What follows belongs to an exercise in optimizing a design on an open flow for small area; a production flow would make more cautious choices.
Where RTL was checked, it was by simulation tests only, not by an equivalence proof against the original.
The series may have gaps, and a smaller design here may also do less where the tests do not look.
The RTL of runs 2 to 11 was laid out without a check of its function.

--- flow/config.mk ---
export PLATFORM = sky130hd
export DESIGN_NAME = FIR_low_pass_filter
export DESIGN_NICKNAME = FIR_low_pass_filter
export VERILOG_FILES = /design/flow/design.v
export SDC_FILE = /design/flow/constraint.sdc
export NUM_CORES = 4
export LEC_CHECK = 0
export CAP_MARGIN = 20
export CORE_MARGIN = 2
export CORE_UTILIZATION = 40
export SLEW_MARGIN = 20
--- flow/constraint.sdc ---
create_clock -name core_clock -period 7.0 [get_ports {clk}]
set_input_delay 1.4000 -clock core_clock [delete_from_list [all_inputs] [get_ports {clk}]]
set_output_delay 1.4000 -clock core_clock [all_outputs]
set_load 0.01 [all_outputs]
--- flow/design.v ---
module FIR_low_pass_filter(
	input clk,
	input rst,
	input [7:0]FIR_IN,
	output reg [16:0]FIR_OUT
);
reg[7:0] delay_pipeline1;
reg[7:0] delay_pipeline2;
reg[7:0] delay_pipeline3;
reg[7:0] delay_pipeline4;
reg[7:0] delay_pipeline5;
reg[7:0] delay_pipeline6;
reg[7:0] delay_pipeline7;
reg[7:0] delay_pipeline8;
reg[7:0] delay_pipeline9;
wire[7:0] coeff1 = 8'd7;	 
wire[7:0] coeff2 = 8'd5;
wire[7:0] coeff3 = 8'd51;
wire[7:0] coeff4 = 8'd135;
wire[7:0] coeff5 = 8'd179;
wire[7:0] coeff6 = 8'd135;
wire[7:0] coeff7 = 8'd51;
wire[7:0] coeff8 = 8'd5;
wire[7:0] coeff9 = 8'd7;
reg signed [16:0] multi_data1 ; 
reg signed [16:0] multi_data2 ;
reg signed [16:0] multi_data3 ;
reg signed [16:0] multi_data4 ;
reg signed [16:0] multi_data5 ;
reg signed [16:0] multi_data6 ;
reg signed [16:0] multi_data7 ;
reg signed [16:0] multi_data8 ;
reg signed [16:0] multi_data9 ;
always@(posedge clk or negedge rst)
if(!rst)
begin
	delay_pipeline1 <= 8'b0 ;
	delay_pipeline2 <= 8'b0 ;
	delay_pipeline3 <= 8'b0 ;
	delay_pipeline4 <= 8'b0 ;
	delay_pipeline5 <= 8'b0 ;
	delay_pipeline6 <= 8'b0 ;
	delay_pipeline7 <= 8'b0 ;
	delay_pipeline8 <= 8'b0 ;
	delay_pipeline9 <= 8'b0 ;
end
else
begin
	delay_pipeline1 <= FIR_IN;
	delay_pipeline2 <= delay_pipeline1 ;
	delay_pipeline3 <= delay_pipeline2 ;
	delay_pipeline4 <= delay_pipeline3 ;
	delay_pipeline5 <= delay_pipeline4 ;
	delay_pipeline6 <= delay_pipeline5 ;
	delay_pipeline7 <= delay_pipeline6 ;
	delay_pipeline8 <= delay_pipeline7 ;
	delay_pipeline9 <= delay_pipeline8 ;
end
always@(posedge clk or negedge rst)  
	if(!rst)
		multi_data1 <= 17'b0 ;
	else
		multi_data1 <= delay_pipeline1*coeff1 ;
always@(posedge clk or negedge rst)  
	if(!rst)
		multi_data2 <= 17'b0 ;
	else
		multi_data2 <= delay_pipeline2*coeff2 ;
always@(posedge clk or negedge rst)  
	if(!rst)
		multi_data3 <= 17'b0 ;
	else
		multi_data3 <= delay_pipeline3*coeff3 ;
always@(posedge clk or negedge rst)  
	if(!rst)
		multi_data4 <= 17'b0 ;
	else
		multi_data4 <= delay_pipeline4*coeff4 ;
always@(posedge clk or negedge rst)  
	if(!rst)
		multi_data5 <= 17'b0 ;
	else
		multi_data5 <= delay_pipeline5*coeff5 ;
always@(posedge clk or negedge rst)  
	if(!rst)
		multi_data6 <= 17'b0 ;
	else
		multi_data6 <= delay_pipeline6*coeff6 ;
always@(posedge clk or negedge rst)  
	if(!rst)
		multi_data7 <= 17'b0 ;
	else
		multi_data7 <= delay_pipeline7*coeff7 ;
always@(posedge clk or negedge rst)  
	if(!rst)
		multi_data8 <= 17'b0 ;
	else
		multi_data8 <= delay_pipeline8*coeff8 ;
always@(posedge clk or negedge rst)  
	if(!rst)
		multi_data9 <= 17'b0 ;
	else
		multi_data9 <= delay_pipeline9*coeff9 ;
always@(posedge clk or negedge rst)
	if(!rst)
		FIR_OUT <= 16'b0 ;
	else
		FIR_OUT <= multi_data1 + multi_data2 + multi_data3 + multi_data4 +multi_data5 + multi_data6 + multi_data7 + multi_data8 + multi_data9 ;
endmodule
--- flow/run.sh ---
#!/bin/bash
# synth_recipe.tcl (not shown) runs the flow's synth.tcl, then flattens the netlist and writes it again
# the make line also repeats each setting of config.mk as NAME=value (left out here)
make -C /OpenROAD-flow-scripts/flow DESIGN_CONFIG=/design/flow/config.mk WORK_HOME=/design/flow/orfs CLKGATE_MAP_FILE= SYNTH_SCRIPT=/design/flow/synth_recipe.tcl finish
==> results.toml, run 1 <==
[timing]
hold_viol = 0
worst_slew_pin_slew_ns = 0.892
fin_crit_sh_pct = 64.5
grt_setup_unrepaired = "no"
setup_viol_count_final = 0
timing.final.max_slew_violations = 0
relSlewSlack_pct = 40.5
final.setup.tns_ns = 0
period_needed_ns = 4.51
max_freq_ghz = 0.222

[setup_path]
r2r_start = "multi_data1[2]"
cp_slowest_stage_delay_ns = 0.55
r2r_slack_ns = 2.49
endpoint = "FIR_OUT[16]"
reg2reg_to = "FIR_OUT[16]"
rr_worst_depth = 17
critical_path_class = "reg2reg"
path_depth = 17
crit_chain = "inv_1 > fa_1 > inv_1 > fa_1 > fa_1 > inv_1 > fa_1 > inv_1 > ha_1 > inv_1 > fa_1 > nor2b_4 > o31a_1 > o41ai_4 > or2_4 > a41o_1 > xnor2_1"
startpoint = "multi_data1[2]"
worst-path-buf-inv = 5
required_ns = 7.32
path_delay_family = "adder cells"
cp_slowest_cell = "fa_1"
worstSetupEndpointType = "flop"
crit_path_start_kind = "flop"
critPathArrivalTime_ns = 4.83
crit_path_max_fanout = 4

[clocking]
cts_buffers = 17
cts_resized = 0
hold_buffers = 0
clk_path_buf_depth = 2
postCtsSetupRepairBufs = 0
cts.reportedPaths.clkPinSlew_ns = 0.07
cts_sinks = 199
htree_levels = 4
cts_root_buf = "clkbuf_16"
cts_tree = "done"

[finish]
multi_input_area_share_pct = 52.5
finish.net_count = 1710
syn2layout_area_growth_pct = 9.87
layout_common_cells = "inv_1, ha_1, dfrtp_1, fa_1, xnor2_1"
nNonClkInverters = 308
buffer_area_share_pct = 1.75
diodes = 0
nMultiInputCombCells = 757
design.seq.count = 199
nFillCells = 3338
drive_above_1_share_pct = 2.95
seqAreaFraction_pct = 31.2
largest_cell_class = "multi-input combinational cells"
buffers = 28
clock_buffers = 18
final-seq-area_mm2 = 0.00498
layout_commonest_cell = "inv_1"
multi_input_area_mm2 = 0.00838
clock_area_share_pct = 3.64

[min_path]
hold_class = "reg2reg"
worstHoldStart = "delay_pipeline8[1]"
worstHoldEndpoint = "delay_pipeline9[1]"
hold_depth = 0

[routing]
met2_length_um = 13300
wl_met1_um = 14000
ant_nets = 0
via_count = 8402
first_pass_iters = 5
drc = 0
routed-wl-met3_um = 767
routed_via_density = 4.71
wl_um = 28500
top_layer_used = "met4"
drtIter0Drc = 342
wl_per_cell_um = 16.0

[global_route]
first_global_vias = 9130
grt_max_degree = 76
grt_usage_pct = 16.4
grt_pass1_wl_um = 47800
antenna_found_initial = 0
overflow = 0

[placed_design]
port_buffers = 26
place_area_mm2 = 0.0154
place_hpwl_um = 23500
place_congestion = 0.869

[logic_synthesis]
synth_warnings = 1
synth-seq-cells = 199
synthCells = 1265
synthDistinctLibCells = 48
syn-cell-area_mm2 = 0.0145
synth_seq_area_share_pct = 34.3
syn-num-nets = 1664
avgSynthCellArea_um2 = 11.5

[die]
tap_cells = 461
initial_core_util_pct = 40.7
core-area_mm2 = 0.0357
io_pins = 27
die_area_mm2 = 0.0378

[run_status]
status = "no timing/DRC/antenna violations"

[run]
cap_violations = 0
run 1: synth_stat cells (all sizes together):
library cell / count / share of area [%]
inv: 308 / 8.0
ha: 239 / 21
dfrtp: 199 / 34
fa: 150 / 21
xnor2: 64 / 3.9
a21oi: 59 / 2.0
nor2: 40 / 1.0
o21ai: 38 / 1.3
nand2: 28 / 0.72
a21o: 22 / 1.1
xor2: 19 / 1.1
o21bai: 13 / 0.67
nor2b: 11 / 0.53
o21a: 10 / 0.52
nand2b: 7 / 0.30
nor3: 7 / 0.24
a211oi: 6 / 0.31
o41ai: 5 / 0.48
nand3: 4 / 0.14
a31o: 3 / 0.18
nand4: 3 / 0.13
o31ai: 3 / 0.16
or3: 3 / 0.13
a2111oi: 2 / 0.29
a21boi: 2 / 0.10
and2: 2 / 0.086
o311ai: 2 / 0.12
o31a: 2 / 0.12
or2: 2 / 0.10
a211o: 1 / 0.060
a31oi: 1 / 0.043
a41o: 1 / 0.069
a41oi: 1 / 0.060
and3: 1 / 0.043
clkbuf: 1 / 0.026
mux2i: 1 / 0.069
nor3b: 1 / 0.052
nor4: 1 / 0.043
o2111ai: 1 / 0.060
o22ai: 1 / 0.043
or4: 1 / 0.052
run 1: through the flow:
| stage | setup slack, ns | instances | hold slack (ns) |
|---|---|---|---|
| 6_report | 2.49 | 1782 | 0.388 |
| 2_1_floorplan | 2.71 | 1265 | 0.360 |
| 3_3_place_gp | 2.53 | 1753 | 0.390 |
| 5_1_grt | 2.25 | 1782 | 0.414 |
| 4_1_cts | 2.48 | 1782 | 0.391 |
| 3_5_place_dp | 2.49 | 1753 | 0.377 |
run 1: routing by layer:
layer	vias up	global-route usage, %
met5	-	0
met4	0	4.33
met3	29	2.34
met2	91	26.8
met1	4200	23.1
li1	4082	-
run 1: state kept, by name, summed over array words and instances, names as in the netlist, 9 cells and up:
signal       count
FIR_OUT         17
multi_data4     15
multi_data5     15
multi_data6     15
multi_data3     13
multi_data7     13
multi_data9     11
multi_data1     10
multi_data2      9
multi_data8      9
run 1: logic make-up (layout without fill, tap and decap cells):
group,after synthesis,in the layout,share of synthesized area [%]
adder cells (fa/ha/maj),389,389,41.3
buffers and inverters,309,365,7.99
flip-flops,199,199,34.3
AO/OA/AOI/OAI,173,173,7.77
AND/OR/NAND/NOR,111,111,3.60
XOR/XNOR,83,83,5.01
multiplexers,1,1,0.0689
Run 1, routing congestion:
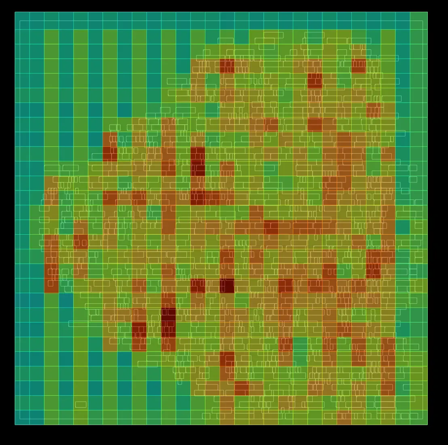
met2 Usage GRT: 26.8%
met3 Use GR: 2.34%
post-layout util: 44.7%
grt met1 use: 23.1%

Run 1, clock network drawn from the DEF:
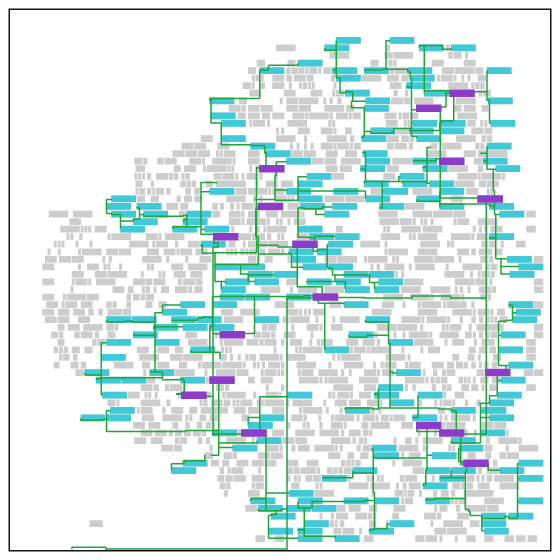
Cyan is flip-flops, count 199. Purple is cells driving clock nets, count 17. Green is clock wires, length 2600 µm.
Position of the flops: spread over the die.
Worst Skew: 0.0130 ns
Clk Latency, worst-skew pair: 0.45 ns

Run 1, top view of the die:
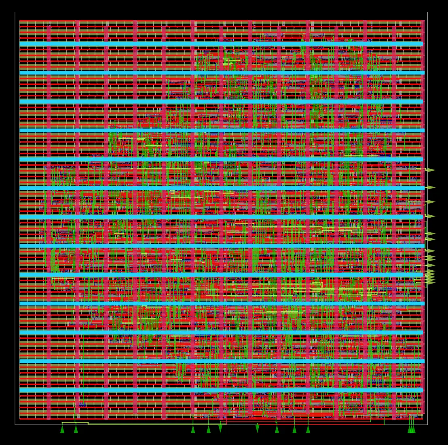
final instance area: 0.0160 mm²
Non-Filler Instances: 1782
die width: 195 µm
num rows: 69

==> run 2: a larger rewrite; changed files in full <==
==> flow/design.v <==
module FIR_low_pass_filter(
	input clk,
	input rst,
	input [7:0]FIR_IN,
	output reg [16:0]FIR_OUT
);
reg [7:0] d0;
reg [7:0] d1;
reg [7:0] d2;
reg [7:0] d3;
reg [7:0] d4;
reg [7:0] d5;
reg [7:0] d6;
reg [7:0] d7;
reg [7:0] d8;
reg [7:0] d9;
always @(posedge clk or negedge rst)
	if (!rst) begin
		d0 <= 8'b0;
		d1 <= 8'b0;
		d2 <= 8'b0;
		d3 <= 8'b0;
		d4 <= 8'b0;
		d5 <= 8'b0;
		d6 <= 8'b0;
		d7 <= 8'b0;
		d8 <= 8'b0;
		d9 <= 8'b0;
	end else begin
		d0 <= FIR_IN;
		d1 <= d0;
		d2 <= d1;
		d3 <= d2;
		d4 <= d3;
		d5 <= d4;
		d6 <= d5;
		d7 <= d6;
		d8 <= d7;
		d9 <= d8;
	end
wire w1;
wire w2;
wire w4;
wire w5;
wire w7;
wire w9;
wire w11;
wire w13;
wire w15;
wire w17;
wire w19;
wire w20;
wire w22;
wire w24;
wire w26;
wire w28;
wire w30;
wire w32;
wire w34;
wire w35;
wire w37;
wire w39;
wire w41;
wire w43;
wire w45;
wire w47;
wire w49;
wire w50;
wire w52;
wire w54;
wire w56;
wire w58;
wire w59;
wire w61;
wire w62;
wire w64;
wire w66;
wire w68;
wire w70;
wire w72;
wire w74;
wire w76;
wire w77;
wire w79;
wire w81;
wire w83;
wire w85;
wire w87;
wire w89;
wire w91;
wire w92;
wire w94;
wire w96;
wire w98;
wire w100;
wire w102;
wire w104;
wire w106;
wire w107;
wire w109;
wire w111;
wire w113;
wire w115;
wire w116;
wire w118;
wire w119;
wire w121;
wire w123;
wire w125;
wire w127;
wire w129;
wire w131;
wire w133;
wire w134;
wire w136;
wire w138;
wire w140;
wire w142;
wire w144;
wire w146;
wire w148;
wire w149;
wire w151;
wire w153;
wire w155;
wire w157;
wire w159;
wire w161;
wire w163;
wire w164;
wire w166;
wire w168;
wire w170;
wire w172;
wire w173;
wire w175;
wire w176;
wire w178;
wire w180;
wire w182;
wire w184;
wire w186;
wire w188;
wire w190;
wire w191;
wire w193;
wire w195;
wire w197;
wire w199;
wire w201;
wire w203;
wire w205;
wire w206;
wire w208;
wire w210;
wire w212;
wire w214;
wire w216;
wire w218;
wire w220;
wire w221;
wire w223;
wire w225;
wire w227;
wire w229;
wire w230;
wire w232;
wire w233;
wire w235;
wire w237;
wire w239;
wire w241;
wire w243;
wire w245;
wire w247;
wire w248;
wire w250;
wire w252;
wire w254;
wire w256;
wire w258;
wire w260;
wire w262;
wire w263;
wire w265;
wire w267;
wire w269;
wire w271;
wire w273;
wire w275;
wire w277;
wire w278;
wire w280;
wire w282;
wire w284;
wire w286;
wire w288;
wire w290;
wire w292;
wire w293;
wire w295;
wire w296;
wire w298;
wire w300;
wire w302;
wire w304;
wire w306;
wire w308;
wire w310;
wire w311;
wire w313;
wire w315;
wire w317;
wire w319;
wire w321;
wire w323;
wire w325;
wire w326;
wire w328;
wire w330;
wire w332;
wire w334;
wire w336;
wire w338;
wire w340;
wire w341;
wire w343;
wire w345;
wire w347;
wire w349;
wire w351;
wire w352;
wire w354;
wire w355;
wire w357;
wire w359;
wire w361;
wire w363;
wire w365;
wire w367;
wire w369;
wire w370;
wire w372;
wire w374;
wire w376;
wire w378;
wire w380;
wire w382;
wire w384;
wire w385;
wire w387;
wire w389;
wire w391;
wire w393;
wire w395;
wire w397;
wire w399;
wire w400;
wire w402;
wire w404;
wire w406;
wire w408;
wire w410;
wire w412;
wire w414;
wire w416;
wire w418;
wire w420;
wire w421;
wire w423;
wire w424;
wire w426;
wire w427;
wire w429;
wire w430;
wire w432;
wire w433;
wire w435;
wire w436;
wire w438;
wire w439;
wire w441;
wire w442;
wire w444;
wire w445;
wire w447;
wire w448;
wire w450;
wire w451;
wire w453;
wire w454;
wire w456;
wire w457;
wire w459;
wire w460;
wire w462;
wire w463;
wire w465;
wire w466;
wire w468;
wire w469;
wire w471;
wire w472;
wire w474;
wire w475;
wire w477;
wire w478;
wire w480;
wire w481;
wire w483;
wire w484;
wire w486;
wire w487;
wire w489;
wire w490;
wire w492;
wire w493;
wire w495;
wire w496;
wire w498;
wire w499;
wire w501;
wire w502;
wire w504;
wire w505;
wire w507;
wire w508;
wire w510;
wire w511;
wire w513;
wire w514;
wire w516;
wire w517;
wire w519;
wire w520;
wire w522;
wire w523;
wire w525;
wire w526;
wire w528;
wire w529;
wire w531;
wire w532;
wire w534;
wire w535;
wire w537;
wire w538;
wire w540;
wire w541;
wire w543;
wire w544;
wire w546;
wire w547;
wire w549;
wire w550;
wire w552;
wire w553;
wire w555;
wire w556;
wire w558;
wire w559;
wire w561;
wire w562;
wire w564;
wire w565;
wire w567;
wire w568;
wire w570;
wire w571;
wire w573;
wire w574;
wire w576;
wire w577;
wire w579;
wire w580;
wire w582;
wire w583;
wire w585;
wire w586;
wire w588;
wire w589;
wire w591;
wire w592;
wire w594;
wire w595;
wire w597;
wire w598;
wire w600;
wire w601;
wire w603;
wire w604;
wire w606;
wire w607;
wire w609;
wire w610;
wire w612;
wire w613;
wire w615;
wire w617;
wire w619;
wire w621;
wire w623;
wire w624;
wire w626;
wire w628;
wire w630;
wire w632;
wire w634;
wire w636;
wire w638;
wire w639;
wire w641;
wire w643;
wire w645;
wire w647;
wire w649;
wire w651;
wire w653;
wire w655;
wire w657;
wire w659;
wire w661;
wire w663;
wire w665;
wire w667;
wire w669;
wire w671;
wire w673;
wire w674;
wire w676;
wire w678;
wire w680;
wire w682;
wire w684;
wire w685;
wire w687;
wire w689;
wire w691;
fir_ha u3 (.a(d1[0]), .b(d9[0]), .y(w1), .z(w2));
fir_ha u6 (.a(d1[1]), .b(d9[1]), .y(w4), .z(w5));
fir_xr u8 (.a(w4), .b(w2), .y(w7));
fir_aoi u10 (.a(w4), .b(w2), .c(w5), .y(w9));
fir_xn u12 (.a(d1[2]), .b(d9[2]), .y(w11));
fir_xr u14 (.a(w11), .b(w9), .y(w13));
fir_nd u16 (.a(d1[2]), .b(d9[2]), .y(w15));
fir_oai u18 (.a(w11), .b(w9), .c(w15), .y(w17));
fir_ha u21 (.a(d1[3]), .b(d9[3]), .y(w19), .z(w20));
fir_xr u23 (.a(w19), .b(w17), .y(w22));
fir_aoi u25 (.a(w19), .b(w17), .c(w20), .y(w24));
fir_xn u27 (.a(d1[4]), .b(d9[4]), .y(w26));
fir_xr u29 (.a(w26), .b(w24), .y(w28));
fir_nd u31 (.a(d1[4]), .b(d9[4]), .y(w30));
fir_oai u33 (.a(w26), .b(w24), .c(w30), .y(w32));
fir_ha u36 (.a(d1[5]), .b(d9[5]), .y(w34), .z(w35));
fir_xr u38 (.a(w34), .b(w32), .y(w37));
fir_aoi u40 (.a(w34), .b(w32), .c(w35), .y(w39));
fir_xn u42 (.a(d1[6]), .b(d9[6]), .y(w41));
fir_xr u44 (.a(w41), .b(w39), .y(w43));
fir_nd u46 (.a(d1[6]), .b(d9[6]), .y(w45));
fir_oai u48 (.a(w41), .b(w39), .c(w45), .y(w47));
fir_ha u51 (.a(d1[7]), .b(d9[7]), .y(w49), .z(w50));
fir_xr u53 (.a(w49), .b(w47), .y(w52));
fir_aoi u55 (.a(w49), .b(w47), .c(w50), .y(w54));
fir_iv u57 (.a(w54), .y(w56));
fir_ha u60 (.a(d2[0]), .b(d8[0]), .y(w58), .z(w59));
fir_ha u63 (.a(d2[1]), .b(d8[1]), .y(w61), .z(w62));
fir_xr u65 (.a(w61), .b(w59), .y(w64));
fir_aoi u67 (.a(w61), .b(w59), .c(w62), .y(w66));
fir_xn u69 (.a(d2[2]), .b(d8[2]), .y(w68));
fir_xr u71 (.a(w68), .b(w66), .y(w70));
fir_nd u73 (.a(d2[2]), .b(d8[2]), .y(w72));
fir_oai u75 (.a(w68), .b(w66), .c(w72), .y(w74));
fir_ha u78 (.a(d2[3]), .b(d8[3]), .y(w76), .z(w77));
fir_xr u80 (.a(w76), .b(w74), .y(w79));
fir_aoi u82 (.a(w76), .b(w74), .c(w77), .y(w81));
fir_xn u84 (.a(d2[4]), .b(d8[4]), .y(w83));
fir_xr u86 (.a(w83), .b(w81), .y(w85));
fir_nd u88 (.a(d2[4]), .b(d8[4]), .y(w87));
fir_oai u90 (.a(w83), .b(w81), .c(w87), .y(w89));
fir_ha u93 (.a(d2[5]), .b(d8[5]), .y(w91), .z(w92));
fir_xr u95 (.a(w91), .b(w89), .y(w94));
fir_aoi u97 (.a(w91), .b(w89), .c(w92), .y(w96));
fir_xn u99 (.a(d2[6]), .b(d8[6]), .y(w98));
fir_xr u101 (.a(w98), .b(w96), .y(w100));
fir_nd u103 (.a(d2[6]), .b(d8[6]), .y(w102));
fir_oai u105 (.a(w98), .b(w96), .c(w102), .y(w104));
fir_ha u108 (.a(d2[7]), .b(d8[7]), .y(w106), .z(w107));
fir_xr u110 (.a(w106), .b(w104), .y(w109));
fir_aoi u112 (.a(w106), .b(w104), .c(w107), .y(w111));
fir_iv u114 (.a(w111), .y(w113));
fir_ha u117 (.a(d3[0]), .b(d7[0]), .y(w115), .z(w116));
fir_ha u120 (.a(d3[1]), .b(d7[1]), .y(w118), .z(w119));
fir_xr u122 (.a(w118), .b(w116), .y(w121));
fir_aoi u124 (.a(w118), .b(w116), .c(w119), .y(w123));
fir_xn u126 (.a(d3[2]), .b(d7[2]), .y(w125));
fir_xr u128 (.a(w125), .b(w123), .y(w127));
fir_nd u130 (.a(d3[2]), .b(d7[2]), .y(w129));
fir_oai u132 (.a(w125), .b(w123), .c(w129), .y(w131));
fir_ha u135 (.a(d3[3]), .b(d7[3]), .y(w133), .z(w134));
fir_xr u137 (.a(w133), .b(w131), .y(w136));
fir_aoi u139 (.a(w133), .b(w131), .c(w134), .y(w138));
fir_xn u141 (.a(d3[4]), .b(d7[4]), .y(w140));
fir_xr u143 (.a(w140), .b(w138), .y(w142));
fir_nd u145 (.a(d3[4]), .b(d7[4]), .y(w144));
fir_oai u147 (.a(w140), .b(w138), .c(w144), .y(w146));
fir_ha u150 (.a(d3[5]), .b(d7[5]), .y(w148), .z(w149));
fir_xr u152 (.a(w148), .b(w146), .y(w151));
fir_aoi u154 (.a(w148), .b(w146), .c(w149), .y(w153));
fir_xn u156 (.a(d3[6]), .b(d7[6]), .y(w155));
fir_xr u158 (.a(w155), .b(w153), .y(w157));
fir_nd u160 (.a(d3[6]), .b(d7[6]), .y(w159));
fir_oai u162 (.a(w155), .b(w153), .c(w159), .y(w161));
fir_ha u165 (.a(d3[7]), .b(d7[7]), .y(w163), .z(w164));
fir_xr u167 (.a(w163), .b(w161), .y(w166));
fir_aoi u169 (.a(w163), .b(w161), .c(w164), .y(w168));
fir_iv u171 (.a(w168), .y(w170));
fir_ha u174 (.a(d4[0]), .b(d6[0]), .y(w172), .z(w173));
fir_ha u177 (.a(d4[1]), .b(d6[1]), .y(w175), .z(w176));
fir_xr u179 (.a(w175), .b(w173), .y(w178));
fir_aoi u181 (.a(w175), .b(w173), .c(w176), .y(w180));
fir_xn u183 (.a(d4[2]), .b(d6[2]), .y(w182));
fir_xr u185 (.a(w182), .b(w180), .y(w184));
fir_nd u187 (.a(d4[2]), .b(d6[2]), .y(w186));
fir_oai u189 (.a(w182), .b(w180), .c(w186), .y(w188));
fir_ha u192 (.a(d4[3]), .b(d6[3]), .y(w190), .z(w191));
fir_xr u194 (.a(w190), .b(w188), .y(w193));
fir_aoi u196 (.a(w190), .b(w188), .c(w191), .y(w195));
fir_xn u198 (.a(d4[4]), .b(d6[4]), .y(w197));
fir_xr u200 (.a(w197), .b(w195), .y(w199));
fir_nd u202 (.a(d4[4]), .b(d6[4]), .y(w201));
fir_oai u204 (.a(w197), .b(w195), .c(w201), .y(w203));
fir_ha u207 (.a(d4[5]), .b(d6[5]), .y(w205), .z(w206));
fir_xr u209 (.a(w205), .b(w203), .y(w208));
fir_aoi u211 (.a(w205), .b(w203), .c(w206), .y(w210));
fir_xn u213 (.a(d4[6]), .b(d6[6]), .y(w212));
fir_xr u215 (.a(w212), .b(w210), .y(w214));
fir_nd u217 (.a(d4[6]), .b(d6[6]), .y(w216));
fir_oai u219 (.a(w212), .b(w210), .c(w216), .y(w218));
fir_ha u222 (.a(d4[7]), .b(d6[7]), .y(w220), .z(w221));
fir_xr u224 (.a(w220), .b(w218), .y(w223));
fir_aoi u226 (.a(w220), .b(w218), .c(w221), .y(w225));
fir_iv u228 (.a(w225), .y(w227));
fir_ha u231 (.a(w1), .b(w172), .y(w229), .z(w230));
fir_ha u234 (.a(w7), .b(w178), .y(w232), .z(w233));
fir_xr u236 (.a(w232), .b(w230), .y(w235));
fir_aoi u238 (.a(w232), .b(w230), .c(w233), .y(w237));
fir_xn u240 (.a(w13), .b(w184), .y(w239));
fir_xr u242 (.a(w239), .b(w237), .y(w241));
fir_nd u244 (.a(w13), .b(w184), .y(w243));
fir_oai u246 (.a(w239), .b(w237), .c(w243), .y(w245));
fir_ha u249 (.a(w22), .b(w193), .y(w247), .z(w248));
fir_xr u251 (.a(w247), .b(w245), .y(w250));
fir_aoi u253 (.a(w247), .b(w245), .c(w248), .y(w252));
fir_xn u255 (.a(w28), .b(w199), .y(w254));
fir_xr u257 (.a(w254), .b(w252), .y(w256));
fir_nd u259 (.a(w28), .b(w199), .y(w258));
fir_oai u261 (.a(w254), .b(w252), .c(w258), .y(w260));
fir_ha u264 (.a(w37), .b(w208), .y(w262), .z(w263));
fir_xr u266 (.a(w262), .b(w260), .y(w265));
fir_aoi u268 (.a(w262), .b(w260), .c(w263), .y(w267));
fir_xn u270 (.a(w43), .b(w214), .y(w269));
fir_xr u272 (.a(w269), .b(w267), .y(w271));
fir_nd u274 (.a(w43), .b(w214), .y(w273));
fir_oai u276 (.a(w269), .b(w267), .c(w273), .y(w275));
fir_ha u279 (.a(w52), .b(w223), .y(w277), .z(w278));
fir_xr u281 (.a(w277), .b(w275), .y(w280));
fir_aoi u283 (.a(w277), .b(w275), .c(w278), .y(w282));
fir_xn u285 (.a(w56), .b(w227), .y(w284));
fir_xr u287 (.a(w284), .b(w282), .y(w286));
fir_nd u289 (.a(w56), .b(w227), .y(w288));
fir_oai u291 (.a(w284), .b(w282), .c(w288), .y(w290));
fir_ha u294 (.a(d5[0]), .b(w115), .y(w292), .z(w293));
fir_ha u297 (.a(d5[1]), .b(w121), .y(w295), .z(w296));
fir_xr u299 (.a(w295), .b(w293), .y(w298));
fir_aoi u301 (.a(w295), .b(w293), .c(w296), .y(w300));
fir_xn u303 (.a(w127), .b(d5[2]), .y(w302));
fir_xr u305 (.a(w302), .b(w300), .y(w304));
fir_nd u307 (.a(w127), .b(d5[2]), .y(w306));
fir_oai u309 (.a(w302), .b(w300), .c(w306), .y(w308));
fir_ha u312 (.a(d5[3]), .b(w136), .y(w310), .z(w311));
fir_xr u314 (.a(w310), .b(w308), .y(w313));
fir_aoi u316 (.a(w310), .b(w308), .c(w311), .y(w315));
fir_xn u318 (.a(w142), .b(d5[4]), .y(w317));
fir_xr u320 (.a(w317), .b(w315), .y(w319));
fir_nd u322 (.a(w142), .b(d5[4]), .y(w321));
fir_oai u324 (.a(w317), .b(w315), .c(w321), .y(w323));
fir_ha u327 (.a(d5[5]), .b(w151), .y(w325), .z(w326));
fir_xr u329 (.a(w325), .b(w323), .y(w328));
fir_aoi u331 (.a(w325), .b(w323), .c(w326), .y(w330));
fir_xn u333 (.a(w157), .b(d5[6]), .y(w332));
fir_xr u335 (.a(w332), .b(w330), .y(w334));
fir_nd u337 (.a(w157), .b(d5[6]), .y(w336));
fir_oai u339 (.a(w332), .b(w330), .c(w336), .y(w338));
fir_ha u342 (.a(d5[7]), .b(w166), .y(w340), .z(w341));
fir_xr u344 (.a(w340), .b(w338), .y(w343));
fir_aoi u346 (.a(w340), .b(w338), .c(w341), .y(w345));
fir_xn u348 (.a(w170), .b(w345), .y(w347));
fir_anb u350 (.a(w170), .b(w345), .y(w349));
fir_ha u353 (.a(w292), .b(w298), .y(w351), .z(w352));
fir_ha u356 (.a(w298), .b(w304), .y(w354), .z(w355));
fir_xr u358 (.a(w354), .b(w352), .y(w357));
fir_aoi u360 (.a(w354), .b(w352), .c(w355), .y(w359));
fir_xn u362 (.a(w313), .b(w304), .y(w361));
fir_xr u364 (.a(w361), .b(w359), .y(w363));
fir_nd u366 (.a(w313), .b(w304), .y(w365));
fir_oai u368 (.a(w361), .b(w359), .c(w365), .y(w367));
fir_ha u371 (.a(w313), .b(w319), .y(w369), .z(w370));
fir_xr u373 (.a(w369), .b(w367), .y(w372));
fir_aoi u375 (.a(w369), .b(w367), .c(w370), .y(w374));
fir_xn u377 (.a(w328), .b(w319), .y(w376));
fir_xr u379 (.a(w376), .b(w374), .y(w378));
fir_nd u381 (.a(w328), .b(w319), .y(w380));
fir_oai u383 (.a(w376), .b(w374), .c(w380), .y(w382));
fir_ha u386 (.a(w328), .b(w334), .y(w384), .z(w385));
fir_xr u388 (.a(w384), .b(w382), .y(w387));
fir_aoi u390 (.a(w384), .b(w382), .c(w385), .y(w389));
fir_xn u392 (.a(w343), .b(w334), .y(w391));
fir_xr u394 (.a(w391), .b(w389), .y(w393));
fir_nd u396 (.a(w343), .b(w334), .y(w395));
fir_oai u398 (.a(w391), .b(w389), .c(w395), .y(w397));
fir_ha u401 (.a(w343), .b(w347), .y(w399), .z(w400));
fir_xr u403 (.a(w399), .b(w397), .y(w402));
fir_aoi u405 (.a(w399), .b(w397), .c(w400), .y(w404));
fir_xn u407 (.a(w349), .b(w347), .y(w406));
fir_xr u409 (.a(w406), .b(w404), .y(w408));
fir_nd u411 (.a(w349), .b(w347), .y(w410));
fir_oai u413 (.a(w406), .b(w404), .c(w410), .y(w412));
fir_xr u415 (.a(w349), .b(w412), .y(w414));
fir_nd u417 (.a(w349), .b(w412), .y(w416));
fir_iv u419 (.a(w416), .y(w418));
fir_fa u422 (.a(w58), .b(w292), .c(w229), .y(w420), .z(w421));
fir_fa u425 (.a(w64), .b(w229), .c(w421), .y(w423), .z(w424));
fir_fa u428 (.a(w235), .b(w351), .c(w423), .y(w426), .z(w427));
fir_fa u431 (.a(w58), .b(w229), .c(w70), .y(w429), .z(w430));
fir_fa u434 (.a(w235), .b(w429), .c(w241), .y(w432), .z(w433));
fir_fa u437 (.a(w424), .b(w432), .c(w357), .y(w435), .z(w436));
fir_fa u440 (.a(w64), .b(w79), .c(w235), .y(w438), .z(w439));
fir_fa u443 (.a(w430), .b(w241), .c(w250), .y(w441), .z(w442));
fir_fa u446 (.a(w438), .b(w433), .c(w441), .y(w444), .z(w445));
fir_fa u449 (.a(w363), .b(w436), .c(w444), .y(w447), .z(w448));
fir_fa u452 (.a(w292), .b(w70), .c(w85), .y(w450), .z(w451));
fir_fa u455 (.a(w241), .b(w439), .c(w250), .y(w453), .z(w454));
fir_fa u458 (.a(w450), .b(w256), .c(w442), .y(w456), .z(w457));
fir_fa u461 (.a(w453), .b(w372), .c(w445), .y(w459), .z(w460));
fir_fa u464 (.a(w456), .b(w448), .c(w459), .y(w462), .z(w463));
fir_fa u467 (.a(w79), .b(w351), .c(w94), .y(w465), .z(w466));
fir_fa u470 (.a(w250), .b(w451), .c(w256), .y(w468), .z(w469));
fir_fa u473 (.a(w465), .b(w454), .c(w265), .y(w471), .z(w472));
fir_fa u476 (.a(w468), .b(w457), .c(w471), .y(w474), .z(w475));
fir_fa u479 (.a(w378), .b(w460), .c(w474), .y(w477), .z(w478));
fir_fa u482 (.a(w85), .b(w100), .c(w256), .y(w480), .z(w481));
fir_fa u485 (.a(w466), .b(w357), .c(w265), .y(w483), .z(w484));
fir_fa u488 (.a(w469), .b(w271), .c(w480), .y(w486), .z(w487));
fir_fa u491 (.a(w472), .b(w483), .c(w486), .y(w489), .z(w490));
fir_fa u494 (.a(w387), .b(w475), .c(w489), .y(w492), .z(w493));
fir_fa u497 (.a(d5[0]), .b(w172), .c(w94), .y(w495), .z(w496));
fir_fa u500 (.a(w109), .b(w495), .c(w265), .y(w498), .z(w499));
fir_fa u503 (.a(w363), .b(w481), .c(w271), .y(w501), .z(w502));
fir_fa u506 (.a(w484), .b(w280), .c(w498), .y(w504), .z(w505));
fir_fa u509 (.a(w487), .b(w501), .c(w504), .y(w507), .z(w508));
fir_fa u512 (.a(w393), .b(w490), .c(w507), .y(w510), .z(w511));
fir_fa u515 (.a(d5[1]), .b(w178), .c(w100), .y(w513), .z(w514));
fir_fa u518 (.a(w496), .b(w113), .c(w513), .y(w516), .z(w517));
fir_fa u521 (.a(w271), .b(w372), .c(w499), .y(w519), .z(w520));
fir_fa u524 (.a(w280), .b(w516), .c(w502), .y(w522), .z(w523));
fir_fa u527 (.a(w286), .b(w505), .c(w519), .y(w525), .z(w526));
fir_fa u530 (.a(w522), .b(w402), .c(w508), .y(w528), .z(w529));
fir_fa u533 (.a(w525), .b(w511), .c(w528), .y(w531), .z(w532));
fir_fa u536 (.a(d5[2]), .b(w184), .c(w109), .y(w534), .z(w535));
fir_fa u539 (.a(w514), .b(w534), .c(w280), .y(w537), .z(w538));
fir_fa u542 (.a(w378), .b(w517), .c(w290), .y(w540), .z(w541));
fir_fa u545 (.a(w286), .b(w520), .c(w537), .y(w543), .z(w544));
fir_fa u548 (.a(w523), .b(w540), .c(w526), .y(w546), .z(w547));
fir_fa u551 (.a(w543), .b(w408), .c(w529), .y(w549), .z(w550));
fir_fa u554 (.a(w546), .b(w549), .c(w532), .y(w552), .z(w553));
fir_fa u557 (.a(d5[3]), .b(w193), .c(w113), .y(w555), .z(w556));
fir_fa u560 (.a(w535), .b(w555), .c(w290), .y(w558), .z(w559));
fir_fa u563 (.a(w286), .b(w387), .c(w538), .y(w561), .z(w562));
fir_fa u566 (.a(w541), .b(w558), .c(w544), .y(w564), .z(w565));
fir_fa u569 (.a(w561), .b(w414), .c(w547), .y(w567), .z(w568));
fir_fa u572 (.a(w564), .b(w550), .c(w567), .y(w570), .z(w571));
fir_fa u575 (.a(d5[4]), .b(w199), .c(w556), .y(w573), .z(w574));
fir_fa u578 (.a(w290), .b(w573), .c(w393), .y(w576), .z(w577));
fir_fa u581 (.a(w559), .b(w562), .c(w576), .y(w579), .z(w580));
fir_fa u584 (.a(w418), .b(w565), .c(w579), .y(w582), .z(w583));
fir_fa u587 (.a(w568), .b(w582), .c(w571), .y(w585), .z(w586));
fir_fa u590 (.a(d5[5]), .b(w208), .c(w574), .y(w588), .z(w589));
fir_fa u593 (.a(w402), .b(w588), .c(w577), .y(w591), .z(w592));
fir_fa u596 (.a(w580), .b(w591), .c(w583), .y(w594), .z(w595));
fir_fa u599 (.a(d5[6]), .b(w214), .c(w589), .y(w597), .z(w598));
fir_fa u602 (.a(w408), .b(w597), .c(w592), .y(w600), .z(w601));
fir_fa u605 (.a(d5[7]), .b(w223), .c(w598), .y(w603), .z(w604));
fir_fa u608 (.a(w414), .b(w603), .c(w601), .y(w606), .z(w607));
fir_fa u611 (.a(w227), .b(w418), .c(w604), .y(w609), .z(w610));
fir_ha u614 (.a(w427), .b(w435), .y(w612), .z(w613));
fir_xr u616 (.a(w447), .b(w613), .y(w615));
fir_nd u618 (.a(w447), .b(w613), .y(w617));
fir_xn u620 (.a(w462), .b(w617), .y(w619));
fir_anb u622 (.a(w462), .b(w617), .y(w621));
fir_ha u625 (.a(w463), .b(w477), .y(w623), .z(w624));
fir_xr u627 (.a(w623), .b(w621), .y(w626));
fir_aoi u629 (.a(w623), .b(w621), .c(w624), .y(w628));
fir_xn u631 (.a(w478), .b(w492), .y(w630));
fir_xr u633 (.a(w630), .b(w628), .y(w632));
fir_nd u635 (.a(w478), .b(w492), .y(w634));
fir_oai u637 (.a(w630), .b(w628), .c(w634), .y(w636));
fir_ha u640 (.a(w493), .b(w510), .y(w638), .z(w639));
fir_xr u642 (.a(w638), .b(w636), .y(w641));
fir_aoi u644 (.a(w638), .b(w636), .c(w639), .y(w643));
fir_xn u646 (.a(w531), .b(w643), .y(w645));
fir_anb u648 (.a(w531), .b(w643), .y(w647));
fir_xr u650 (.a(w552), .b(w647), .y(w649));
fir_nd u652 (.a(w552), .b(w647), .y(w651));
fir_xn u654 (.a(w553), .b(w570), .y(w653));
fir_xr u656 (.a(w653), .b(w651), .y(w655));
fir_nd u658 (.a(w553), .b(w570), .y(w657));
fir_oai u660 (.a(w653), .b(w651), .c(w657), .y(w659));
fir_xr u662 (.a(w585), .b(w659), .y(w661));
fir_nd u664 (.a(w585), .b(w659), .y(w663));
fir_xn u666 (.a(w586), .b(w594), .y(w665));
fir_xr u668 (.a(w665), .b(w663), .y(w667));
fir_nd u670 (.a(w586), .b(w594), .y(w669));
fir_oai u672 (.a(w665), .b(w663), .c(w669), .y(w671));
fir_ha u675 (.a(w600), .b(w595), .y(w673), .z(w674));
fir_xr u677 (.a(w673), .b(w671), .y(w676));
fir_aoi u679 (.a(w673), .b(w671), .c(w674), .y(w678));
fir_xn u681 (.a(w606), .b(w678), .y(w680));
fir_anb u683 (.a(w606), .b(w678), .y(w682));
fir_ha u686 (.a(w609), .b(w607), .y(w684), .z(w685));
fir_xr u688 (.a(w684), .b(w682), .y(w687));
fir_aoi u690 (.a(w684), .b(w682), .c(w685), .y(w689));
fir_xn u692 (.a(w610), .b(w689), .y(w691));
wire [16:0] y = {w691, w687, w680, w676, w667, w661, w655, w649, w645, w641, w632, w626, w619, w615, w612, w426, w420};
always @(posedge clk or negedge rst)
	if (!rst)
		FIR_OUT <= 17'b0;
	else
		FIR_OUT <= y;
endmodule
module fir_anb(input a, input b, output y);
	assign y = a & ~b;
endmodule
module fir_aoi(input a, input b, input c, output y);
	assign y = ~((a & b) | c);
endmodule
module fir_fa(input a, input b, input c, output y, output z);
	assign y = a ^ b ^ c;
	assign z = (a & b) | (a & c) | (b & c);
endmodule
module fir_ha(input a, input b, output y, output z);
	assign y = a ^ b;
	assign z = a & b;
endmodule
module fir_iv(input a, output y);
	assign y = ~a;
endmodule
module fir_nd(input a, input b, output y);
	assign y = ~(a & b);
endmodule
module fir_oai(input a, input b, input c, output y);
	assign y = ~((a | b) & c);
endmodule
module fir_xn(input a, input b, output y);
	assign y = ~(a ^ b);
endmodule
module fir_xr(input a, input b, output y);
	assign y = a ^ b;
endmodule
==> flow/config.mk <==
export PLATFORM = sky130hd
export DESIGN_NAME = FIR_low_pass_filter
export DESIGN_NICKNAME = FIR_low_pass_filter
export VERILOG_FILES = /design/flow/design.v
export SDC_FILE = /design/flow/constraint.sdc
export NUM_CORES = 4
export LEC_CHECK = 0
export ABC_AREA = 1
export CAP_MARGIN = 20
export CORE_MARGIN = 2
export CORE_UTILIZATION = 40
export SLEW_MARGIN = 20
export SYNTH_HIERARCHICAL = 1
export SYNTH_MINIMUM_KEEP_SIZE = 0
==> results.toml, run 2 <==
[setup_path]
crit_top_cell = "nand2_1"
cp_slowest_cell = "fa_1"
startpoint = "d1[1]"
crit_path_start_kind = "flop"
required_ns = 7.25
critPathArrivalTime_ns = 6.62
worstSetupEndpointType = "flop"
crit_path_max_fanout = 3
cp_slowest_stage_delay_ns = 0.53
r2r_start = "d1[1]"
critical_path_class = "reg2reg"

[finish]
largest_reg_flops = 17
largest_register = "FIR_OUT"
syn2layout_area_growth_pct = 12.9
drive_above_1_share_pct = 6.67
finish.net_count = 919
layout_commonest_cell = "nand2_1"
fin_area_mm2 = 0.00738
diodes = 0
layout_common_cells = "nand2_1, inv_1, dfrtp_1, fa_1, ha_1"

[timing]
setup_viol_count_final = 0
worst_slew_pin_slew_ns = 0.775
fin_skew_ns = 0.0126
period_needed_ns = 6.37
relSlewSlack_pct = 48.3
hold_viol = 0
grt_setup_unrepaired = "no"
final.setup.tns_ns = 0
timing.final.max_slew_violations = 0
max_freq_ghz = 0.157
setup_ws_ns = 0.631
fin_crit_sh_pct = 91.0

[clocking]
hold_buffers = 0
cts_buffers = 9
cts_tree = "done"
cts_sinks = 97
cts_root_buf = "clkbuf_16"
cts_resized = 0
cts.reportedPaths.clkPinSlew_ns = 0.07
clk_path_buf_depth = 2
htree_levels = 3
postCtsSetupRepairBufs = 0
clock_latency_ns = 0.36

[logic_synthesis]
synth_most_common_cell = "nand2_1"
synth_top_area_cell = "dfrtp_1"
synth_edf_count = 0
synth_seq_area_share_pct = 37.1
synthXorXnorAreaFrac_pct = 0
synth-seq-cells = 97
syn-num-nets = 881
synth_warnings = 7
yosysTopAreaCellShare_pct = 37.1
synthDistinctLibCells = 8
synth-main-ff-cell = "dfrtp_1"
synthCells = 767
avgSynthCellArea_um2 = 8.52
synthSimpleGateAreaFrac_pct = 18.1
synth-adder-area-share_pct = 27.3
synth_compound_area_share_pct = 6.28
synth.top_cells.by_area = "dfrtp_1, fa_1, nand2_1"
synth_top_family_by_area = "adder cells"
syn-cell-area_mm2 = 0.00654
synthArstFlopShare_pct = 100
synth.area.mux_share_pct = 0
synth.top_cells.by_count = "nand2_1, inv_1, dfrtp_1"

[global_route]
antenna_found_initial = 0
first_global_vias = 4223
grt_max_degree = 63
grt_pass1_wl_um = 19800
overflow = 0
grt_usage_pct = 14.5

[placed_design]
port_buffers = 26
dp_slack_ns = 0.632
place_congestion = 0.800
place_hpwl_um = 9090
place_area_mm2 = 0.00707

[run]
cap_violations = 0

[routing]
first_pass_iters = 4
ant_nets = 0
wl_um = 11200
routed_via_density = 4.18
via_count = 4293
wl_per_cell_um = 10.9
drtIter0Drc = 177
drc = 0

[die]
core-area_mm2 = 0.0159
initial_core_util_pct = 41.0
die_area_mm2 = 0.0174
die_x_um = 132
rows = 46
io_pins = 27
die_h_um = 132

[run_status]
status = "no timing/DRC/antenna violations"

[min_path]
worstHoldStart = "d0[7]"
hold_class = "reg2reg"
[run 2: area by class of cell]
cell class                      instances  area (µm²)
Clock buffer                            9         225
Fill cell                            1530        8560
Tap cell                              216         270
Multi-Input combinational cell        475        3380
Sequential cell                        97        2430
Inverter                              195         732
Timing Repair Buffer                   27         265
Clock inverter                          7        85.1
[run 2: kinds of logic after synthesis]
family	count (synthesis)
AO/OA/AOI/OAI	58
adder cells (fa/ha/maj)	104
flip-flops	97
AND/OR/NAND/NOR	313
buffers and inverters	195
[run 2: modules after synthesis (local to each module, per instance), excerpt]
module   times used  flip-flops and latches  cell area [µm²]  cells
fir_ha           40                       0             12.5      1
fir_nd           30                       0             3.75      1
fir_fa           64                       0             20.0      1
fir_oai          26                       0             5.00      1
fir_xn           31                       0             18.8      5
fir_aoi          32                       0             8.76      1
fir_xr           62                       0             18.8      5
[run 2: routing by layer]
layer	vias to the layer above	routed length [µm]	track usage, %
li1	2297	-	-
met1	1953	5670	19.4
met2	32	5120	23.7
met3	11	250	3.23
met4	0	177	4.65
met5	-	0	0
[run 2: worst paths after layout]
check / end / slack (ns) / cells after the start
max: FIR_OUT[16] / 0.63 / 27
min: d1[7] / 0.35 / 0
max reg2reg: FIR_OUT[16] / 0.63 / 27
min reg2reg: d1[7] / 0.35 / 0
max in group asynchronous: d3[7] / 4.87 / 2
min in group asynchronous: d1[1] / 0.99 / 1
[run 2: worst max-delay path, delay by kind of cell, from the launching register on]
| kind | cells | cell delay, ns |
|---|---|---|
| flip-flops | 1 | 0.39 |
| AND/OR/NAND/NOR | 9 | 0.84 |
| AO/OA/AOI/OAI | 8 | 1.43 |
| adder cells (fa/ha/maj) | 8 | 3.45 |
| buffers and inverters | 2 | 0.14 |
[run 2: per-stage QoR]
| stage | hold WS [ns] | std cells | util (%) |
|---|---|---|---|
| after floorplan | 0.331 | 767 | - |
| after global routing | 0.358 | 1026 | 46.3 |
| after CTS | 0.351 | 1026 | 46.3 |
| after detailed placement | 0.335 | 1010 | 44.4 |
| final | 0.349 | 1026 | 46.3 |
| after global placement | 0.332 | 1010 | 44.4 |
Run 2, a small window of the routed layout:
Bar = 20 µm. Region (74, 8) to (124, 58) µm. Cells in grey, sequential cells in the stronger grey; small squares are vias.
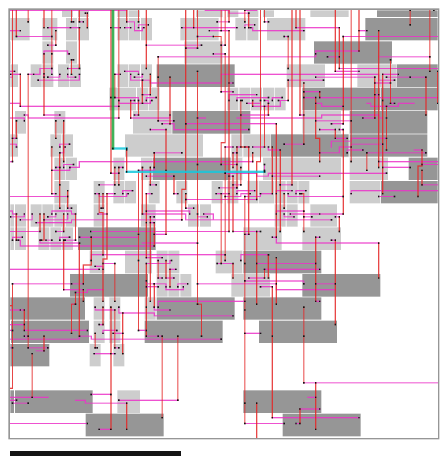
Red is met2. Magenta is met1. Cyan is met3. Green is met4.
125 logic cells have their middle in the window. Netlist names of flops here include `d2` (3), `d3` (3), `d5` (3). Most frequent: nand2_1 (44), inv_1 (28), dfrtp_1 (27). Sequential cells in the window: 27.

Run 2, routing congestion:
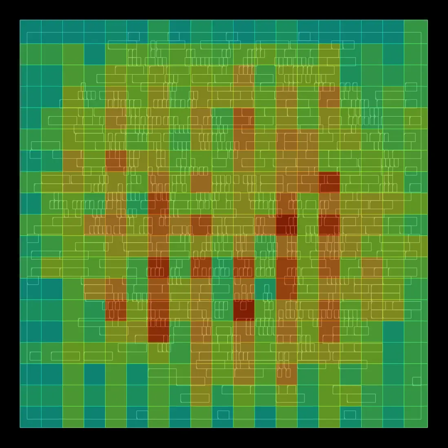
global route hottest layer: met2
grt met1 use: 19.4%

--- run 3 (diff from run 2) ---
--- a/flow/config.mk
+++ b/flow/config.mk
@@ -7,3 +7,2 @@
 export LEC_CHECK = 0
-export ABC_AREA = 1
 export CAP_MARGIN = 20
==> results.toml, run 3 <==
[run_status]
status = "no timing/DRC/antenna violations"

[die]
die_area_mm2 = 0.0150
core-area_mm2 = 0.0138
die_x_um = 123
rows = 43
initial_core_util_pct = 40.6
die_h_um = 123

[logic_synthesis]
synth_top_area_cell = "dfrtp_1"
synth_seq_area_share_pct = 43.2
syn-cell-area_mm2 = 0.00562
synthArstFlopShare_pct = 100
synth_edf_count = 0
synthCells = 391
avgSynthCellArea_um2 = 14.4
synth.top_cells.by_count = "dfrtp_1, fa_1, xor2_1"
synth-main-ff-cell = "dfrtp_1"
synth.top_cells.by_area = "dfrtp_1, fa_1, xor2_1"
syn-num-nets = 505
synth_most_common_cell = "dfrtp_1"
yosysTopAreaCellShare_pct = 43.2
synth_warnings = 7
synthDistinctLibCells = 10
synth-seq-cells = 97

[routing]
routed_via_density = 4.63
wl_um = 9140
first_pass_iters = 4
via_count = 2842
wl_per_cell_um = 14.9
ant_nets = 0
drc = 0
drtIter0Drc = 93

[clocking]
cts_resized = 0
htree_levels = 3
clk_path_buf_depth = 2
cts.reportedPaths.clkPinSlew_ns = 0.07
postCtsSetupRepairBufs = 0
hold_buffers = 0
cts_root_buf = "clkbuf_16"
cts_tree = "done"
cts_buffers = 9
cts_sinks = 97

[placed_design]
dp_slack_ns = 0.395
place_congestion = 0.795
dpl.cell_count = 598
place_area_mm2 = 0.00611
place_hpwl_um = 7430

[setup_path]
worstSetupEndpointType = "flop"
critPathArrivalTime_ns = 6.74
required_ns = 7.24
rr_worst_depth = 22
crit_path_start_kind = "flop"
crit_path_max_fanout = 3
critical_path_class = "reg2reg"

[finish]
syn2layout_area_growth_pct = 14.4
layout_commonest_cell = "dfrtp_1"
largest_reg_flops = 17
largest_register = "FIR_OUT"
fin_area_mm2 = 0.00643
diodes = 0
layout_common_cells = "dfrtp_1, fa_1, xor2_1, ha_1, a21oi_2"
final_util_pct = 46.5
final-seq-area_mm2 = 0.00243
multi_input_area_mm2 = 0.00319
finish.net_count = 543
final-instance-count-excl-fill = 614
nFillCells = 1217
drive_above_1_share_pct = 12.9

[global_route]
first_global_vias = 3261
antenna_found_initial = 0
grt_max_degree = 80
grt_pass1_wl_um = 16000
overflow = 0
grt_usage_pct = 14.4

[timing]
fin_hold_ws_ns = 0.348
grt_setup_unrepaired = "no"
timing.final.max_slew_violations = 0
hold_viol = 0
setup_viol_count_final = 0
fin_crit_sh_pct = 92.9
worst_slew_pin_slew_ns = 0.937
final.setup.tns_ns = 0
max_freq_ghz = 0.154
period_needed_ns = 6.50
setup_ws_ns = 0.499
relSlewSlack_pct = 37.5

[run]
cap_violations = 0

[min_path]
hold_class = "reg2reg"
hold_depth = 0
## run 3: cell count changes after synthesis, sizes merged
cell   before  now
inv       195    5
nand2     309   30
nor2        4    0
nor2b       0    4
xnor2       0   31
xor2        0   62
## run 3: per-module statistics from Yosys, one instance, submodules excluded
module               flops+latches  cells inside
FIR_low_pass_filter             97            97
fir_fa                           0             1
fir_anb                          0             1
fir_ha                           0             1
fir_aoi                          0             1
fir_xn                           0             1
fir_xr                           0             1
fir_oai                          0             1
fir_iv                           0             1
fir_nd                           0             1
## run 3: worst paths after layout
path / from / end / slack, ns
min: d0[3] / d1[3] / 0.35
min reg2reg: d0[3] / d1[3] / 0.35
max in group asynchronous: rst / d9[7] / 4.86
max reg2reg: d4[1] / FIR_OUT[16] / 0.50
min in group asynchronous: rst / FIR_OUT[10] / 0.92
max: d4[1] / FIR_OUT[16] / 0.50
## run 3: layout make-up
| type | instances | share of cell area (%) |
|---|---|---|
| repair buffers | 27 | 4.13 |
| clock inverters | 6 | 1.01 |
| multi-input cells | 289 | 49.6 |
| flip-flops and latches | 97 | 37.8 |
| well taps | 180 | 3.50 |
| clock buffers | 10 | 3.72 |
| inverters | 5 | 0.292 |
## run 3: cells by family after synthesis
logic type / Yosys count / synth area share (%)
AOI/OAI and AO/OA: 58 / 7.30
xor gates and xnor gates: 93 / 14.5
adders and majority gates: 104 / 31.7
buffers and inverters: 5 / 0.334
DFF: 97 / 43.2
and+or+nand+nor: 34 / 2.98
## run 3: routing by layer
metal  wire length [µm]  global-route usage, %  vias to the layer above  share of wire [%]
li1                   -                      -                     1359                  -
met2               4320                   22.8                       37                 47
met5                  0                      0                        -                  0
met3                263                   3.81                       11                2.9
met4                148                   4.81                        0                1.6
met1               4410                   19.2                     1435                 48
## run 3: critical path, stage by stage (launching register included)
cell	delay [ns]
dfrtp_1	0.39
ha_1	0.34
a21oi_2	0.22
xor2_1	0.39
xnor2_1	0.18
o21ai_1	0.28
a21oi_2	0.12
o21ai_1	0.30
xor2_2	0.31
fa_1	0.49
fa_1	0.51
fa_1	0.42
fa_1	0.40
fa_1	0.42
fa_1	0.53
nand2_1	0.09
o21ai_1	0.21
nand2_1	0.12
o21ai_1	0.24
a21oi_2	0.12
nor2b_4	0.14
a21oi_2	0.06
xnor2_1	0.12
Run 3, clock network drawn from the DEF:
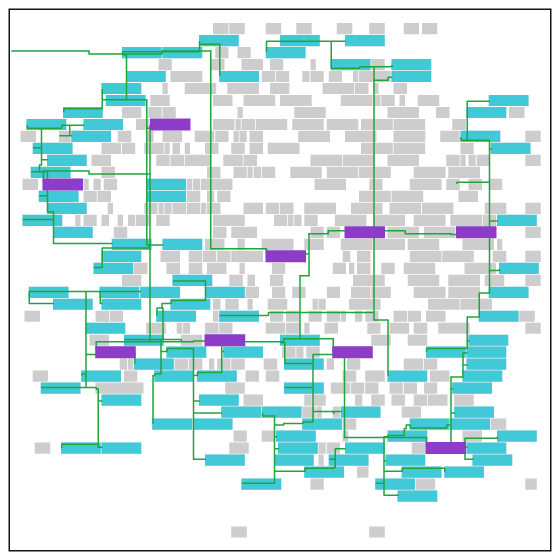
Worst Skew: 0.00791 ns
Clk Latency, worst-skew pair: 0.35 ns

Run 3, nets reached from selected ports:
Bar = 20 µm.
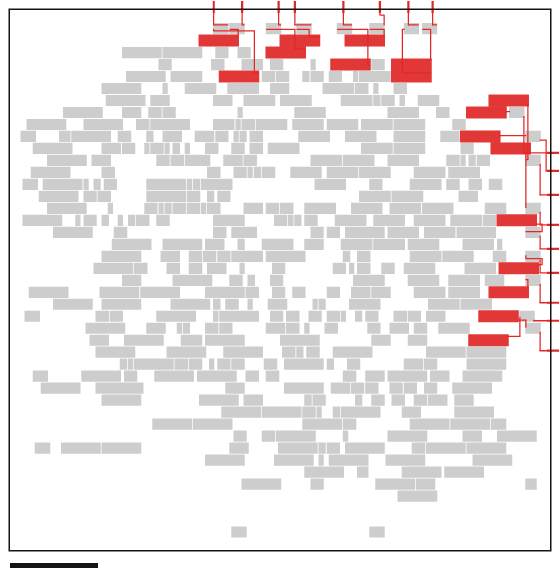
Red is `FIR_OUT`, bits 17, direction output, edge 9 right, 8 top, end cells 17, buffers 17, wire 246 µm.
Port Buffer Count: 26
IO Pins: 27

--- run 4 (diff from run 3) ---
--- a/flow/config.mk
+++ b/flow/config.mk
@@ -10,2 +10,3 @@
 export CORE_UTILIZATION = 40
+export CTS_BUF_LIST = sky130_fd_sc_hd__clkbuf_8
 export SLEW_MARGIN = 20
==> results.toml, run 4 <==
[finish]
largest_reg_flops = 17
final_util_pct = 45.8
syn2layout_area_growth_pct = 12.6
drive_above_1_share_pct = 12.9
diodes = 0
layout_commonest_cell = "dfrtp_1"
layout_common_cells = "dfrtp_1, fa_1, xor2_1, ha_1, a21oi_2"
final-seq-area_mm2 = 0.00243

[run]
cap_violations = 0

[global_route]
overflow = 0
antenna_found_initial = 0
first_global_vias = 3263
grt_usage_pct = 14.4
grt_pass1_wl_um = 16000

[setup_path]
worst-path-buf-inv = 0
critical_path_class = "reg2reg"
endpoint = "FIR_OUT[16]"
cp_slowest_cell = "fa_1"
path_delay_family = "adder cells"
startpoint = "d4[1]"
critPathArrivalTime_ns = 6.78
rr_worst_depth = 22
worstSetupEndpointType = "flop"
crit_chain = "ha_1 > a21oi_2 > xor2_1 > xnor2_1 > o21ai_1 > a21oi_2 > o21ai_1 > xor2_2 > fa_1 > fa_1 > fa_1 > fa_1 > fa_1 > fa_1 > nand2_1 > o21ai_1 > nand2_1 > o21ai_1 > a21oi_2 > nor2b_4 > a21oi_2 > xnor2_1"
crit_path_start_kind = "flop"
crit_top_cell = "fa_1"
path_depth = 22
r2r_slack_ns = 0.50
crit_path_max_fanout = 3
r2r_start = "d4[1]"
required_ns = 7.27

[min_path]
hold_depth = 0
worstHoldEndpoint = "d1[3]"
worstHoldStart = "d0[3]"
hold_class = "reg2reg"

[logic_synthesis]
synthDistinctLibCells = 10
synth_warnings = 7
synth-seq-cells = 97
synthCells = 391
synthArstFlopShare_pct = 100
synth.top_cells.by_count = "dfrtp_1, fa_1, xor2_1"
avgSynthCellArea_um2 = 14.4
yosysTopAreaCellShare_pct = 43.2
synth_seq_area_share_pct = 43.2
synth.top_cells.by_area = "dfrtp_1, fa_1, xor2_1"
synth-main-ff-cell = "dfrtp_1"
synth_edf_count = 0
syn-cell-area_mm2 = 0.00562

[run_status]
status = "no timing/DRC/antenna violations"

[routing]
drtIter0Drc = 82
ant_nets = 0
wl_per_cell_um = 14.8
first_pass_iters = 4
routed_via_density = 4.62
wl_um = 9110
drc = 0

[timing]
period_needed_ns = 6.50
final.setup.tns_ns = 0
setup_viol_count_final = 0
max_freq_ghz = 0.154
hold_viol = 0
fin_hold_ws_ns = 0.353
worst_slew_pin_slew_ns = 0.934
relSlewSlack_pct = 37.8
fin_crit_sh_pct = 92.9

[clocking]
cts_resized = 0
cts.reportedPaths.clkPinSlew_ns = 0.09
hold_buffers = 0
cts_tree = "done"
cts_sinks = 97
postCtsSetupRepairBufs = 0
clk_path_buf_depth = 2
cts_buffers = 9

[die]
die_area_mm2 = 0.0150
rows = 43
die_x_um = 123
initial_core_util_pct = 40.6

[placed_design]
place_congestion = 0.795
place_hpwl_um = 7430
port_buffers = 26
==> run 4: changes by cell type in the layout (fill, tap and decap cells not counted) <==
| cell | before | now |
|---|---|---|
| clkbuf_16 | 9 | 0 |
| clkbuf_8 | 1 | 10 |
==> run 4: kinds of logic (layout without fill, tap and decap cells) <==
| kind of cell | Yosys count | count (layout) | synth area share (%) |
|---|---|---|---|
| xor+xnor | 93 | 93 | 14.5 |
| compound gates | 58 | 58 | 7.30 |
| buf+inv | 5 | 48 | 0.334 |
| fa+ha+maj | 104 | 104 | 31.7 |
| flops | 97 | 97 | 43.2 |
| simple gates | 34 | 34 | 2.98 |
==> run 4: layer usage <==
layer	part of all wire (%)	routed length [µm]	track usage, %
met1	48	4350	19.2
met2	47	4310	22.5
met3	3.4	308	4.51
met4	1.5	140	4.74
met5	0	0	0
==> run 4: cell type report <==
| type | instances | area share (%) |
|---|---|---|
| inverters | 5 | 0.297 |
| flip-flops and latches | 97 | 38.4 |
| repair buffers | 27 | 4.19 |
| clock inverters | 6 | 1.03 |
| clock buffers | 10 | 2.17 |
| well taps | 180 | 3.56 |
| multi-input cells | 289 | 50.4 |
==> run 4: through the flow <==
stage / std cells / setup WS (ns) / instance area (µm²)
after floorplan: 391 / 1.04 / 5620
after CTS: 614 / 0.381 / 6310
after detailed placement: 598 / 0.395 / 6110
after global routing: 614 / 0.0335 / 6330
final: 614 / 0.496 / 6330
after global placement: 598 / 0.429 / 6110
==> run 4: Yosys stat by module (local to each module, per instance) <==
| module | area (µm²) | copies in the design | cells | flip-flops and latches |
|---|---|---|---|---|
| fir_ha | 12.5 | 40 | 1 | 0 |
| fir_xr | 8.76 | 62 | 1 | 0 |
| fir_aoi | 8.76 | 32 | 1 | 0 |
| fir_anb | 13.8 | 4 | 1 | 0 |
| fir_nd | 3.75 | 30 | 1 | 0 |
| fir_fa | 20.0 | 64 | 1 | 0 |
| FIR_low_pass_filter | 2430 | 1 | 97 | 97 |
| fir_oai | 5.00 | 26 | 1 | 0 |
| fir_iv | 3.75 | 5 | 1 | 0 |
| fir_xn | 8.76 | 31 | 1 | 0 |
Run 4, nets reached from selected ports:
Bar = 20 µm.
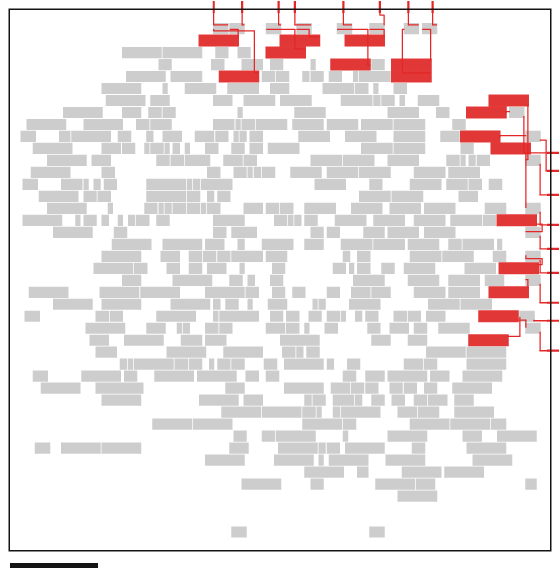

Run 4, clock network drawn from the DEF:
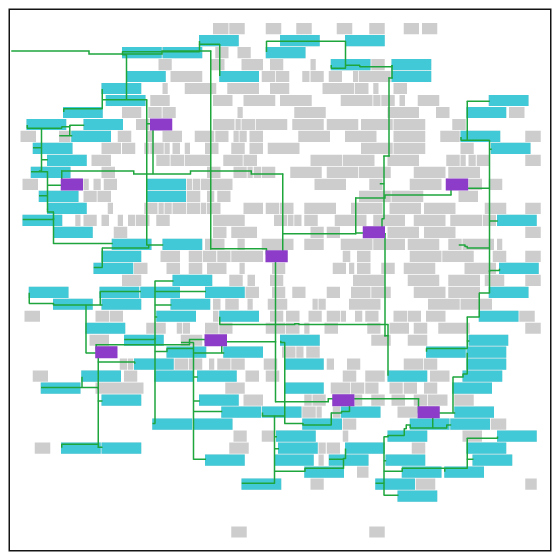
Green is clock wires, length 1250 µm. Purple is cells driving clock nets, count 9. Cyan is flip-flops, count 97.
There are 10 routed clock nets. Position of the flops: spread over the die.
Worst Skew: 0.0211 ns
Clk Latency, worst-skew pair: 0.39 ns

--- run 5 (diff from run 4) ---
--- a/flow/config.mk
+++ b/flow/config.mk
@@ -11,2 +11,4 @@
 export CTS_BUF_LIST = sky130_fd_sc_hd__clkbuf_8
+export CTS_CLUSTER_DIAMETER = 100
+export CTS_CLUSTER_SIZE = 20
 export SLEW_MARGIN = 20
==> results.toml, run 5 <==
[run_status]
status = "no timing/DRC/antenna violations"

[routing]
routed_via_density = 4.62
ant_nets = 0
first_pass_iters = 4
drtIter0Drc = 82
drc = 0

[logic_synthesis]
avgSynthCellArea_um2 = 14.4
syn-cell-area_mm2 = 0.00562
synth_seq_area_share_pct = 43.2
synth_compound_area_share_pct = 7.30
syn-num-nets = 505
synth.top_cells.by_count = "dfrtp_1, fa_1, xor2_1"
synthCells = 391
synth_top_area_cell = "dfrtp_1"
synth_most_common_cell = "dfrtp_1"
synthSimpleGateAreaFrac_pct = 2.98
synth.top_cells.by_area = "dfrtp_1, fa_1, xor2_1"
yosysTopAreaCellShare_pct = 43.2
synth_warnings = 7
synthXorXnorAreaFrac_pct = 14.5
synth_top_family_by_area = "adder cells"
synth-adder-area-share_pct = 31.7
synthArstFlopShare_pct = 100
synth.area.mux_share_pct = 0
synthDistinctLibCells = 10
synth-seq-cells = 97
synth-main-ff-cell = "dfrtp_1"
synth_edf_count = 0

[timing]
setup_ws_ns = 0.496
fin_crit_sh_pct = 92.9
fin_skew_ns = 0.0211
final.setup.tns_ns = 0
grt_setup_unrepaired = "no"
worst_slew_pin_slew_ns = 0.934
setup_viol_count_final = 0
period_needed_ns = 6.50
max_freq_ghz = 0.154
relSlewSlack_pct = 37.8
timing.final.max_slew_violations = 0
hold_viol = 0

[setup_path]
critical_path_class = "reg2reg"
crit_path_max_fanout = 3
r2r_slack_ns = 0.50
cp_slowest_stage_delay_ns = 0.55
crit_chain = "ha_1 > a21oi_2 > xor2_1 > xnor2_1 > o21ai_1 > a21oi_2 > o21ai_1 > xor2_2 > fa_1 > fa_1 > fa_1 > fa_1 > fa_1 > fa_1 > nand2_1 > o21ai_1 > nand2_1 > o21ai_1 > a21oi_2 > nor2b_4 > a21oi_2 > xnor2_1"
worstSetupEndpointType = "flop"
crit_path_start_kind = "flop"
critPathArrivalTime_ns = 6.78
required_ns = 7.27
rr_worst_depth = 22
r2r_start = "d4[1]"
crit_top_cell = "fa_1"
endpoint = "FIR_OUT[16]"
cp_slowest_cell = "fa_1"
reg2reg_to = "FIR_OUT[16]"
startpoint = "d4[1]"

[clocking]
hold_buffers = 0
cts.reportedPaths.clkPinSlew_ns = 0.09
cts_sinks = 97
htree_levels = 3
cts_root_buf = "clkbuf_8"
cts_tree = "done"
cts_buffers = 9
postCtsSetupRepairBufs = 0
clock_latency_ns = 0.39
cts_resized = 0
clk_path_buf_depth = 2

[finish]
largest_register = "FIR_OUT"
layout_common_cells = "dfrtp_1, fa_1, xor2_1, ha_1, a21oi_2"
final_util_pct = 45.8
layout_commonest_cell = "dfrtp_1"
diodes = 0
syn2layout_area_growth_pct = 12.6
largest_reg_flops = 17
nFillCells = 1225
drive_above_1_share_pct = 12.9
finish.net_count = 543

[placed_design]
port_buffers = 26
dp_slack_ns = 0.395
place_hpwl_um = 7430
place_congestion = 0.795

[global_route]
first_global_vias = 3263
overflow = 0
grt_pass1_wl_um = 16000
antenna_found_initial = 0
grt_max_degree = 80

[die]
io_pins = 27
die_x_um = 123
rows = 43
initial_core_util_pct = 40.6
core-area_mm2 = 0.0138
die_area_mm2 = 0.0150
die_h_um = 123

[min_path]
hold_class = "reg2reg"

[run]
cap_violations = 0
-- run 5: final cells by class --
class	count	area, µm²	share of cell area (%)
clock buffers	10	138	2.17
clock inverters	6	65.1	1.03
inverters	5	18.8	0.297
multi-input cells	289	3190	50.4
flip-flops and latches	97	2430	38.4
well taps	180	225	3.56
repair buffers	27	265	4.19
-- run 5: worst min-delay path by stage --
stage | from | to | slack, ns | cells past startpoint
after floorplan | d0[0] | d1[0] | 0.33 | 0
after global placement | d0[4] | d1[4] | 0.33 | 0
after detailed placement | d0[3] | d1[3] | 0.33 | 0
after CTS | d0[3] | d1[3] | 0.36 | 0
after global routing | d0[4] | d1[4] | 0.36 | 0
final | d0[3] | d1[3] | 0.35 | 0
-- run 5: Yosys stat by module (local to each module, per instance) --
module,cell area (µm²),copies in the design
FIR_low_pass_filter,2430,1
fir_fa,20.0,64
fir_anb,13.8,4
fir_ha,12.5,40
fir_aoi,8.76,32
fir_xn,8.76,31
fir_xr,8.76,62
fir_oai,5.00,26
fir_iv,3.75,5
fir_nd,3.75,30
-- run 5: layer usage --
layer / global-route usage, % / vias to the layer above / wire, µm
li1: - / 1357 / -
met1: 19.2 / 1429 / 4350
met2: 22.5 / 41 / 4310
met3: 4.51 / 11 / 308
met4: 4.74 / 0 / 140
met5: 0 / - / 0
-- run 5: logic make-up after synthesis --
logic type | Yosys count
AND/OR/NAND/NOR | 34
XOR/XNOR | 93
adder cells (fa/ha/maj) | 104
AO/OA/AOI/OAI | 58
flip-flops | 97
buffers and inverters | 5
-- run 5: worst max-delay path: cells and delay by family, from the launching register on --
family | cells | cell delay [ns]
and+or+nand+nor | 3 | 0.35
DFF | 1 | 0.39
xor gates and xnor gates | 4 | 1.00
adders and majority gates | 7 | 3.09
AOI/OAI and AO/OA | 8 | 1.55
-- run 5: through the flow --
step | std cells | hold slack (ns) | cell area (µm²)
2_1_floorplan | 391 | 0.331 | 5620
3_3_place_gp | 598 | 0.333 | 6110
3_5_place_dp | 598 | 0.335 | 6110
4_1_cts | 614 | 0.356 | 6310
5_1_grt | 614 | 0.363 | 6330
6_report | 614 | 0.353 | 6330
Run 5, routing congestion:
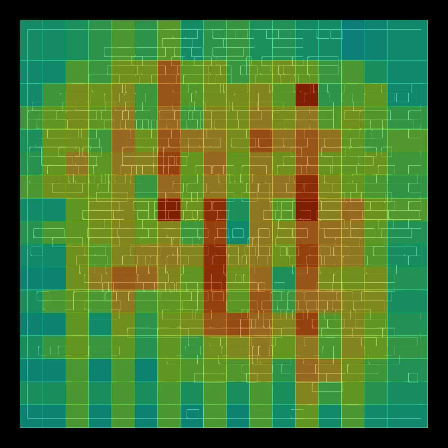
DR WL/cell: 14.8 µm
met2 Usage GRT: 22.5%

Run 5, routed metal per tile:
The die is cut into 25 by 25 equal tiles; dark purple is low, yellow is high, scaled to the fullest tile. Values are wire area over tile area, all layers added.
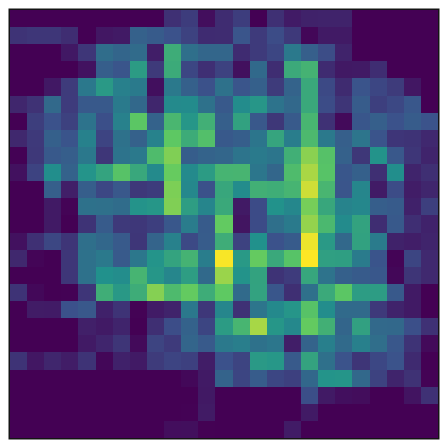
The emptiest ninth of the die: lower left. The fullest tile reaches 0.37. 24% of the tiles are nearly empty.
Global Route Usage Sum: 14.4%
Total Routed Length: 9110 µm
Vias: 2838

--- run 6 (diff from run 5) ---
--- a/flow/config.mk
+++ b/flow/config.mk
@@ -10,5 +10,3 @@
 export CORE_UTILIZATION = 40
-export CTS_BUF_LIST = sky130_fd_sc_hd__clkbuf_8
-export CTS_CLUSTER_DIAMETER = 100
-export CTS_CLUSTER_SIZE = 20
+export CTS_BUF_LIST = sky130_fd_sc_hd__clkbuf_2 sky130_fd_sc_hd__clkbuf_4 sky130_fd_sc_hd__clkbuf_8
 export SLEW_MARGIN = 20
==> results.toml, run 6 <==
[clocking]
cts_tree = "done"
cts_sinks = 97
postCtsSetupRepairBufs = 0
clk_path_buf_depth = 2
cts_root_buf = "clkbuf_8"
cts_buffers = 9
cts.reportedPaths.clkPinSlew_ns = 0.09
clock_latency_ns = 0.39
hold_buffers = 0
htree_levels = 3

[timing]
worst_slew_pin_slew_ns = 0.934
hold_viol = 0
setup_ws_ns = 0.496
setup_viol_count_final = 0
fin_skew_ns = 0.0211
grt_setup_unrepaired = "no"
fin_crit_sh_pct = 92.9
max_freq_ghz = 0.154

[placed_design]
place_congestion = 0.795
place_area_mm2 = 0.00611
dpl.cell_count = 598
place_hpwl_um = 7430
dp_slack_ns = 0.395

[finish]
finish.net_count = 543
fin_area_mm2 = 0.00633
syn2layout_area_growth_pct = 12.6
nFillCells = 1225
multi_input_area_mm2 = 0.00319
largest_register = "FIR_OUT"
layout_commonest_cell = "dfrtp_1"
diodes = 0
drive_above_1_share_pct = 12.9
layout_common_cells = "dfrtp_1, fa_1, xor2_1, ha_1, a21oi_2"
final-seq-area_mm2 = 0.00243

[logic_synthesis]
synthDistinctLibCells = 10
synth_edf_count = 0
synthArstFlopShare_pct = 100
synth-main-ff-cell = "dfrtp_1"
synth_warnings = 7
synth_most_common_cell = "dfrtp_1"
synth-seq-cells = 97
yosysTopAreaCellShare_pct = 43.2
avgSynthCellArea_um2 = 14.4
synth.top_cells.by_area = "dfrtp_1, fa_1, xor2_1"
synthCells = 391
syn-num-nets = 505
synth.top_cells.by_count = "dfrtp_1, fa_1, xor2_1"
synth_top_area_cell = "dfrtp_1"

[die]
io_pins = 27
rows = 43
core-area_mm2 = 0.0138
initial_core_util_pct = 40.6

[global_route]
overflow = 0
antenna_found_initial = 0
first_global_vias = 3263
grt_pass1_wl_um = 16000
grt_usage_pct = 14.4
grt_max_degree = 80

[setup_path]
required_ns = 7.27
crit_path_start_kind = "flop"
startpoint = "d4[1]"
worstSetupEndpointType = "flop"
r2r_start = "d4[1]"
crit_path_max_fanout = 3
critPathArrivalTime_ns = 6.78
critical_path_class = "reg2reg"

[run]
cap_violations = 0

[routing]
first_pass_iters = 4
routed_via_density = 4.62
via_count = 2838
drc = 0
drtIter0Drc = 82

[min_path]
worstHoldStart = "d0[3]"
hold_class = "reg2reg"

[run_status]
status = "no timing/DRC/antenna violations"
[run 6: cell counts in the layout (fill, tap and decap cells not counted)]
No cell type changed its count.
[run 6: cell type report]
| cell class | instances | share of cell area [%] |
|---|---|---|
| clock buffers | 10 | 2.17 |
| clock inverters | 6 | 1.03 |
| inverters | 5 | 0.297 |
| multi-input cells | 289 | 50.4 |
| flip-flops and latches | 97 | 38.4 |
| well taps | 180 | 3.56 |
| repair buffers | 27 | 4.19 |
[run 6: worst max-delay path, stage by stage (launching register included)]
cell and delay, ns:
dfrtp_1 0.39, ha_1 0.34, a21oi_2 0.22, xor2_1 0.39, xnor2_1 0.18, o21ai_1 0.27
a21oi_2 0.12, o21ai_1 0.30, xor2_2 0.31, fa_1 0.49, fa_1 0.45, fa_1 0.39
fa_1 0.40, fa_1 0.47, fa_1 0.55, nand2_1 0.09, o21ai_1 0.22, nand2_1 0.12
o21ai_1 0.24, a21oi_2 0.12, nor2b_4 0.14, a21oi_2 0.06, xnor2_1 0.12
[run 6: cell families after synthesis]
family	synth area share (%)
xor gates and xnor gates	14.5
adders and majority gates	31.7
AOI/OAI and AO/OA	7.30
buffers and inverters	0.334
DFF	43.2
and+or+nand+nor	2.98
[run 6: worst paths after layout]
| kind | depth (start not counted) | endpoint | slack (ns) |
|---|---|---|---|
| max | 22 | FIR_OUT[16] | 0.50 |
| min | 0 | d1[3] | 0.35 |
| max reg2reg | 22 | FIR_OUT[16] | 0.50 |
| min reg2reg | 0 | d1[3] | 0.35 |
| max in group asynchronous | 2 | d9[7] | 4.90 |
| min in group asynchronous | 1 | FIR_OUT[10] | 0.87 |
[run 6: timing repair]
item / 4_1_cts / 5_1_grt
endpoints found under the hold margin: 0 / 0
endpoints found under the setup margin: 0 / 1
resized for setup: 0 / 2
[run 6: per-module statistics from Yosys (local to each module, per instance)]
module / flops+latches / cells inside
fir_iv: 0 / 1
fir_aoi: 0 / 1
fir_nd: 0 / 1
fir_oai: 0 / 1
fir_xn: 0 / 1
fir_ha: 0 / 1
FIR_low_pass_filter: 97 / 97
fir_anb: 0 / 1
fir_xr: 0 / 1
fir_fa: 0 / 1
[run 6: layer usage]
metal	vias up	GRT usage (%)	share of wire, %
li1	1357	-	-
met4	0	4.74	1.5
met5	-	0	0
met1	1429	19.2	48
met2	41	22.5	47
met3	11	4.51	3.4
Run 6, a small window of the routed layout:
Bar = 20 µm. Region (67, 6) to (117, 56) µm. Cells in grey, sequential cells in the stronger grey; small squares are vias.
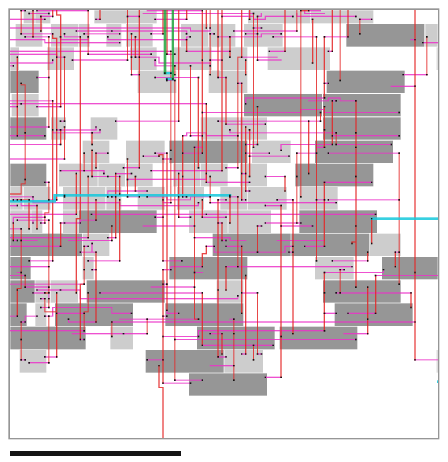

Run 6, top view of the die:
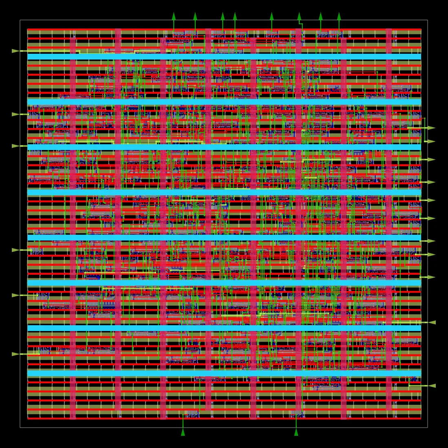
Die ar.: 0.0150 mm²
die width: 123 µm

--- run 7: outline of the changes from run 6 ---
flow/design.v: 768 -> 685 lines; modules unchanged: 8
  FIR_low_pass_filter: edited, 739 -> 656 lines
  fir_nab: new, 3 lines
  removed: fir_anb
==> module fir_nab as of run 7 <==
module fir_nab(input a, input b, output y);
	assign y = ~(~a & b);
endmodule
--- a/flow/config.mk
+++ b/flow/config.mk
@@ -9,5 +9,5 @@
 export CORE_MARGIN = 2
 export CORE_UTILIZATION = 40
-export CTS_BUF_LIST = sky130_fd_sc_hd__clkbuf_2 sky130_fd_sc_hd__clkbuf_4 sky130_fd_sc_hd__clkbuf_8
+export CTS_BUF_LIST = sky130_fd_sc_hd__clkbuf_8
 export SLEW_MARGIN = 20
 export SYNTH_HIERARCHICAL = 1
==> results.toml, run 7 <==
[die]
io_pins = 27
core-area_mm2 = 0.0131
initial_core_util_pct = 40.5
rows = 42
die_x_um = 119
die_area_mm2 = 0.0142

[logic_synthesis]
synthDistinctLibCells = 10
synth.top_cells.by_area = "dfrtp_1, fa_1, ha_1"
synthCells = 349
synth_most_common_cell = "dfrtp_1"
synthArstFlopShare_pct = 100
synth_warnings = 7
syn-num-nets = 464
synth-main-ff-cell = "dfrtp_1"
synth.top_cells.by_count = "dfrtp_1, fa_1, xor2_1"
synth_edf_count = 0
avgSynthCellArea_um2 = 15.2

[min_path]
hold_class = "reg2reg"

[timing]
fin_crit_sh_pct = 96.1
setup_viol_count_final = 0
max_freq_ghz = 0.149
fin_skew_ns = 0.00957
setup_ws_ns = 0.276

[global_route]
first_global_vias = 2989
overflow = 0
grt_max_degree = 58
grt_pass1_wl_um = 15100

[finish]
syn2layout_area_growth_pct = 18.3
drive_above_1_share_pct = 19.7
layout_common_cells = "dfrtp_1, fa_1, xor2_1, ha_1"
layout_commonest_cell = "dfrtp_1"
largest_register = "FIR_OUT"
finish.net_count = 517

[placed_design]
dp_slack_ns = 0.0215
place_area_mm2 = 0.00587
place_congestion = 0.748
place_hpwl_um = 7040

[setup_path]
cp_slowest_stage_delay_ns = 0.52
critical_path_class = "reg2reg"
crit_path_max_fanout = 3
crit_chain = "ha_1 > fa_1 > fa_1 > fa_1 > fa_1 > fa_1 > fa_1 > fa_1 > ha_2 > a21oi_4 > o21ai_2 > a21oi_2 > o21ai_2 > xor2_2 > fa_1 > ha_1 > a21oi_2 > o21ai_2 > a21oi_2 > o21ai_2 > nand2_1 > o21ai_1 > xor2_1"
cp_slowest_cell = "fa_1"
worstSetupEndpointType = "flop"

[clocking]
cts.reportedPaths.clkPinSlew_ns = 0.10
cts_root_buf = "clkbuf_8"
hold_buffers = 0
cts_sinks = 97
clk_path_buf_depth = 2
cts_buffers = 9
cts_tree = "done"
htree_levels = 3

[routing]
first_pass_iters = 4
routed_via_density = 4.51
drtIter0Drc = 79
drc = 0

[run]
cap_violations = 0

[run_status]
status = "no timing/DRC/antenna violations"
## run 7: cell types whose count changed after synthesis, sizes merged
cell	delta
xnor2	-9
a21oi	-9
nand2b	+1
nor2b	-4
fa	+6
nand2	-5
ha	-5
o21ai	-5
xor2	-13
inv	+1
## run 7: cell families (layout without fill, tap and decap cells)
| family | Yosys count | after routing | share of synthesized area [%] |
|---|---|---|---|
| compound gates | 44 | 44 | 5.76 |
| xor+xnor | 71 | 71 | 11.7 |
| fa+ha+maj | 105 | 105 | 34.6 |
| buf+inv | 6 | 64 | 0.423 |
| flops | 97 | 97 | 45.6 |
| simple gates | 26 | 26 | 1.88 |
## run 7: worst max-delay path, delay by kind of cell, from the launching register on
family,cells,cell delay (ns)
xor+xnor,2,0.43
flops,1,0.41
compound gates,9,1.27
fa+ha+maj,11,4.42
simple gates,1,0.09
## run 7: modules after synthesis (local to each module, per instance)
module               cell area, µm²  cells inside
fir_fa                         20.0             1
fir_iv                         3.75             1
fir_nd                         3.75             1
fir_xn                         8.76             1
fir_aoi                        8.76             1
fir_nab                        6.26             1
fir_oai                        5.00             1
FIR_low_pass_filter            2430            97
fir_ha                         12.5             1
fir_xr                         8.76             1
## run 7: final timing paths
kind	slack (ns)	start	cells after the start	to
min in group asynchronous	1.01	rst	1	d7[2]
max in group asynchronous	4.91	rst	2	d8[3]
min	0.35	d0[0]	0	d1[0]
min reg2reg	0.35	d0[0]	0	d1[0]
max reg2reg	0.28	d7[0]	23	FIR_OUT[16]
max	0.28	d7[0]	23	FIR_OUT[16]
## run 7: through the flow
step	utilization (%)	instances
finish	47.9	583
global route	47.9	583
CTS	46.4	577
detailed placement	44.7	561
global placement	44.7	561
floorplan	-	349
## run 7: repair_timing
| action | CTS | global route |
|---|---|---|
| buffers inserted | 0 | 6 |
| endpoints found under the setup margin | 0 | 3 |
| gates resized for setup | 0 | 25 |
## run 7: layout make-up
type,count,area [µm²]
inverter,6,22.5
multi-input combinational,246,3020
tap,176,220
timing repair buffer,42,378
clock inverter,6,88.8
sequential,97,2430
fill,1158,6850
clock buffer,10,138
## run 7: metal layers
layer / share of wire, % / GRT usage, % / routed length (µm) / vias to the layer above
met2: 49 / 22.7 / 4320 / 29
met1: 47 / 19.1 / 4110 / 1361
li1: - / - / - / 1229
met5: 0 / 0 / 0 / -
met3: 2.8 / 4.26 / 248 / 8
met4: 1.3 / 4.19 / 113 / 0
Run 7, routed metal per tile:
The die is cut into 24 by 24 equal tiles; dark purple is low, yellow is high, scaled to the fullest tile. Values are wire area over tile area, all layers added.
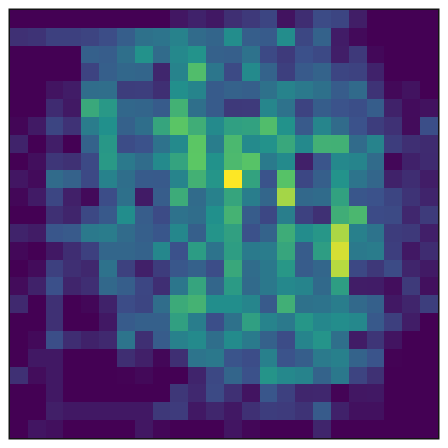
11% of the tiles are over half the peak. 19% of the tiles are nearly empty. The mean over all tiles is 0.094. The densest ninth of the die: centre.
Vias: 2627
Global Route Usage Sum: 14.3%
Total Routed Length: 8790 µm

Run 7, nets reached from selected ports:
Bar = 20 µm.
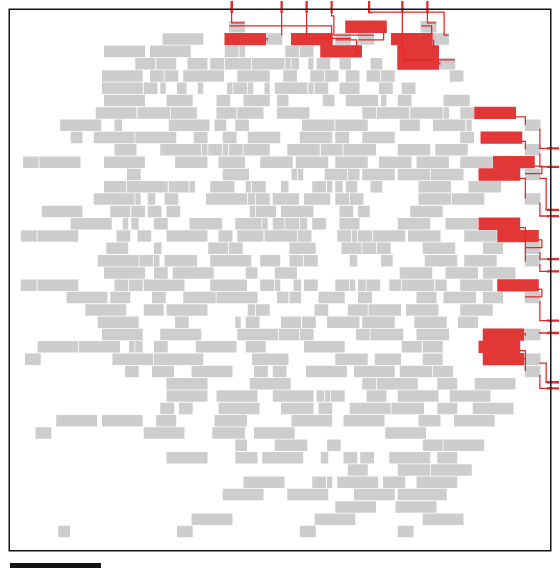
Red is `FIR_OUT`, bits 17, direction output, edge 10 right, 7 top, end cells 17, buffers 17, wire 241 µm.

==> run 8: too many edits to list; what changed since run 7 <==
flow/design.v: 685 -> 725 lines; modules unchanged: 9
  FIR_low_pass_filter: edited, 656 -> 696 lines
==> flow/flow/run.sh (new file) <==
#!/bin/bash
# Own layout flow: the standard flow (standard.sh) with synthesis unchanged and
# two layout settings changed: the ports are buffered with sky130_fd_sc_hd__buf_1
# instead of the default buffer, and CTS inserts no dummy loads (clock buffers
# clkbuf_8 as in config.mk). Each step's full output goes to its own log file here.
set -euo pipefail
bash standard.sh synth > synth.log 2>&1
bash standard.sh \
  BUFFER_PORTS_ARGS="-buffer_cell sky130_fd_sc_hd__buf_1" \
  CTS_ARGS="-sink_clustering_enable -repair_clock_nets -dont_use_dummy_load -buf_list sky130_fd_sc_hd__clkbuf_8" \
  finish > layout.log 2>&1
==> flow/standard.sh (new file) <==
#!/bin/bash
# synth_recipe.tcl (not shown) runs the flow's synth.tcl, then flattens the netlist and writes it again
# the make line also repeats each setting of config.mk as NAME=value (left out here)
make -C /OpenROAD-flow-scripts/flow DESIGN_CONFIG=/design/flow/config.mk WORK_HOME=/design/flow/orfs CLKGATE_MAP_FILE= SYNTH_SCRIPT=/design/flow/synth_recipe.tcl "${@:-finish}"
removed: flow/run.sh
==> results.toml, run 8 <==
[run_status]
status = "no timing/DRC/antenna violations"

[clocking]
cts_buffers = 9
cts_root_buf = "clkbuf_8"
clock_latency_ns = 0.37
hold_buffers = 0
cts.reportedPaths.clkPinSlew_ns = 0.10
cts_sinks = 98
htree_levels = 3
clk_path_buf_depth = 2
postCtsSetupRepairBufs = 0
cts_tree = "done"

[setup_path]
crit_path_max_fanout = 2
cp_slowest_stage_delay_ns = 0.51
required_ns = 7.31
worstSetupEndpointType = "flop"
critical_path_class = "reg2reg"
crit_chain = "ha_1 > xor2_1 > fa_1 > a21oi_2 > o21ai_1 > a21oi_2 > o21ai_1 > a21oi_2 > o21ai_1 > xor2_1 > ha_1 > xor2_1 > fa_1 > fa_1 > fa_1 > xnor2_1 > o21ai_1 > a21oi_2 > o21ai_1 > a21oi_2 > o21ai_1 > nand2_1 > o21ai_1 > xor2_1"
cp_slowest_cell = "fa_1"

[global_route]
grt-busiest-layer = "met2"
grt_pass1_wl_um = 15900
antenna_found_initial = 0
first_global_vias = 3122
gr-usage-met1_pct = 20.1
use_met2_pct = 23.8
grt_max_degree = 58
grt_use_met3_pct = 3.25
overflow = 0

[logic_synthesis]
synth-main-ff-cell = "dfrtp_1"
syn-num-nets = 482
synthArstFlopShare_pct = 100
synth-seq-cells = 98
synth_top_area_cell = "dfrtp_1"
synth_edf_count = 0
synth_most_common_cell = "dfrtp_1"
synthCells = 371
avgSynthCellArea_um2 = 14.6
synth_warnings = 7
yosysTopAreaCellShare_pct = 45.3
synth.top_cells.by_area = "dfrtp_1, fa_1, ha_1"
syn-cell-area_mm2 = 0.00542
synthDistinctLibCells = 10
synth.top_cells.by_count = "dfrtp_1, fa_1, xor2_1"

[timing]
fin_skew_ns = 0.0281
worst_slew_pin_slew_ns = 0.696
final.setup.tns_ns = 0
setup_ws_ns = 0.452
fin_crit_sh_pct = 93.5
period_needed_ns = 6.55
timing.final.max_slew_violations = 0
setup_viol_count_final = 0
max_freq_ghz = 0.153
grt_setup_unrepaired = "no"

[placed_design]
port_buffers = 26
dpl.cell_count = 574
dp_slack_ns = 0.423
place_congestion = 0.773
place_hpwl_um = 7410
place_area_mm2 = 0.00575

[finish]
top_regs = "FIR_OUT (17), r (9)"
diodes = 0
largest_register = "FIR_OUT"
fin_area_mm2 = 0.00593
syn2layout_area_growth_pct = 9.40
final-instance-count-excl-fill = 583
layout_commonest_cell = "dfrtp_1"
layout_common_cells = "dfrtp_1, fa_1, xor2_1, ha_1"
drive_above_1_share_pct = 11.5
largest_reg_flops = 17
final_util_pct = 44.8
finish.net_count = 520

[min_path]
hold_class = "reg2reg"

[routing]
wl_met1_um = 4430
ant_nets = 0
routed-wl-met3_um = 234
drtIter0Drc = 107
drc = 0
routed_via_density = 4.66
top_layer_used = "met4"
met2_length_um = 4500
first_pass_iters = 4

[die]
initial_core_util_pct = 40.9
io_pins = 27
die_x_um = 120
die_area_mm2 = 0.0145
die_h_um = 120
rows = 42
core-area_mm2 = 0.0132

[run]
cap_violations = 0
==> run 8: cell types whose count changed after synthesis, moves of 2 or more <==
| cell | change |
|---|---|
| nand2b_1 | +2 |
| o21ai_1 | +4 |
| nand2_1 | +2 |
| ha_1 | +5 |
| xor2_1 | +7 |
| xnor2_1 | +6 |
| fa_1 | -9 |
| a21oi_2 | +5 |
==> run 8: final timing paths <==
kind                       startpoint  slack (ns)  cells past startpoint     endpoint
hold reg to reg                 d1[2]        0.34                      0        d2[2]
setup / recovery                d4[1]        0.45                     24  FIR_OUT[16]
min in group asynchronous         rst        1.06                      1        d6[1]
hold / removal                  d1[2]        0.34                      0        d2[2]
setup reg to reg                d4[1]        0.45                     24  FIR_OUT[16]
max in group asynchronous         rst        4.82                      2        d8[3]
==> run 8: what timing repair did <==
action | 4_1_cts | 5_1_grt
endpoints found under the setup margin | 0 | 1
hold endpoints to repair | 0 | 0
gates resized for setup | 0 | 8
==> run 8: modules after synthesis, one instance, submodules excluded <==
module,copies in the design,cells
FIR_low_pass_filter,1,98
fir_fa,61,1
fir_ha,40,1
fir_aoi,28,1
fir_xn,28,1
fir_xr,56,1
fir_nab,3,1
fir_oai,25,1
fir_iv,5,1
fir_nd,27,1
==> run 8: cell type report <==
cell class	instances	area, µm²
clock buffers	9	124
fillers	1225	7310
inverters	5	18.8
multi-input cells	268	3000
flip-flops and latches	98	2450
well taps	176	220
repair buffers	27	109
==> run 8: kinds of logic (layout without fill, tap and decap cells) <==
kind of cell / Yosys count / count (layout) / synth area share, %
AOI/OAI and AO/OA: 53 / 53 / 6.83
xor gates and xnor gates: 84 / 84 / 13.6
adders and majority gates: 101 / 101 / 31.8
buffers and inverters: 5 / 41 / 0.346
DFF: 98 / 98 / 45.3
and+or+nand+nor: 30 / 30 / 2.22
==> run 8: critical path: cells and delay by family (launching register included) <==
| family | cells | cell delay [ns] |
|---|---|---|
| AND/OR/NAND/NOR | 1 | 0.12 |
| AO/OA/AOI/OAI | 12 | 2.31 |
| XOR/XNOR | 5 | 1.26 |
| flip-flops | 1 | 0.39 |
| adder cells (fa/ha/maj) | 6 | 2.39 |
Run 8, a small window of the routed layout:
Bar = 20 µm. Region (65, 5) to (115, 55) µm. Cells in grey, sequential cells in the stronger grey; small squares are vias.
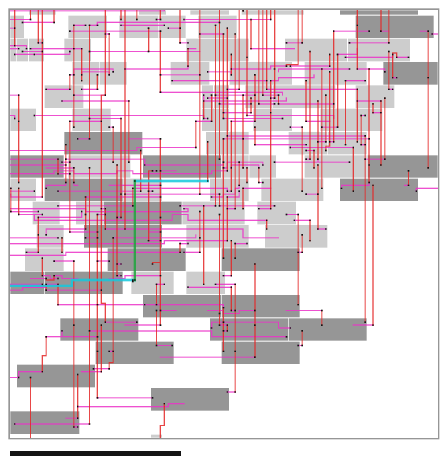

Run 8, routed metal per tile:
The die is cut into 24 by 24 equal tiles; dark purple is low, yellow is high, scaled to the fullest tile. Values are wire area over tile area, all layers added.
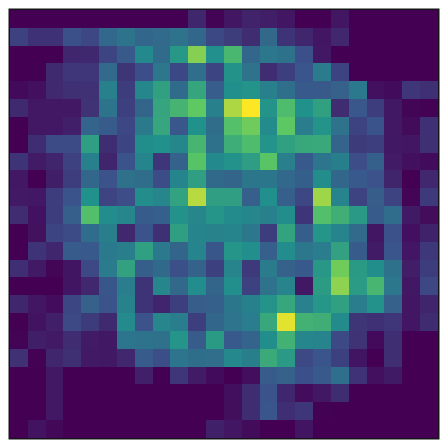
Global Route Usage Sum: 14.8%
Vias: 2717
Total Routed Length: 9270 µm
DR WL/cell: 15.9 µm

## Run 9: large edit since run 8, in outline
flow/design.v: 725 -> 756 lines; modules unchanged: 9
  FIR_low_pass_filter: edited, 696 -> 727 lines
==> results.toml, run 9 <==
[global_route]
grt_usage_pct = 14.4
grt_max_degree = 50
antenna_found_initial = 0
first_global_vias = 3100
overflow = 0
grt_pass1_wl_um = 15500

[clocking]
clock_latency_ns = 0.37
cts_tree = "done"
clk_path_buf_depth = 2
postCtsSetupRepairBufs = 0
cts_buffers = 9
cts_root_buf = "clkbuf_8"
htree_levels = 3
cts.reportedPaths.clkPinSlew_ns = 0.09
cts_sinks = 97

[setup_path]
crit_path_max_fanout = 2
worstSetupEndpointType = "flop"
required_ns = 7.30
cp_slowest_cell = "fa_1"
crit_chain = "ha_1 > a21oi_2 > xor2_1 > ha_1 > a21oi_2 > o21ai_1 > a21oi_2 > o21ai_1 > xor2_1 > ha_1 > a21oi_2 > xor2_1 > fa_1 > fa_1 > fa_1 > xnor2_1 > o21ai_1 > a21oi_2 > o21ai_1 > a21oi_2 > o21ai_1 > nand2_1 > o21ai_1 > xor2_1"
worst-path-buf-inv = 0
cp_slowest_stage_delay_ns = 0.57
path_delay_family = "adder cells"
crit_path_start_kind = "flop"
critPathArrivalTime_ns = 6.80
critical_path_class = "reg2reg"

[logic_synthesis]
synth-adder-area-share_pct = 29.9
synth.top_cells.by_count = "dfrtp_1, xor2_1, fa_1"
synth_most_common_cell = "dfrtp_1"
synthXorXnorAreaFrac_pct = 15.1
synth_seq_area_share_pct = 44.5
synth.top_cells.by_area = "dfrtp_1, fa_1, xor2_1"
synth_edf_count = 0
synthCells = 388
avgSynthCellArea_um2 = 14.1
synth_compound_area_share_pct = 7.70
synthSimpleGateAreaFrac_pct = 2.41
syn-cell-area_mm2 = 0.00546
synth-main-ff-cell = "dfrtp_1"
synthArstFlopShare_pct = 100
synth-seq-cells = 97
yosysTopAreaCellShare_pct = 44.5
synthDistinctLibCells = 10
synth.area.mux_share_pct = 0
synth_top_family_by_area = "adder cells"
syn-num-nets = 496
synth_warnings = 7
synth_top_area_cell = "dfrtp_1"

[finish]
multi_input_area_share_pct = 50.9
multi_input_area_mm2 = 0.00301
fin_area_mm2 = 0.00592
layout_commonest_cell = "dfrtp_1"
design.seq.count = 97
finish.net_count = 534
seqAreaFraction_pct = 41.0
largest_reg_flops = 17
nNonClkInverters = 6
clock_buffers = 9
final-seq-area_mm2 = 0.00243
clock_area_share_pct = 2.09
largest_register = "FIR_OUT"
syn2layout_area_growth_pct = 8.44
drive_above_1_share_pct = 10.4
largest_cell_class = "multi-input combinational cells"
layout_common_cells = "dfrtp_1, xor2_1, fa_1, ha_1, a21oi_2"
diodes = 0
nFillCells = 1212
buffer_area_share_pct = 1.84
buffers = 27
nMultiInputCombCells = 285

[routing]
routed_via_density = 4.58
wl_per_cell_um = 15.1
ant_nets = 0
first_pass_iters = 4
drtIter0Drc = 85
drc = 0
via_count = 2748

[run]
cap_violations = 0

[timing]
relSlewSlack_pct = 54.1
worst_slew_pin_slew_ns = 0.689
period_needed_ns = 6.50
fin_skew_ns = 0.0236
hold_viol = 0
max_freq_ghz = 0.154
final.setup.tns_ns = 0
timing.final.max_slew_violations = 0
setup_viol_count_final = 0
grt_setup_unrepaired = "no"
fin_crit_sh_pct = 92.9
fin_hold_ws_ns = 0.350

[placed_design]
place_congestion = 0.764
place_area_mm2 = 0.00579
port_buffers = 26
place_hpwl_um = 7310

[die]
die_area_mm2 = 0.0146
initial_core_util_pct = 41.0
tap_cells = 176
rows = 42
io_pins = 27
core-area_mm2 = 0.0133

[min_path]
hold_class = "reg2reg"

[run_status]
status = "no timing/DRC/antenna violations"
## run 9: cell types whose count changed in the layout (fill, tap and decap cells not counted), sizes merged, moves of 3 or more
cell   previous run  this run
xor2             56        63
fa               61        54
nand2            27        30
o21ai            25        28
a21oi            28        32
ha               40        44
xnor2            28        31
## run 9: repair_timing
item | in CTS | in global routing
resized for setup | 0 | 1
setup endpoints to repair | 0 | 1
hold buffers | 0 | 0
hold endpoints to repair | 0 | 0
## run 9: per-stage QoR
step	setup WS (ns)	utilization (%)	std cells
final	0.497	44.5	600
after global routing	0.0193	44.5	600
after CTS	0.398	44.4	600
after detailed placement	0.459	43.5	591
after global placement	0.494	43.5	591
after floorplan	1.18	-	388
## run 9: Yosys stat by module (local to each module, per instance)
module / cell area (µm²) / flip-flops and latches
FIR_low_pass_filter: 2430 / 97
fir_aoi: 8.76 / 0
fir_fa: 20.0 / 0
fir_ha: 12.5 / 0
fir_iv: 3.75 / 0
fir_nab: 6.26 / 0
fir_nd: 3.75 / 0
fir_oai: 5.00 / 0
fir_xn: 8.76 / 0
fir_xr: 8.76 / 0
## run 9: routing by layer
layer,up-vias,GRT usage (%),routed length [µm]
met2,33,22.9,4300
li1,1346,-,-
met4,0,4.80,136
met5,-,0,0
met3,8,3.54,243
met1,1361,19.4,4400
## run 9: worst register-to-register path, cell delays in order, from the launching register on
cell     delay [ns]
dfrtp_1        0.39
ha_1           0.34
a21oi_2        0.19
xor2_1         0.35
ha_1           0.34
a21oi_2        0.19
o21ai_1        0.14
a21oi_2        0.19
o21ai_1        0.13
xor2_1         0.33
ha_1           0.33
a21oi_2        0.20
xor2_1         0.30
fa_1           0.51
fa_1           0.57
fa_1           0.45
xnor2_1        0.17
o21ai_1        0.23
a21oi_2        0.10
o21ai_1        0.24
a21oi_2        0.10
o21ai_1        0.21
nand2_1        0.12
o21ai_1        0.17
xor2_1         0.15
## run 9: worst paths after layout
| path | start | end | slack, ns | depth (start not counted) |
|---|---|---|---|---|
| worst max-delay path | d4[1] | FIR_OUT[16] | 0.50 | 24 |
| worst min-delay path | d0[3] | d1[3] | 0.35 | 0 |
| worst max register to register | d4[1] | FIR_OUT[16] | 0.50 | 24 |
| worst min register to register | d0[3] | d1[3] | 0.35 | 0 |
| max in group asynchronous | rst | d8[3] | 4.85 | 2 |
| min in group asynchronous | rst | d0[3] | 1.10 | 1 |
Run 9, nets reached from selected ports:
Bar = 20 µm.
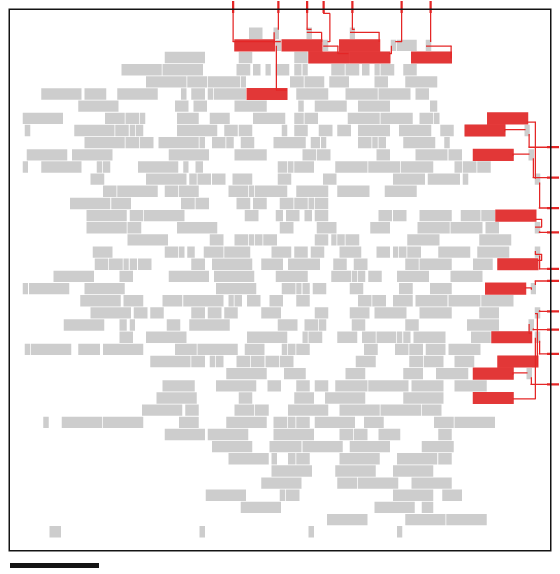

Run 9, top view of the die:
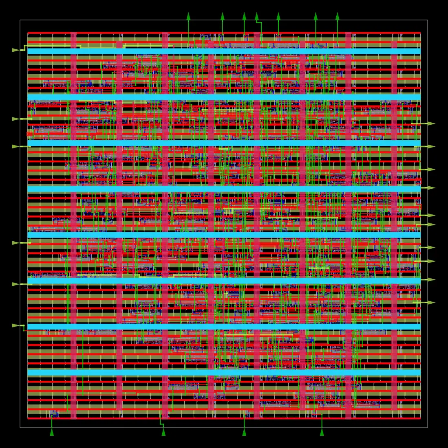
Non-Filler Instances: 600
Die Y: 121 µm
die width: 121 µm
Total Routed Length: 9080 µm

## Run 10: large edit since run 9, in outline
flow/design.v: 756 -> 683 lines; modules unchanged: 8
  FIR_low_pass_filter: edited, 727 -> 657 lines
  removed: fir_nab
==> results.toml, run 10 <==
[run_status]
status = "no timing/DRC/antenna violations"

[timing]
period_needed_ns = 6.62
fin_crit_sh_pct = 94.6
relSlewSlack_pct = 55.2
final.setup.tns_ns = 0
timing.final.max_slew_violations = 0
hold_viol = 0
fin_skew_ns = 0.0227
setup_viol_count_final = 0
setup_ws_ns = 0.376
worst_slew_pin_slew_ns = 0.672
max_freq_ghz = 0.151

[run]
cap_violations = 0

[global_route]
first_global_vias = 3020
antenna_found_initial = 0
grt_pass1_wl_um = 15100
grt_max_degree = 57
overflow = 0

[logic_synthesis]
synth.top_cells.by_count = "dfrtp_1, fa_1, xor2_1"
synth_most_common_cell = "dfrtp_1"
synthDistinctLibCells = 9
synth_seq_area_share_pct = 46.0
avgSynthCellArea_um2 = 15.2
yosysTopAreaCellShare_pct = 46.0
syn-cell-area_mm2 = 0.00533
synth_edf_count = 0
synth_top_area_cell = "dfrtp_1"
synth_warnings = 7
synth-main-ff-cell = "dfrtp_1"
synth.top_cells.by_area = "dfrtp_1, fa_1, xor2_1"
synth-seq-cells = 98
synthArstFlopShare_pct = 100
synthCells = 350
syn-num-nets = 464

[placed_design]
place_congestion = 0.798
dp_slack_ns = 0.232
place_hpwl_um = 7110
port_buffers = 26

[min_path]
hold_class = "reg2reg"
hold_depth = 0
worstHoldStart = "d1[2]"
worstHoldEndpoint = "d2[2]"

[setup_path]
r2r_start = "d4[0]"
crit_chain = "ha_1 > fa_1 > fa_1 > fa_1 > fa_1 > a21oi_2 > o21ai_1 > a21oi_2 > o21ai_1 > xor2_1 > fa_1 > fa_1 > fa_1 > fa_1 > ha_1 > a21oi_2 > o21ai_2 > a21oi_2 > o21ai_1 > nand2_1 > o21ai_1 > xor2_1"
cp_slowest_cell = "fa_1"
critPathArrivalTime_ns = 6.90
rr_worst_depth = 22
crit_path_start_kind = "flop"
crit_path_max_fanout = 2
required_ns = 7.28
r2r_slack_ns = 0.38
reg2reg_to = "FIR_OUT[16]"
crit_top_cell = "fa_1"
critical_path_class = "reg2reg"
worstSetupEndpointType = "flop"
cp_slowest_stage_delay_ns = 0.59

[routing]
via_count = 2584
drtIter0Drc = 112
drc = 0
first_pass_iters = 4
routed_via_density = 4.57
ant_nets = 0

[finish]
top_regs = "FIR_OUT (17), r (9)"
buffers = 31
drive_above_1_share_pct = 15.1
nFillCells = 1216
clock_area_share_pct = 2.07
multi_input_area_share_pct = 50.5
diodes = 0
design.seq.count = 98
syn2layout_area_growth_pct = 12.0
multi_input_area_mm2 = 0.00302
layout_common_cells = "dfrtp_1, fa_1, xor2_1, ha_1, nand2_1"
final-seq-area_mm2 = 0.00245
buffer_area_share_pct = 2.33
largest_cell_class = "multi-input combinational cells"
largest_register = "FIR_OUT"
clock_buffers = 9
finish.net_count = 506
seqAreaFraction_pct = 41.1
largest_reg_flops = 17
layout_commonest_cell = "dfrtp_1"
nNonClkInverters = 5
nMultiInputCombCells = 247

[clocking]
cts_buffers = 9
clk_path_buf_depth = 2
cts_tree = "done"
clock_latency_ns = 0.36
htree_levels = 3
cts.reportedPaths.clkPinSlew_ns = 0.09
hold_buffers = 0
cts_root_buf = "clkbuf_8"
cts_sinks = 98

[die]
core-area_mm2 = 0.0131
tap_cells = 176
rows = 42
io_pins = 27
initial_core_util_pct = 40.6
==> run 10: layer usage <==
layer	wire, µm	track usage, %	part of all wire [%]
met1	4160	19.4	48
met3	241	3.69	2.8
met4	144	5.22	1.6
met2	4210	22.1	48
met5	0	0	0
==> run 10: worst max-delay path, delay by kind of cell (launching register included) <==
family	cells	cell delay [ns]
flip-flops	1	0.40
adder cells (fa/ha/maj)	10	4.24
AND/OR/NAND/NOR	1	0.11
AO/OA/AOI/OAI	9	1.41
XOR/XNOR	2	0.38
==> run 10: per-module statistics from Yosys, one instance, submodules excluded <==
module / cells / flops+latches / times used
FIR_low_pass_filter: 98 / 98 / 1
fir_aoi: 1 / 0 / 22
fir_fa: 1 / 0 / 70
fir_ha: 1 / 0 / 34
fir_iv: 1 / 0 / 5
fir_nd: 1 / 0 / 27
fir_oai: 1 / 0 / 22
fir_xn: 1 / 0 / 22
fir_xr: 1 / 0 / 50
==> run 10: worst max-delay path by stage <==
stage	from	to	slack [ns]	depth (start not counted)
floorplan	d4[0]	FIR_OUT[16]	0.77	22
global placement	d3[0]	FIR_OUT[16]	0.24	24
detailed placement	d3[0]	FIR_OUT[16]	0.23	22
CTS	d3[0]	FIR_OUT[16]	0.19	22
global route	d3[0]	FIR_OUT[16]	-0.01	25
finish	d4[0]	FIR_OUT[16]	0.38	22
==> run 10: logic make-up (layout without fill, tap and decap cells) <==
kind of cell	Yosys count	in the layout	synth area share, %
AOI/OAI and AO/OA	44	44	5.68
xor gates and xnor gates	72	72	11.8
adders and majority gates	104	104	34.3
buffers and inverters	5	45	0.352
DFF	98	98	46.0
and+or+nand+nor	27	27	1.90
==> run 10: stage by stage <==
| stage | area, µm² | hold WS (ns) | utilization (%) | instances |
|---|---|---|---|---|
| after global routing | 5970 | 0.362 | 45.5 | 566 |
| after detailed placement | 5680 | 0.336 | 43.2 | 555 |
| final | 5970 | 0.349 | 45.5 | 566 |
| after floorplan | 5330 | 0.331 | - | 350 |
| after CTS | 5800 | 0.353 | 44.2 | 564 |
| after global placement | 5680 | 0.334 | 43.2 | 555 |
==> run 10: what timing repair did <==
action | 4_1_cts | 5_1_grt
setup endpoints to repair | 0 | 2
buffers inserted | 0 | 2
endpoints found under the hold margin | 0 | 0
gates resized for setup | 0 | 24
Run 10, routed metal per tile:
The die is cut into 24 by 24 equal tiles; dark purple is low, yellow is high, scaled to the fullest tile. Values are wire area over tile area, all layers added.
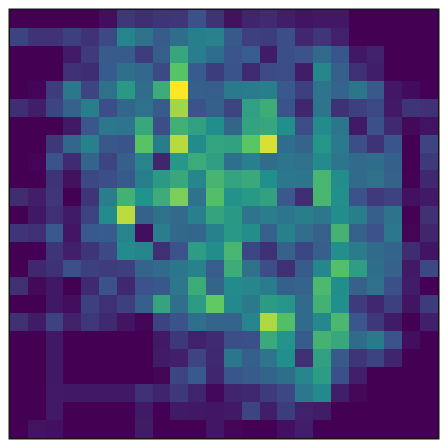
21% of the tiles are nearly empty. The densest ninth of the die: centre. The fullest tile reaches 0.40. The emptiest ninth of the die: lower left.
DR WL/cell: 15.5 µm
Global Route Usage Sum: 14.2%
Total Routed Length: 8760 µm

Run 10, top view of the die:
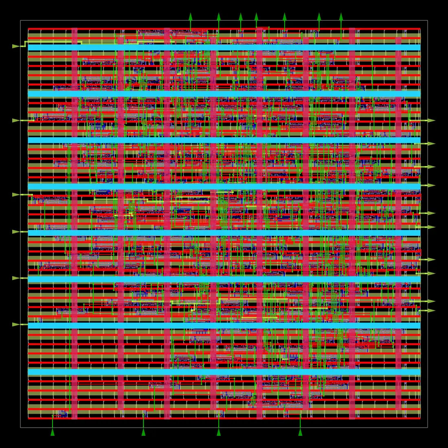
post-layout util: 45.5%
die width: 119 µm
Die Y: 119 µm
Non-Filler Instances: 566
Die ar.: 0.0143 mm²

--- run 11 (diff from run 10) ---
--- a/flow/config.mk
+++ b/flow/config.mk
@@ -11,2 +11,3 @@
 export CTS_BUF_LIST = sky130_fd_sc_hd__clkbuf_8
+export SETUP_SLACK_MARGIN = -0.25
 export SLEW_MARGIN = 20
==> results.toml, run 11 <==
[run_status]
status = "no timing/DRC/antenna violations"

[setup_path]
required_ns = 7.28
critPathArrivalTime_ns = 7.05
crit_path_start_kind = "flop"
crit_path_max_fanout = 3
worstSetupEndpointType = "flop"
critical_path_class = "reg2reg"

[finish]
nFillCells = 1223
multi_input_area_mm2 = 0.00286
seqAreaFraction_pct = 42.3
final_util_pct = 44.2
syn2layout_area_growth_pct = 8.78
multi_input_area_share_pct = 49.3
diodes = 0
layout_common_cells = "dfrtp_1, fa_1, xor2_1, ha_1, nand2_1"
top_regs = "FIR_OUT (17), r (9)"
largest_cell_class = "multi-input combinational cells"
nNonClkInverters = 5
nMultiInputCombCells = 247
buffer_area_share_pct = 2.14
clock_buffers = 9
final-seq-area_mm2 = 0.00245
layout_commonest_cell = "dfrtp_1"
drive_above_1_share_pct = 9.02
finish.net_count = 504
largest_register = "FIR_OUT"
clock_area_share_pct = 2.14

[logic_synthesis]
synth-seq-cells = 98
synth_top_area_cell = "dfrtp_1"
synth.area.mux_share_pct = 0
synth-adder-area-share_pct = 34.3
synth_most_common_cell = "dfrtp_1"
synth-main-ff-cell = "dfrtp_1"
synth.top_cells.by_area = "dfrtp_1, fa_1, xor2_1"
synthDistinctLibCells = 9
synth.top_cells.by_count = "dfrtp_1, fa_1, xor2_1"
synth_seq_area_share_pct = 46.0
syn-cell-area_mm2 = 0.00533
avgSynthCellArea_um2 = 15.2
synth_warnings = 7
synthCells = 350
synth_edf_count = 0
synth_compound_area_share_pct = 5.68

[routing]
routed_via_density = 4.59
drtIter0Drc = 136
ant_nets = 0
first_pass_iters = 4
drc = 0

[clocking]
cts_sinks = 98
cts_buffers = 9
postCtsSetupRepairBufs = 0
cts_resized = 0
clk_path_buf_depth = 2
cts_root_buf = "clkbuf_8"
htree_levels = 3
hold_buffers = 0
clock_latency_ns = 0.36
cts_tree = "done"

[min_path]
hold_class = "reg2reg"

[die]
die_x_um = 119
initial_core_util_pct = 40.6
rows = 42
die_h_um = 119
io_pins = 27

[global_route]
grt_use_met3_pct = 3.69
use_met2_pct = 22.1
grt_usage_pct = 14.2
grt-busiest-layer = "met2"
grt_pass1_wl_um = 15100
antenna_found_initial = 0
gr-usage-met1_pct = 19.4

[timing]
max_freq_ghz = 0.148
hold_viol = 0
setup_viol_count_final = 0
final.setup.tns_ns = 0
period_needed_ns = 6.77
fin_hold_ws_ns = 0.350
relSlewSlack_pct = 54.9
worst_slew_pin_slew_ns = 0.676
timing.final.max_slew_violations = 0

[placed_design]
place_hpwl_um = 7110
port_buffers = 26
place_congestion = 0.798
## run 11: cell types whose count changed in the layout (fill, tap and decap cells not counted)
cell / previous run / this run
o21ai_2: 5 / 0
fa_2: 1 / 0
o21ai_1: 17 / 22
xor2_2: 16 / 0
buf_4: 5 / 3
a21oi_4: 2 / 0
fa_1: 69 / 70
a21oi_2: 20 / 22
xor2_1: 34 / 50
## run 11: through the flow
step	setup slack, ns	cells	instance area, µm²
2_1_floorplan	0.774	350	5330
3_3_place_gp	0.244	555	5680
3_5_place_dp	0.232	555	5680
4_1_cts	0.186	564	5800
5_1_grt	-0.231	564	5800
6_report	0.225	564	5800
## run 11: worst max-delay path, stage by stage (launching register included)
cell	delay [ns]
dfrtp_1	0.40
ha_1	0.22
fa_1	0.40
fa_1	0.39
fa_1	0.49
fa_1	0.46
xor2_1	0.32
ha_1	0.33
a21oi_2	0.20
o21ai_1	0.15
xor2_1	0.39
fa_1	0.52
fa_1	0.57
fa_1	0.43
ha_1	0.34
a21oi_2	0.08
o21ai_1	0.24
a21oi_2	0.10
o21ai_1	0.20
nand2_1	0.11
o21ai_1	0.17
xor2_1	0.17
## run 11: logic make-up (layout without fill, tap and decap cells)
kind of cell / count (synthesis) / in the layout
AND/OR/NAND/NOR: 27 / 27
XOR/XNOR: 72 / 72
AO/OA/AOI/OAI: 44 / 44
flip-flops: 98 / 98
buffers and inverters: 5 / 43
adder cells (fa/ha/maj): 104 / 104
## run 11: per-layer routing
metal	share of wire, %	routed length [µm]
met5	0	0
met4	1.6	137
met3	3.0	262
met2	47	4150
met1	48	4190
## run 11: path summary, 6_finish.rpt
check                      startpoint  slack (ns)  cells past startpoint     endpoint
setup / recovery                d3[0]        0.23                     21  FIR_OUT[16]
setup reg to reg                d3[0]        0.23                     21  FIR_OUT[16]
max in group asynchronous         rst        4.83                      2        d0[4]
hold / removal                  d1[2]        0.35                      0        d2[2]
min in group asynchronous         rst        1.07                      1        d7[1]
hold reg to reg                 d1[2]        0.35                      0        d2[2]
Run 11, clock network drawn from the DEF:
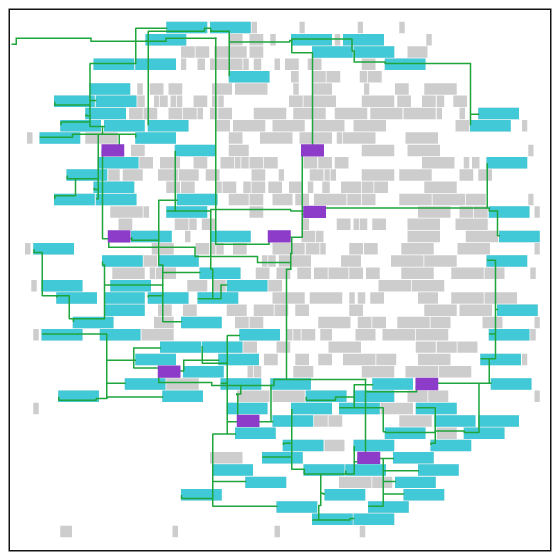
Cyan is flip-flops, count 98. Green is clock wires, length 1270 µm. Purple is cells driving clock nets, count 9.
There are 10 routed clock nets.
Worst Skew: 0.0224 ns

Run 11, routed metal per tile:
The die is cut into 24 by 24 equal tiles; dark purple is low, yellow is high, scaled to the fullest tile. Values are wire area over tile area, all layers added.
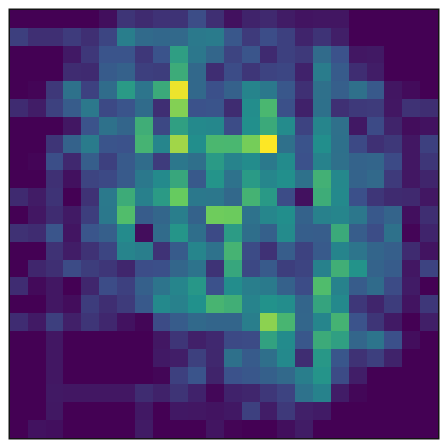
The mean over all tiles is 0.094. 8.9% of the tiles are over half the peak. The densest ninth of the die: centre.
Vias: 2589
Total Routed Length: 8740 µm
DR WL/cell: 15.5 µm


==> notes/layouts.md <==
Pictures saved along the way, in no particular order.

Routed metal per tile.
picture 1
The die is cut into 25 by 25 equal tiles; dark purple is low, yellow is high, scaled to the fullest tile. Values are wire area over tile area, all layers added.
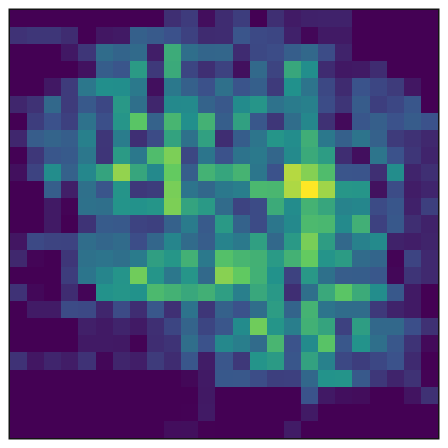
picture 2
The die is cut into 39 by 39 equal tiles; dark purple is low, yellow is high, scaled to the fullest tile. Values are wire area over tile area, all layers added.
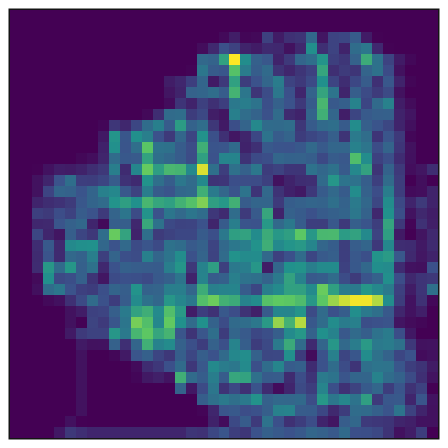
| picture | from |
|---|---|
| picture 1 | run 3 |
| picture 2 | run 1 |


==> notes/layouts.md <==
Pictures saved along the way, in no particular order.

Clock network drawn from the DEF.
panel A
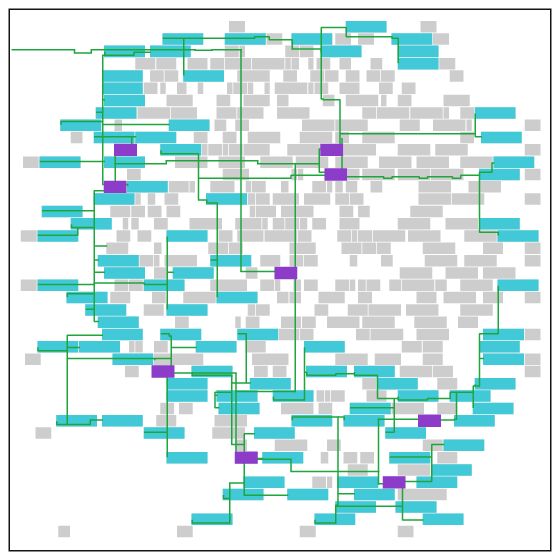
panel B
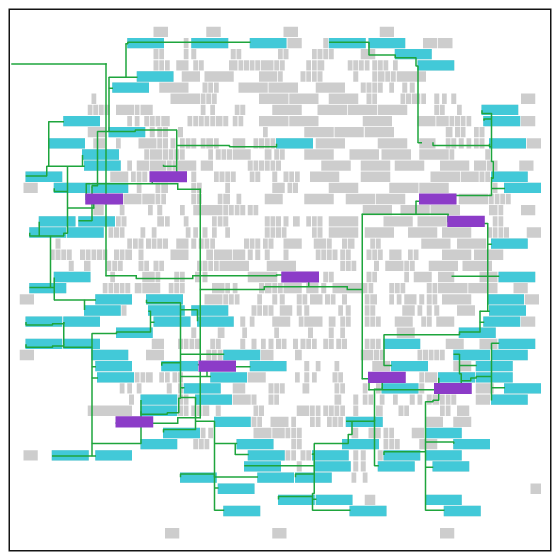
run 7 -> panel A
run 2 -> panel B

-- port drivers added, routing unchanged --
Ports are ideal in the flow. The routed layouts listed here were re-timed in OpenROAD. Step 1, drivers: a clkbuf_16 drives clk and a buf_2 each remaining input, both assumed. Step 2 times the ports against the registers' clock, not the clock port: input delays grow and output delays shrink by t, the midpoint of the rising clock arrivals with the driver on. a / b / c = ideal / step 1 / step 2; a / b = the first two.
run	shift t [ns]	slack for setup (ns)	slew at the worst register clock pin (ns)
run 1	0.495	2.488 / 2.488 / 2.488	0.07 / 0.07
run 2	0.391	0.631 / 0.631 / 0.631	0.08 / 0.08
run 3	0.385	0.499 / 0.499 / 0.499	0.07 / 0.07
run 4	0.413	0.496 / 0.496 / 0.496	0.11 / 0.11
run 5	0.413	0.496 / 0.496 / 0.496	0.11 / 0.11
run 6	0.413	0.496 / 0.496 / 0.496	0.11 / 0.11
run 7	0.402	0.276 / 0.276 / 0.276	0.10 / 0.10
run 8	0.393	0.452 / 0.452 / 0.452	0.10 / 0.10
run 9	0.394	0.497 / 0.497 / 0.497	0.09 / 0.09
run 10	0.388	0.376 / 0.376 / 0.376	0.09 / 0.09
run 11	0.388	0.225 / 0.225 / 0.225	0.09 / 0.09
After both steps every run listed still meets setup and hold.
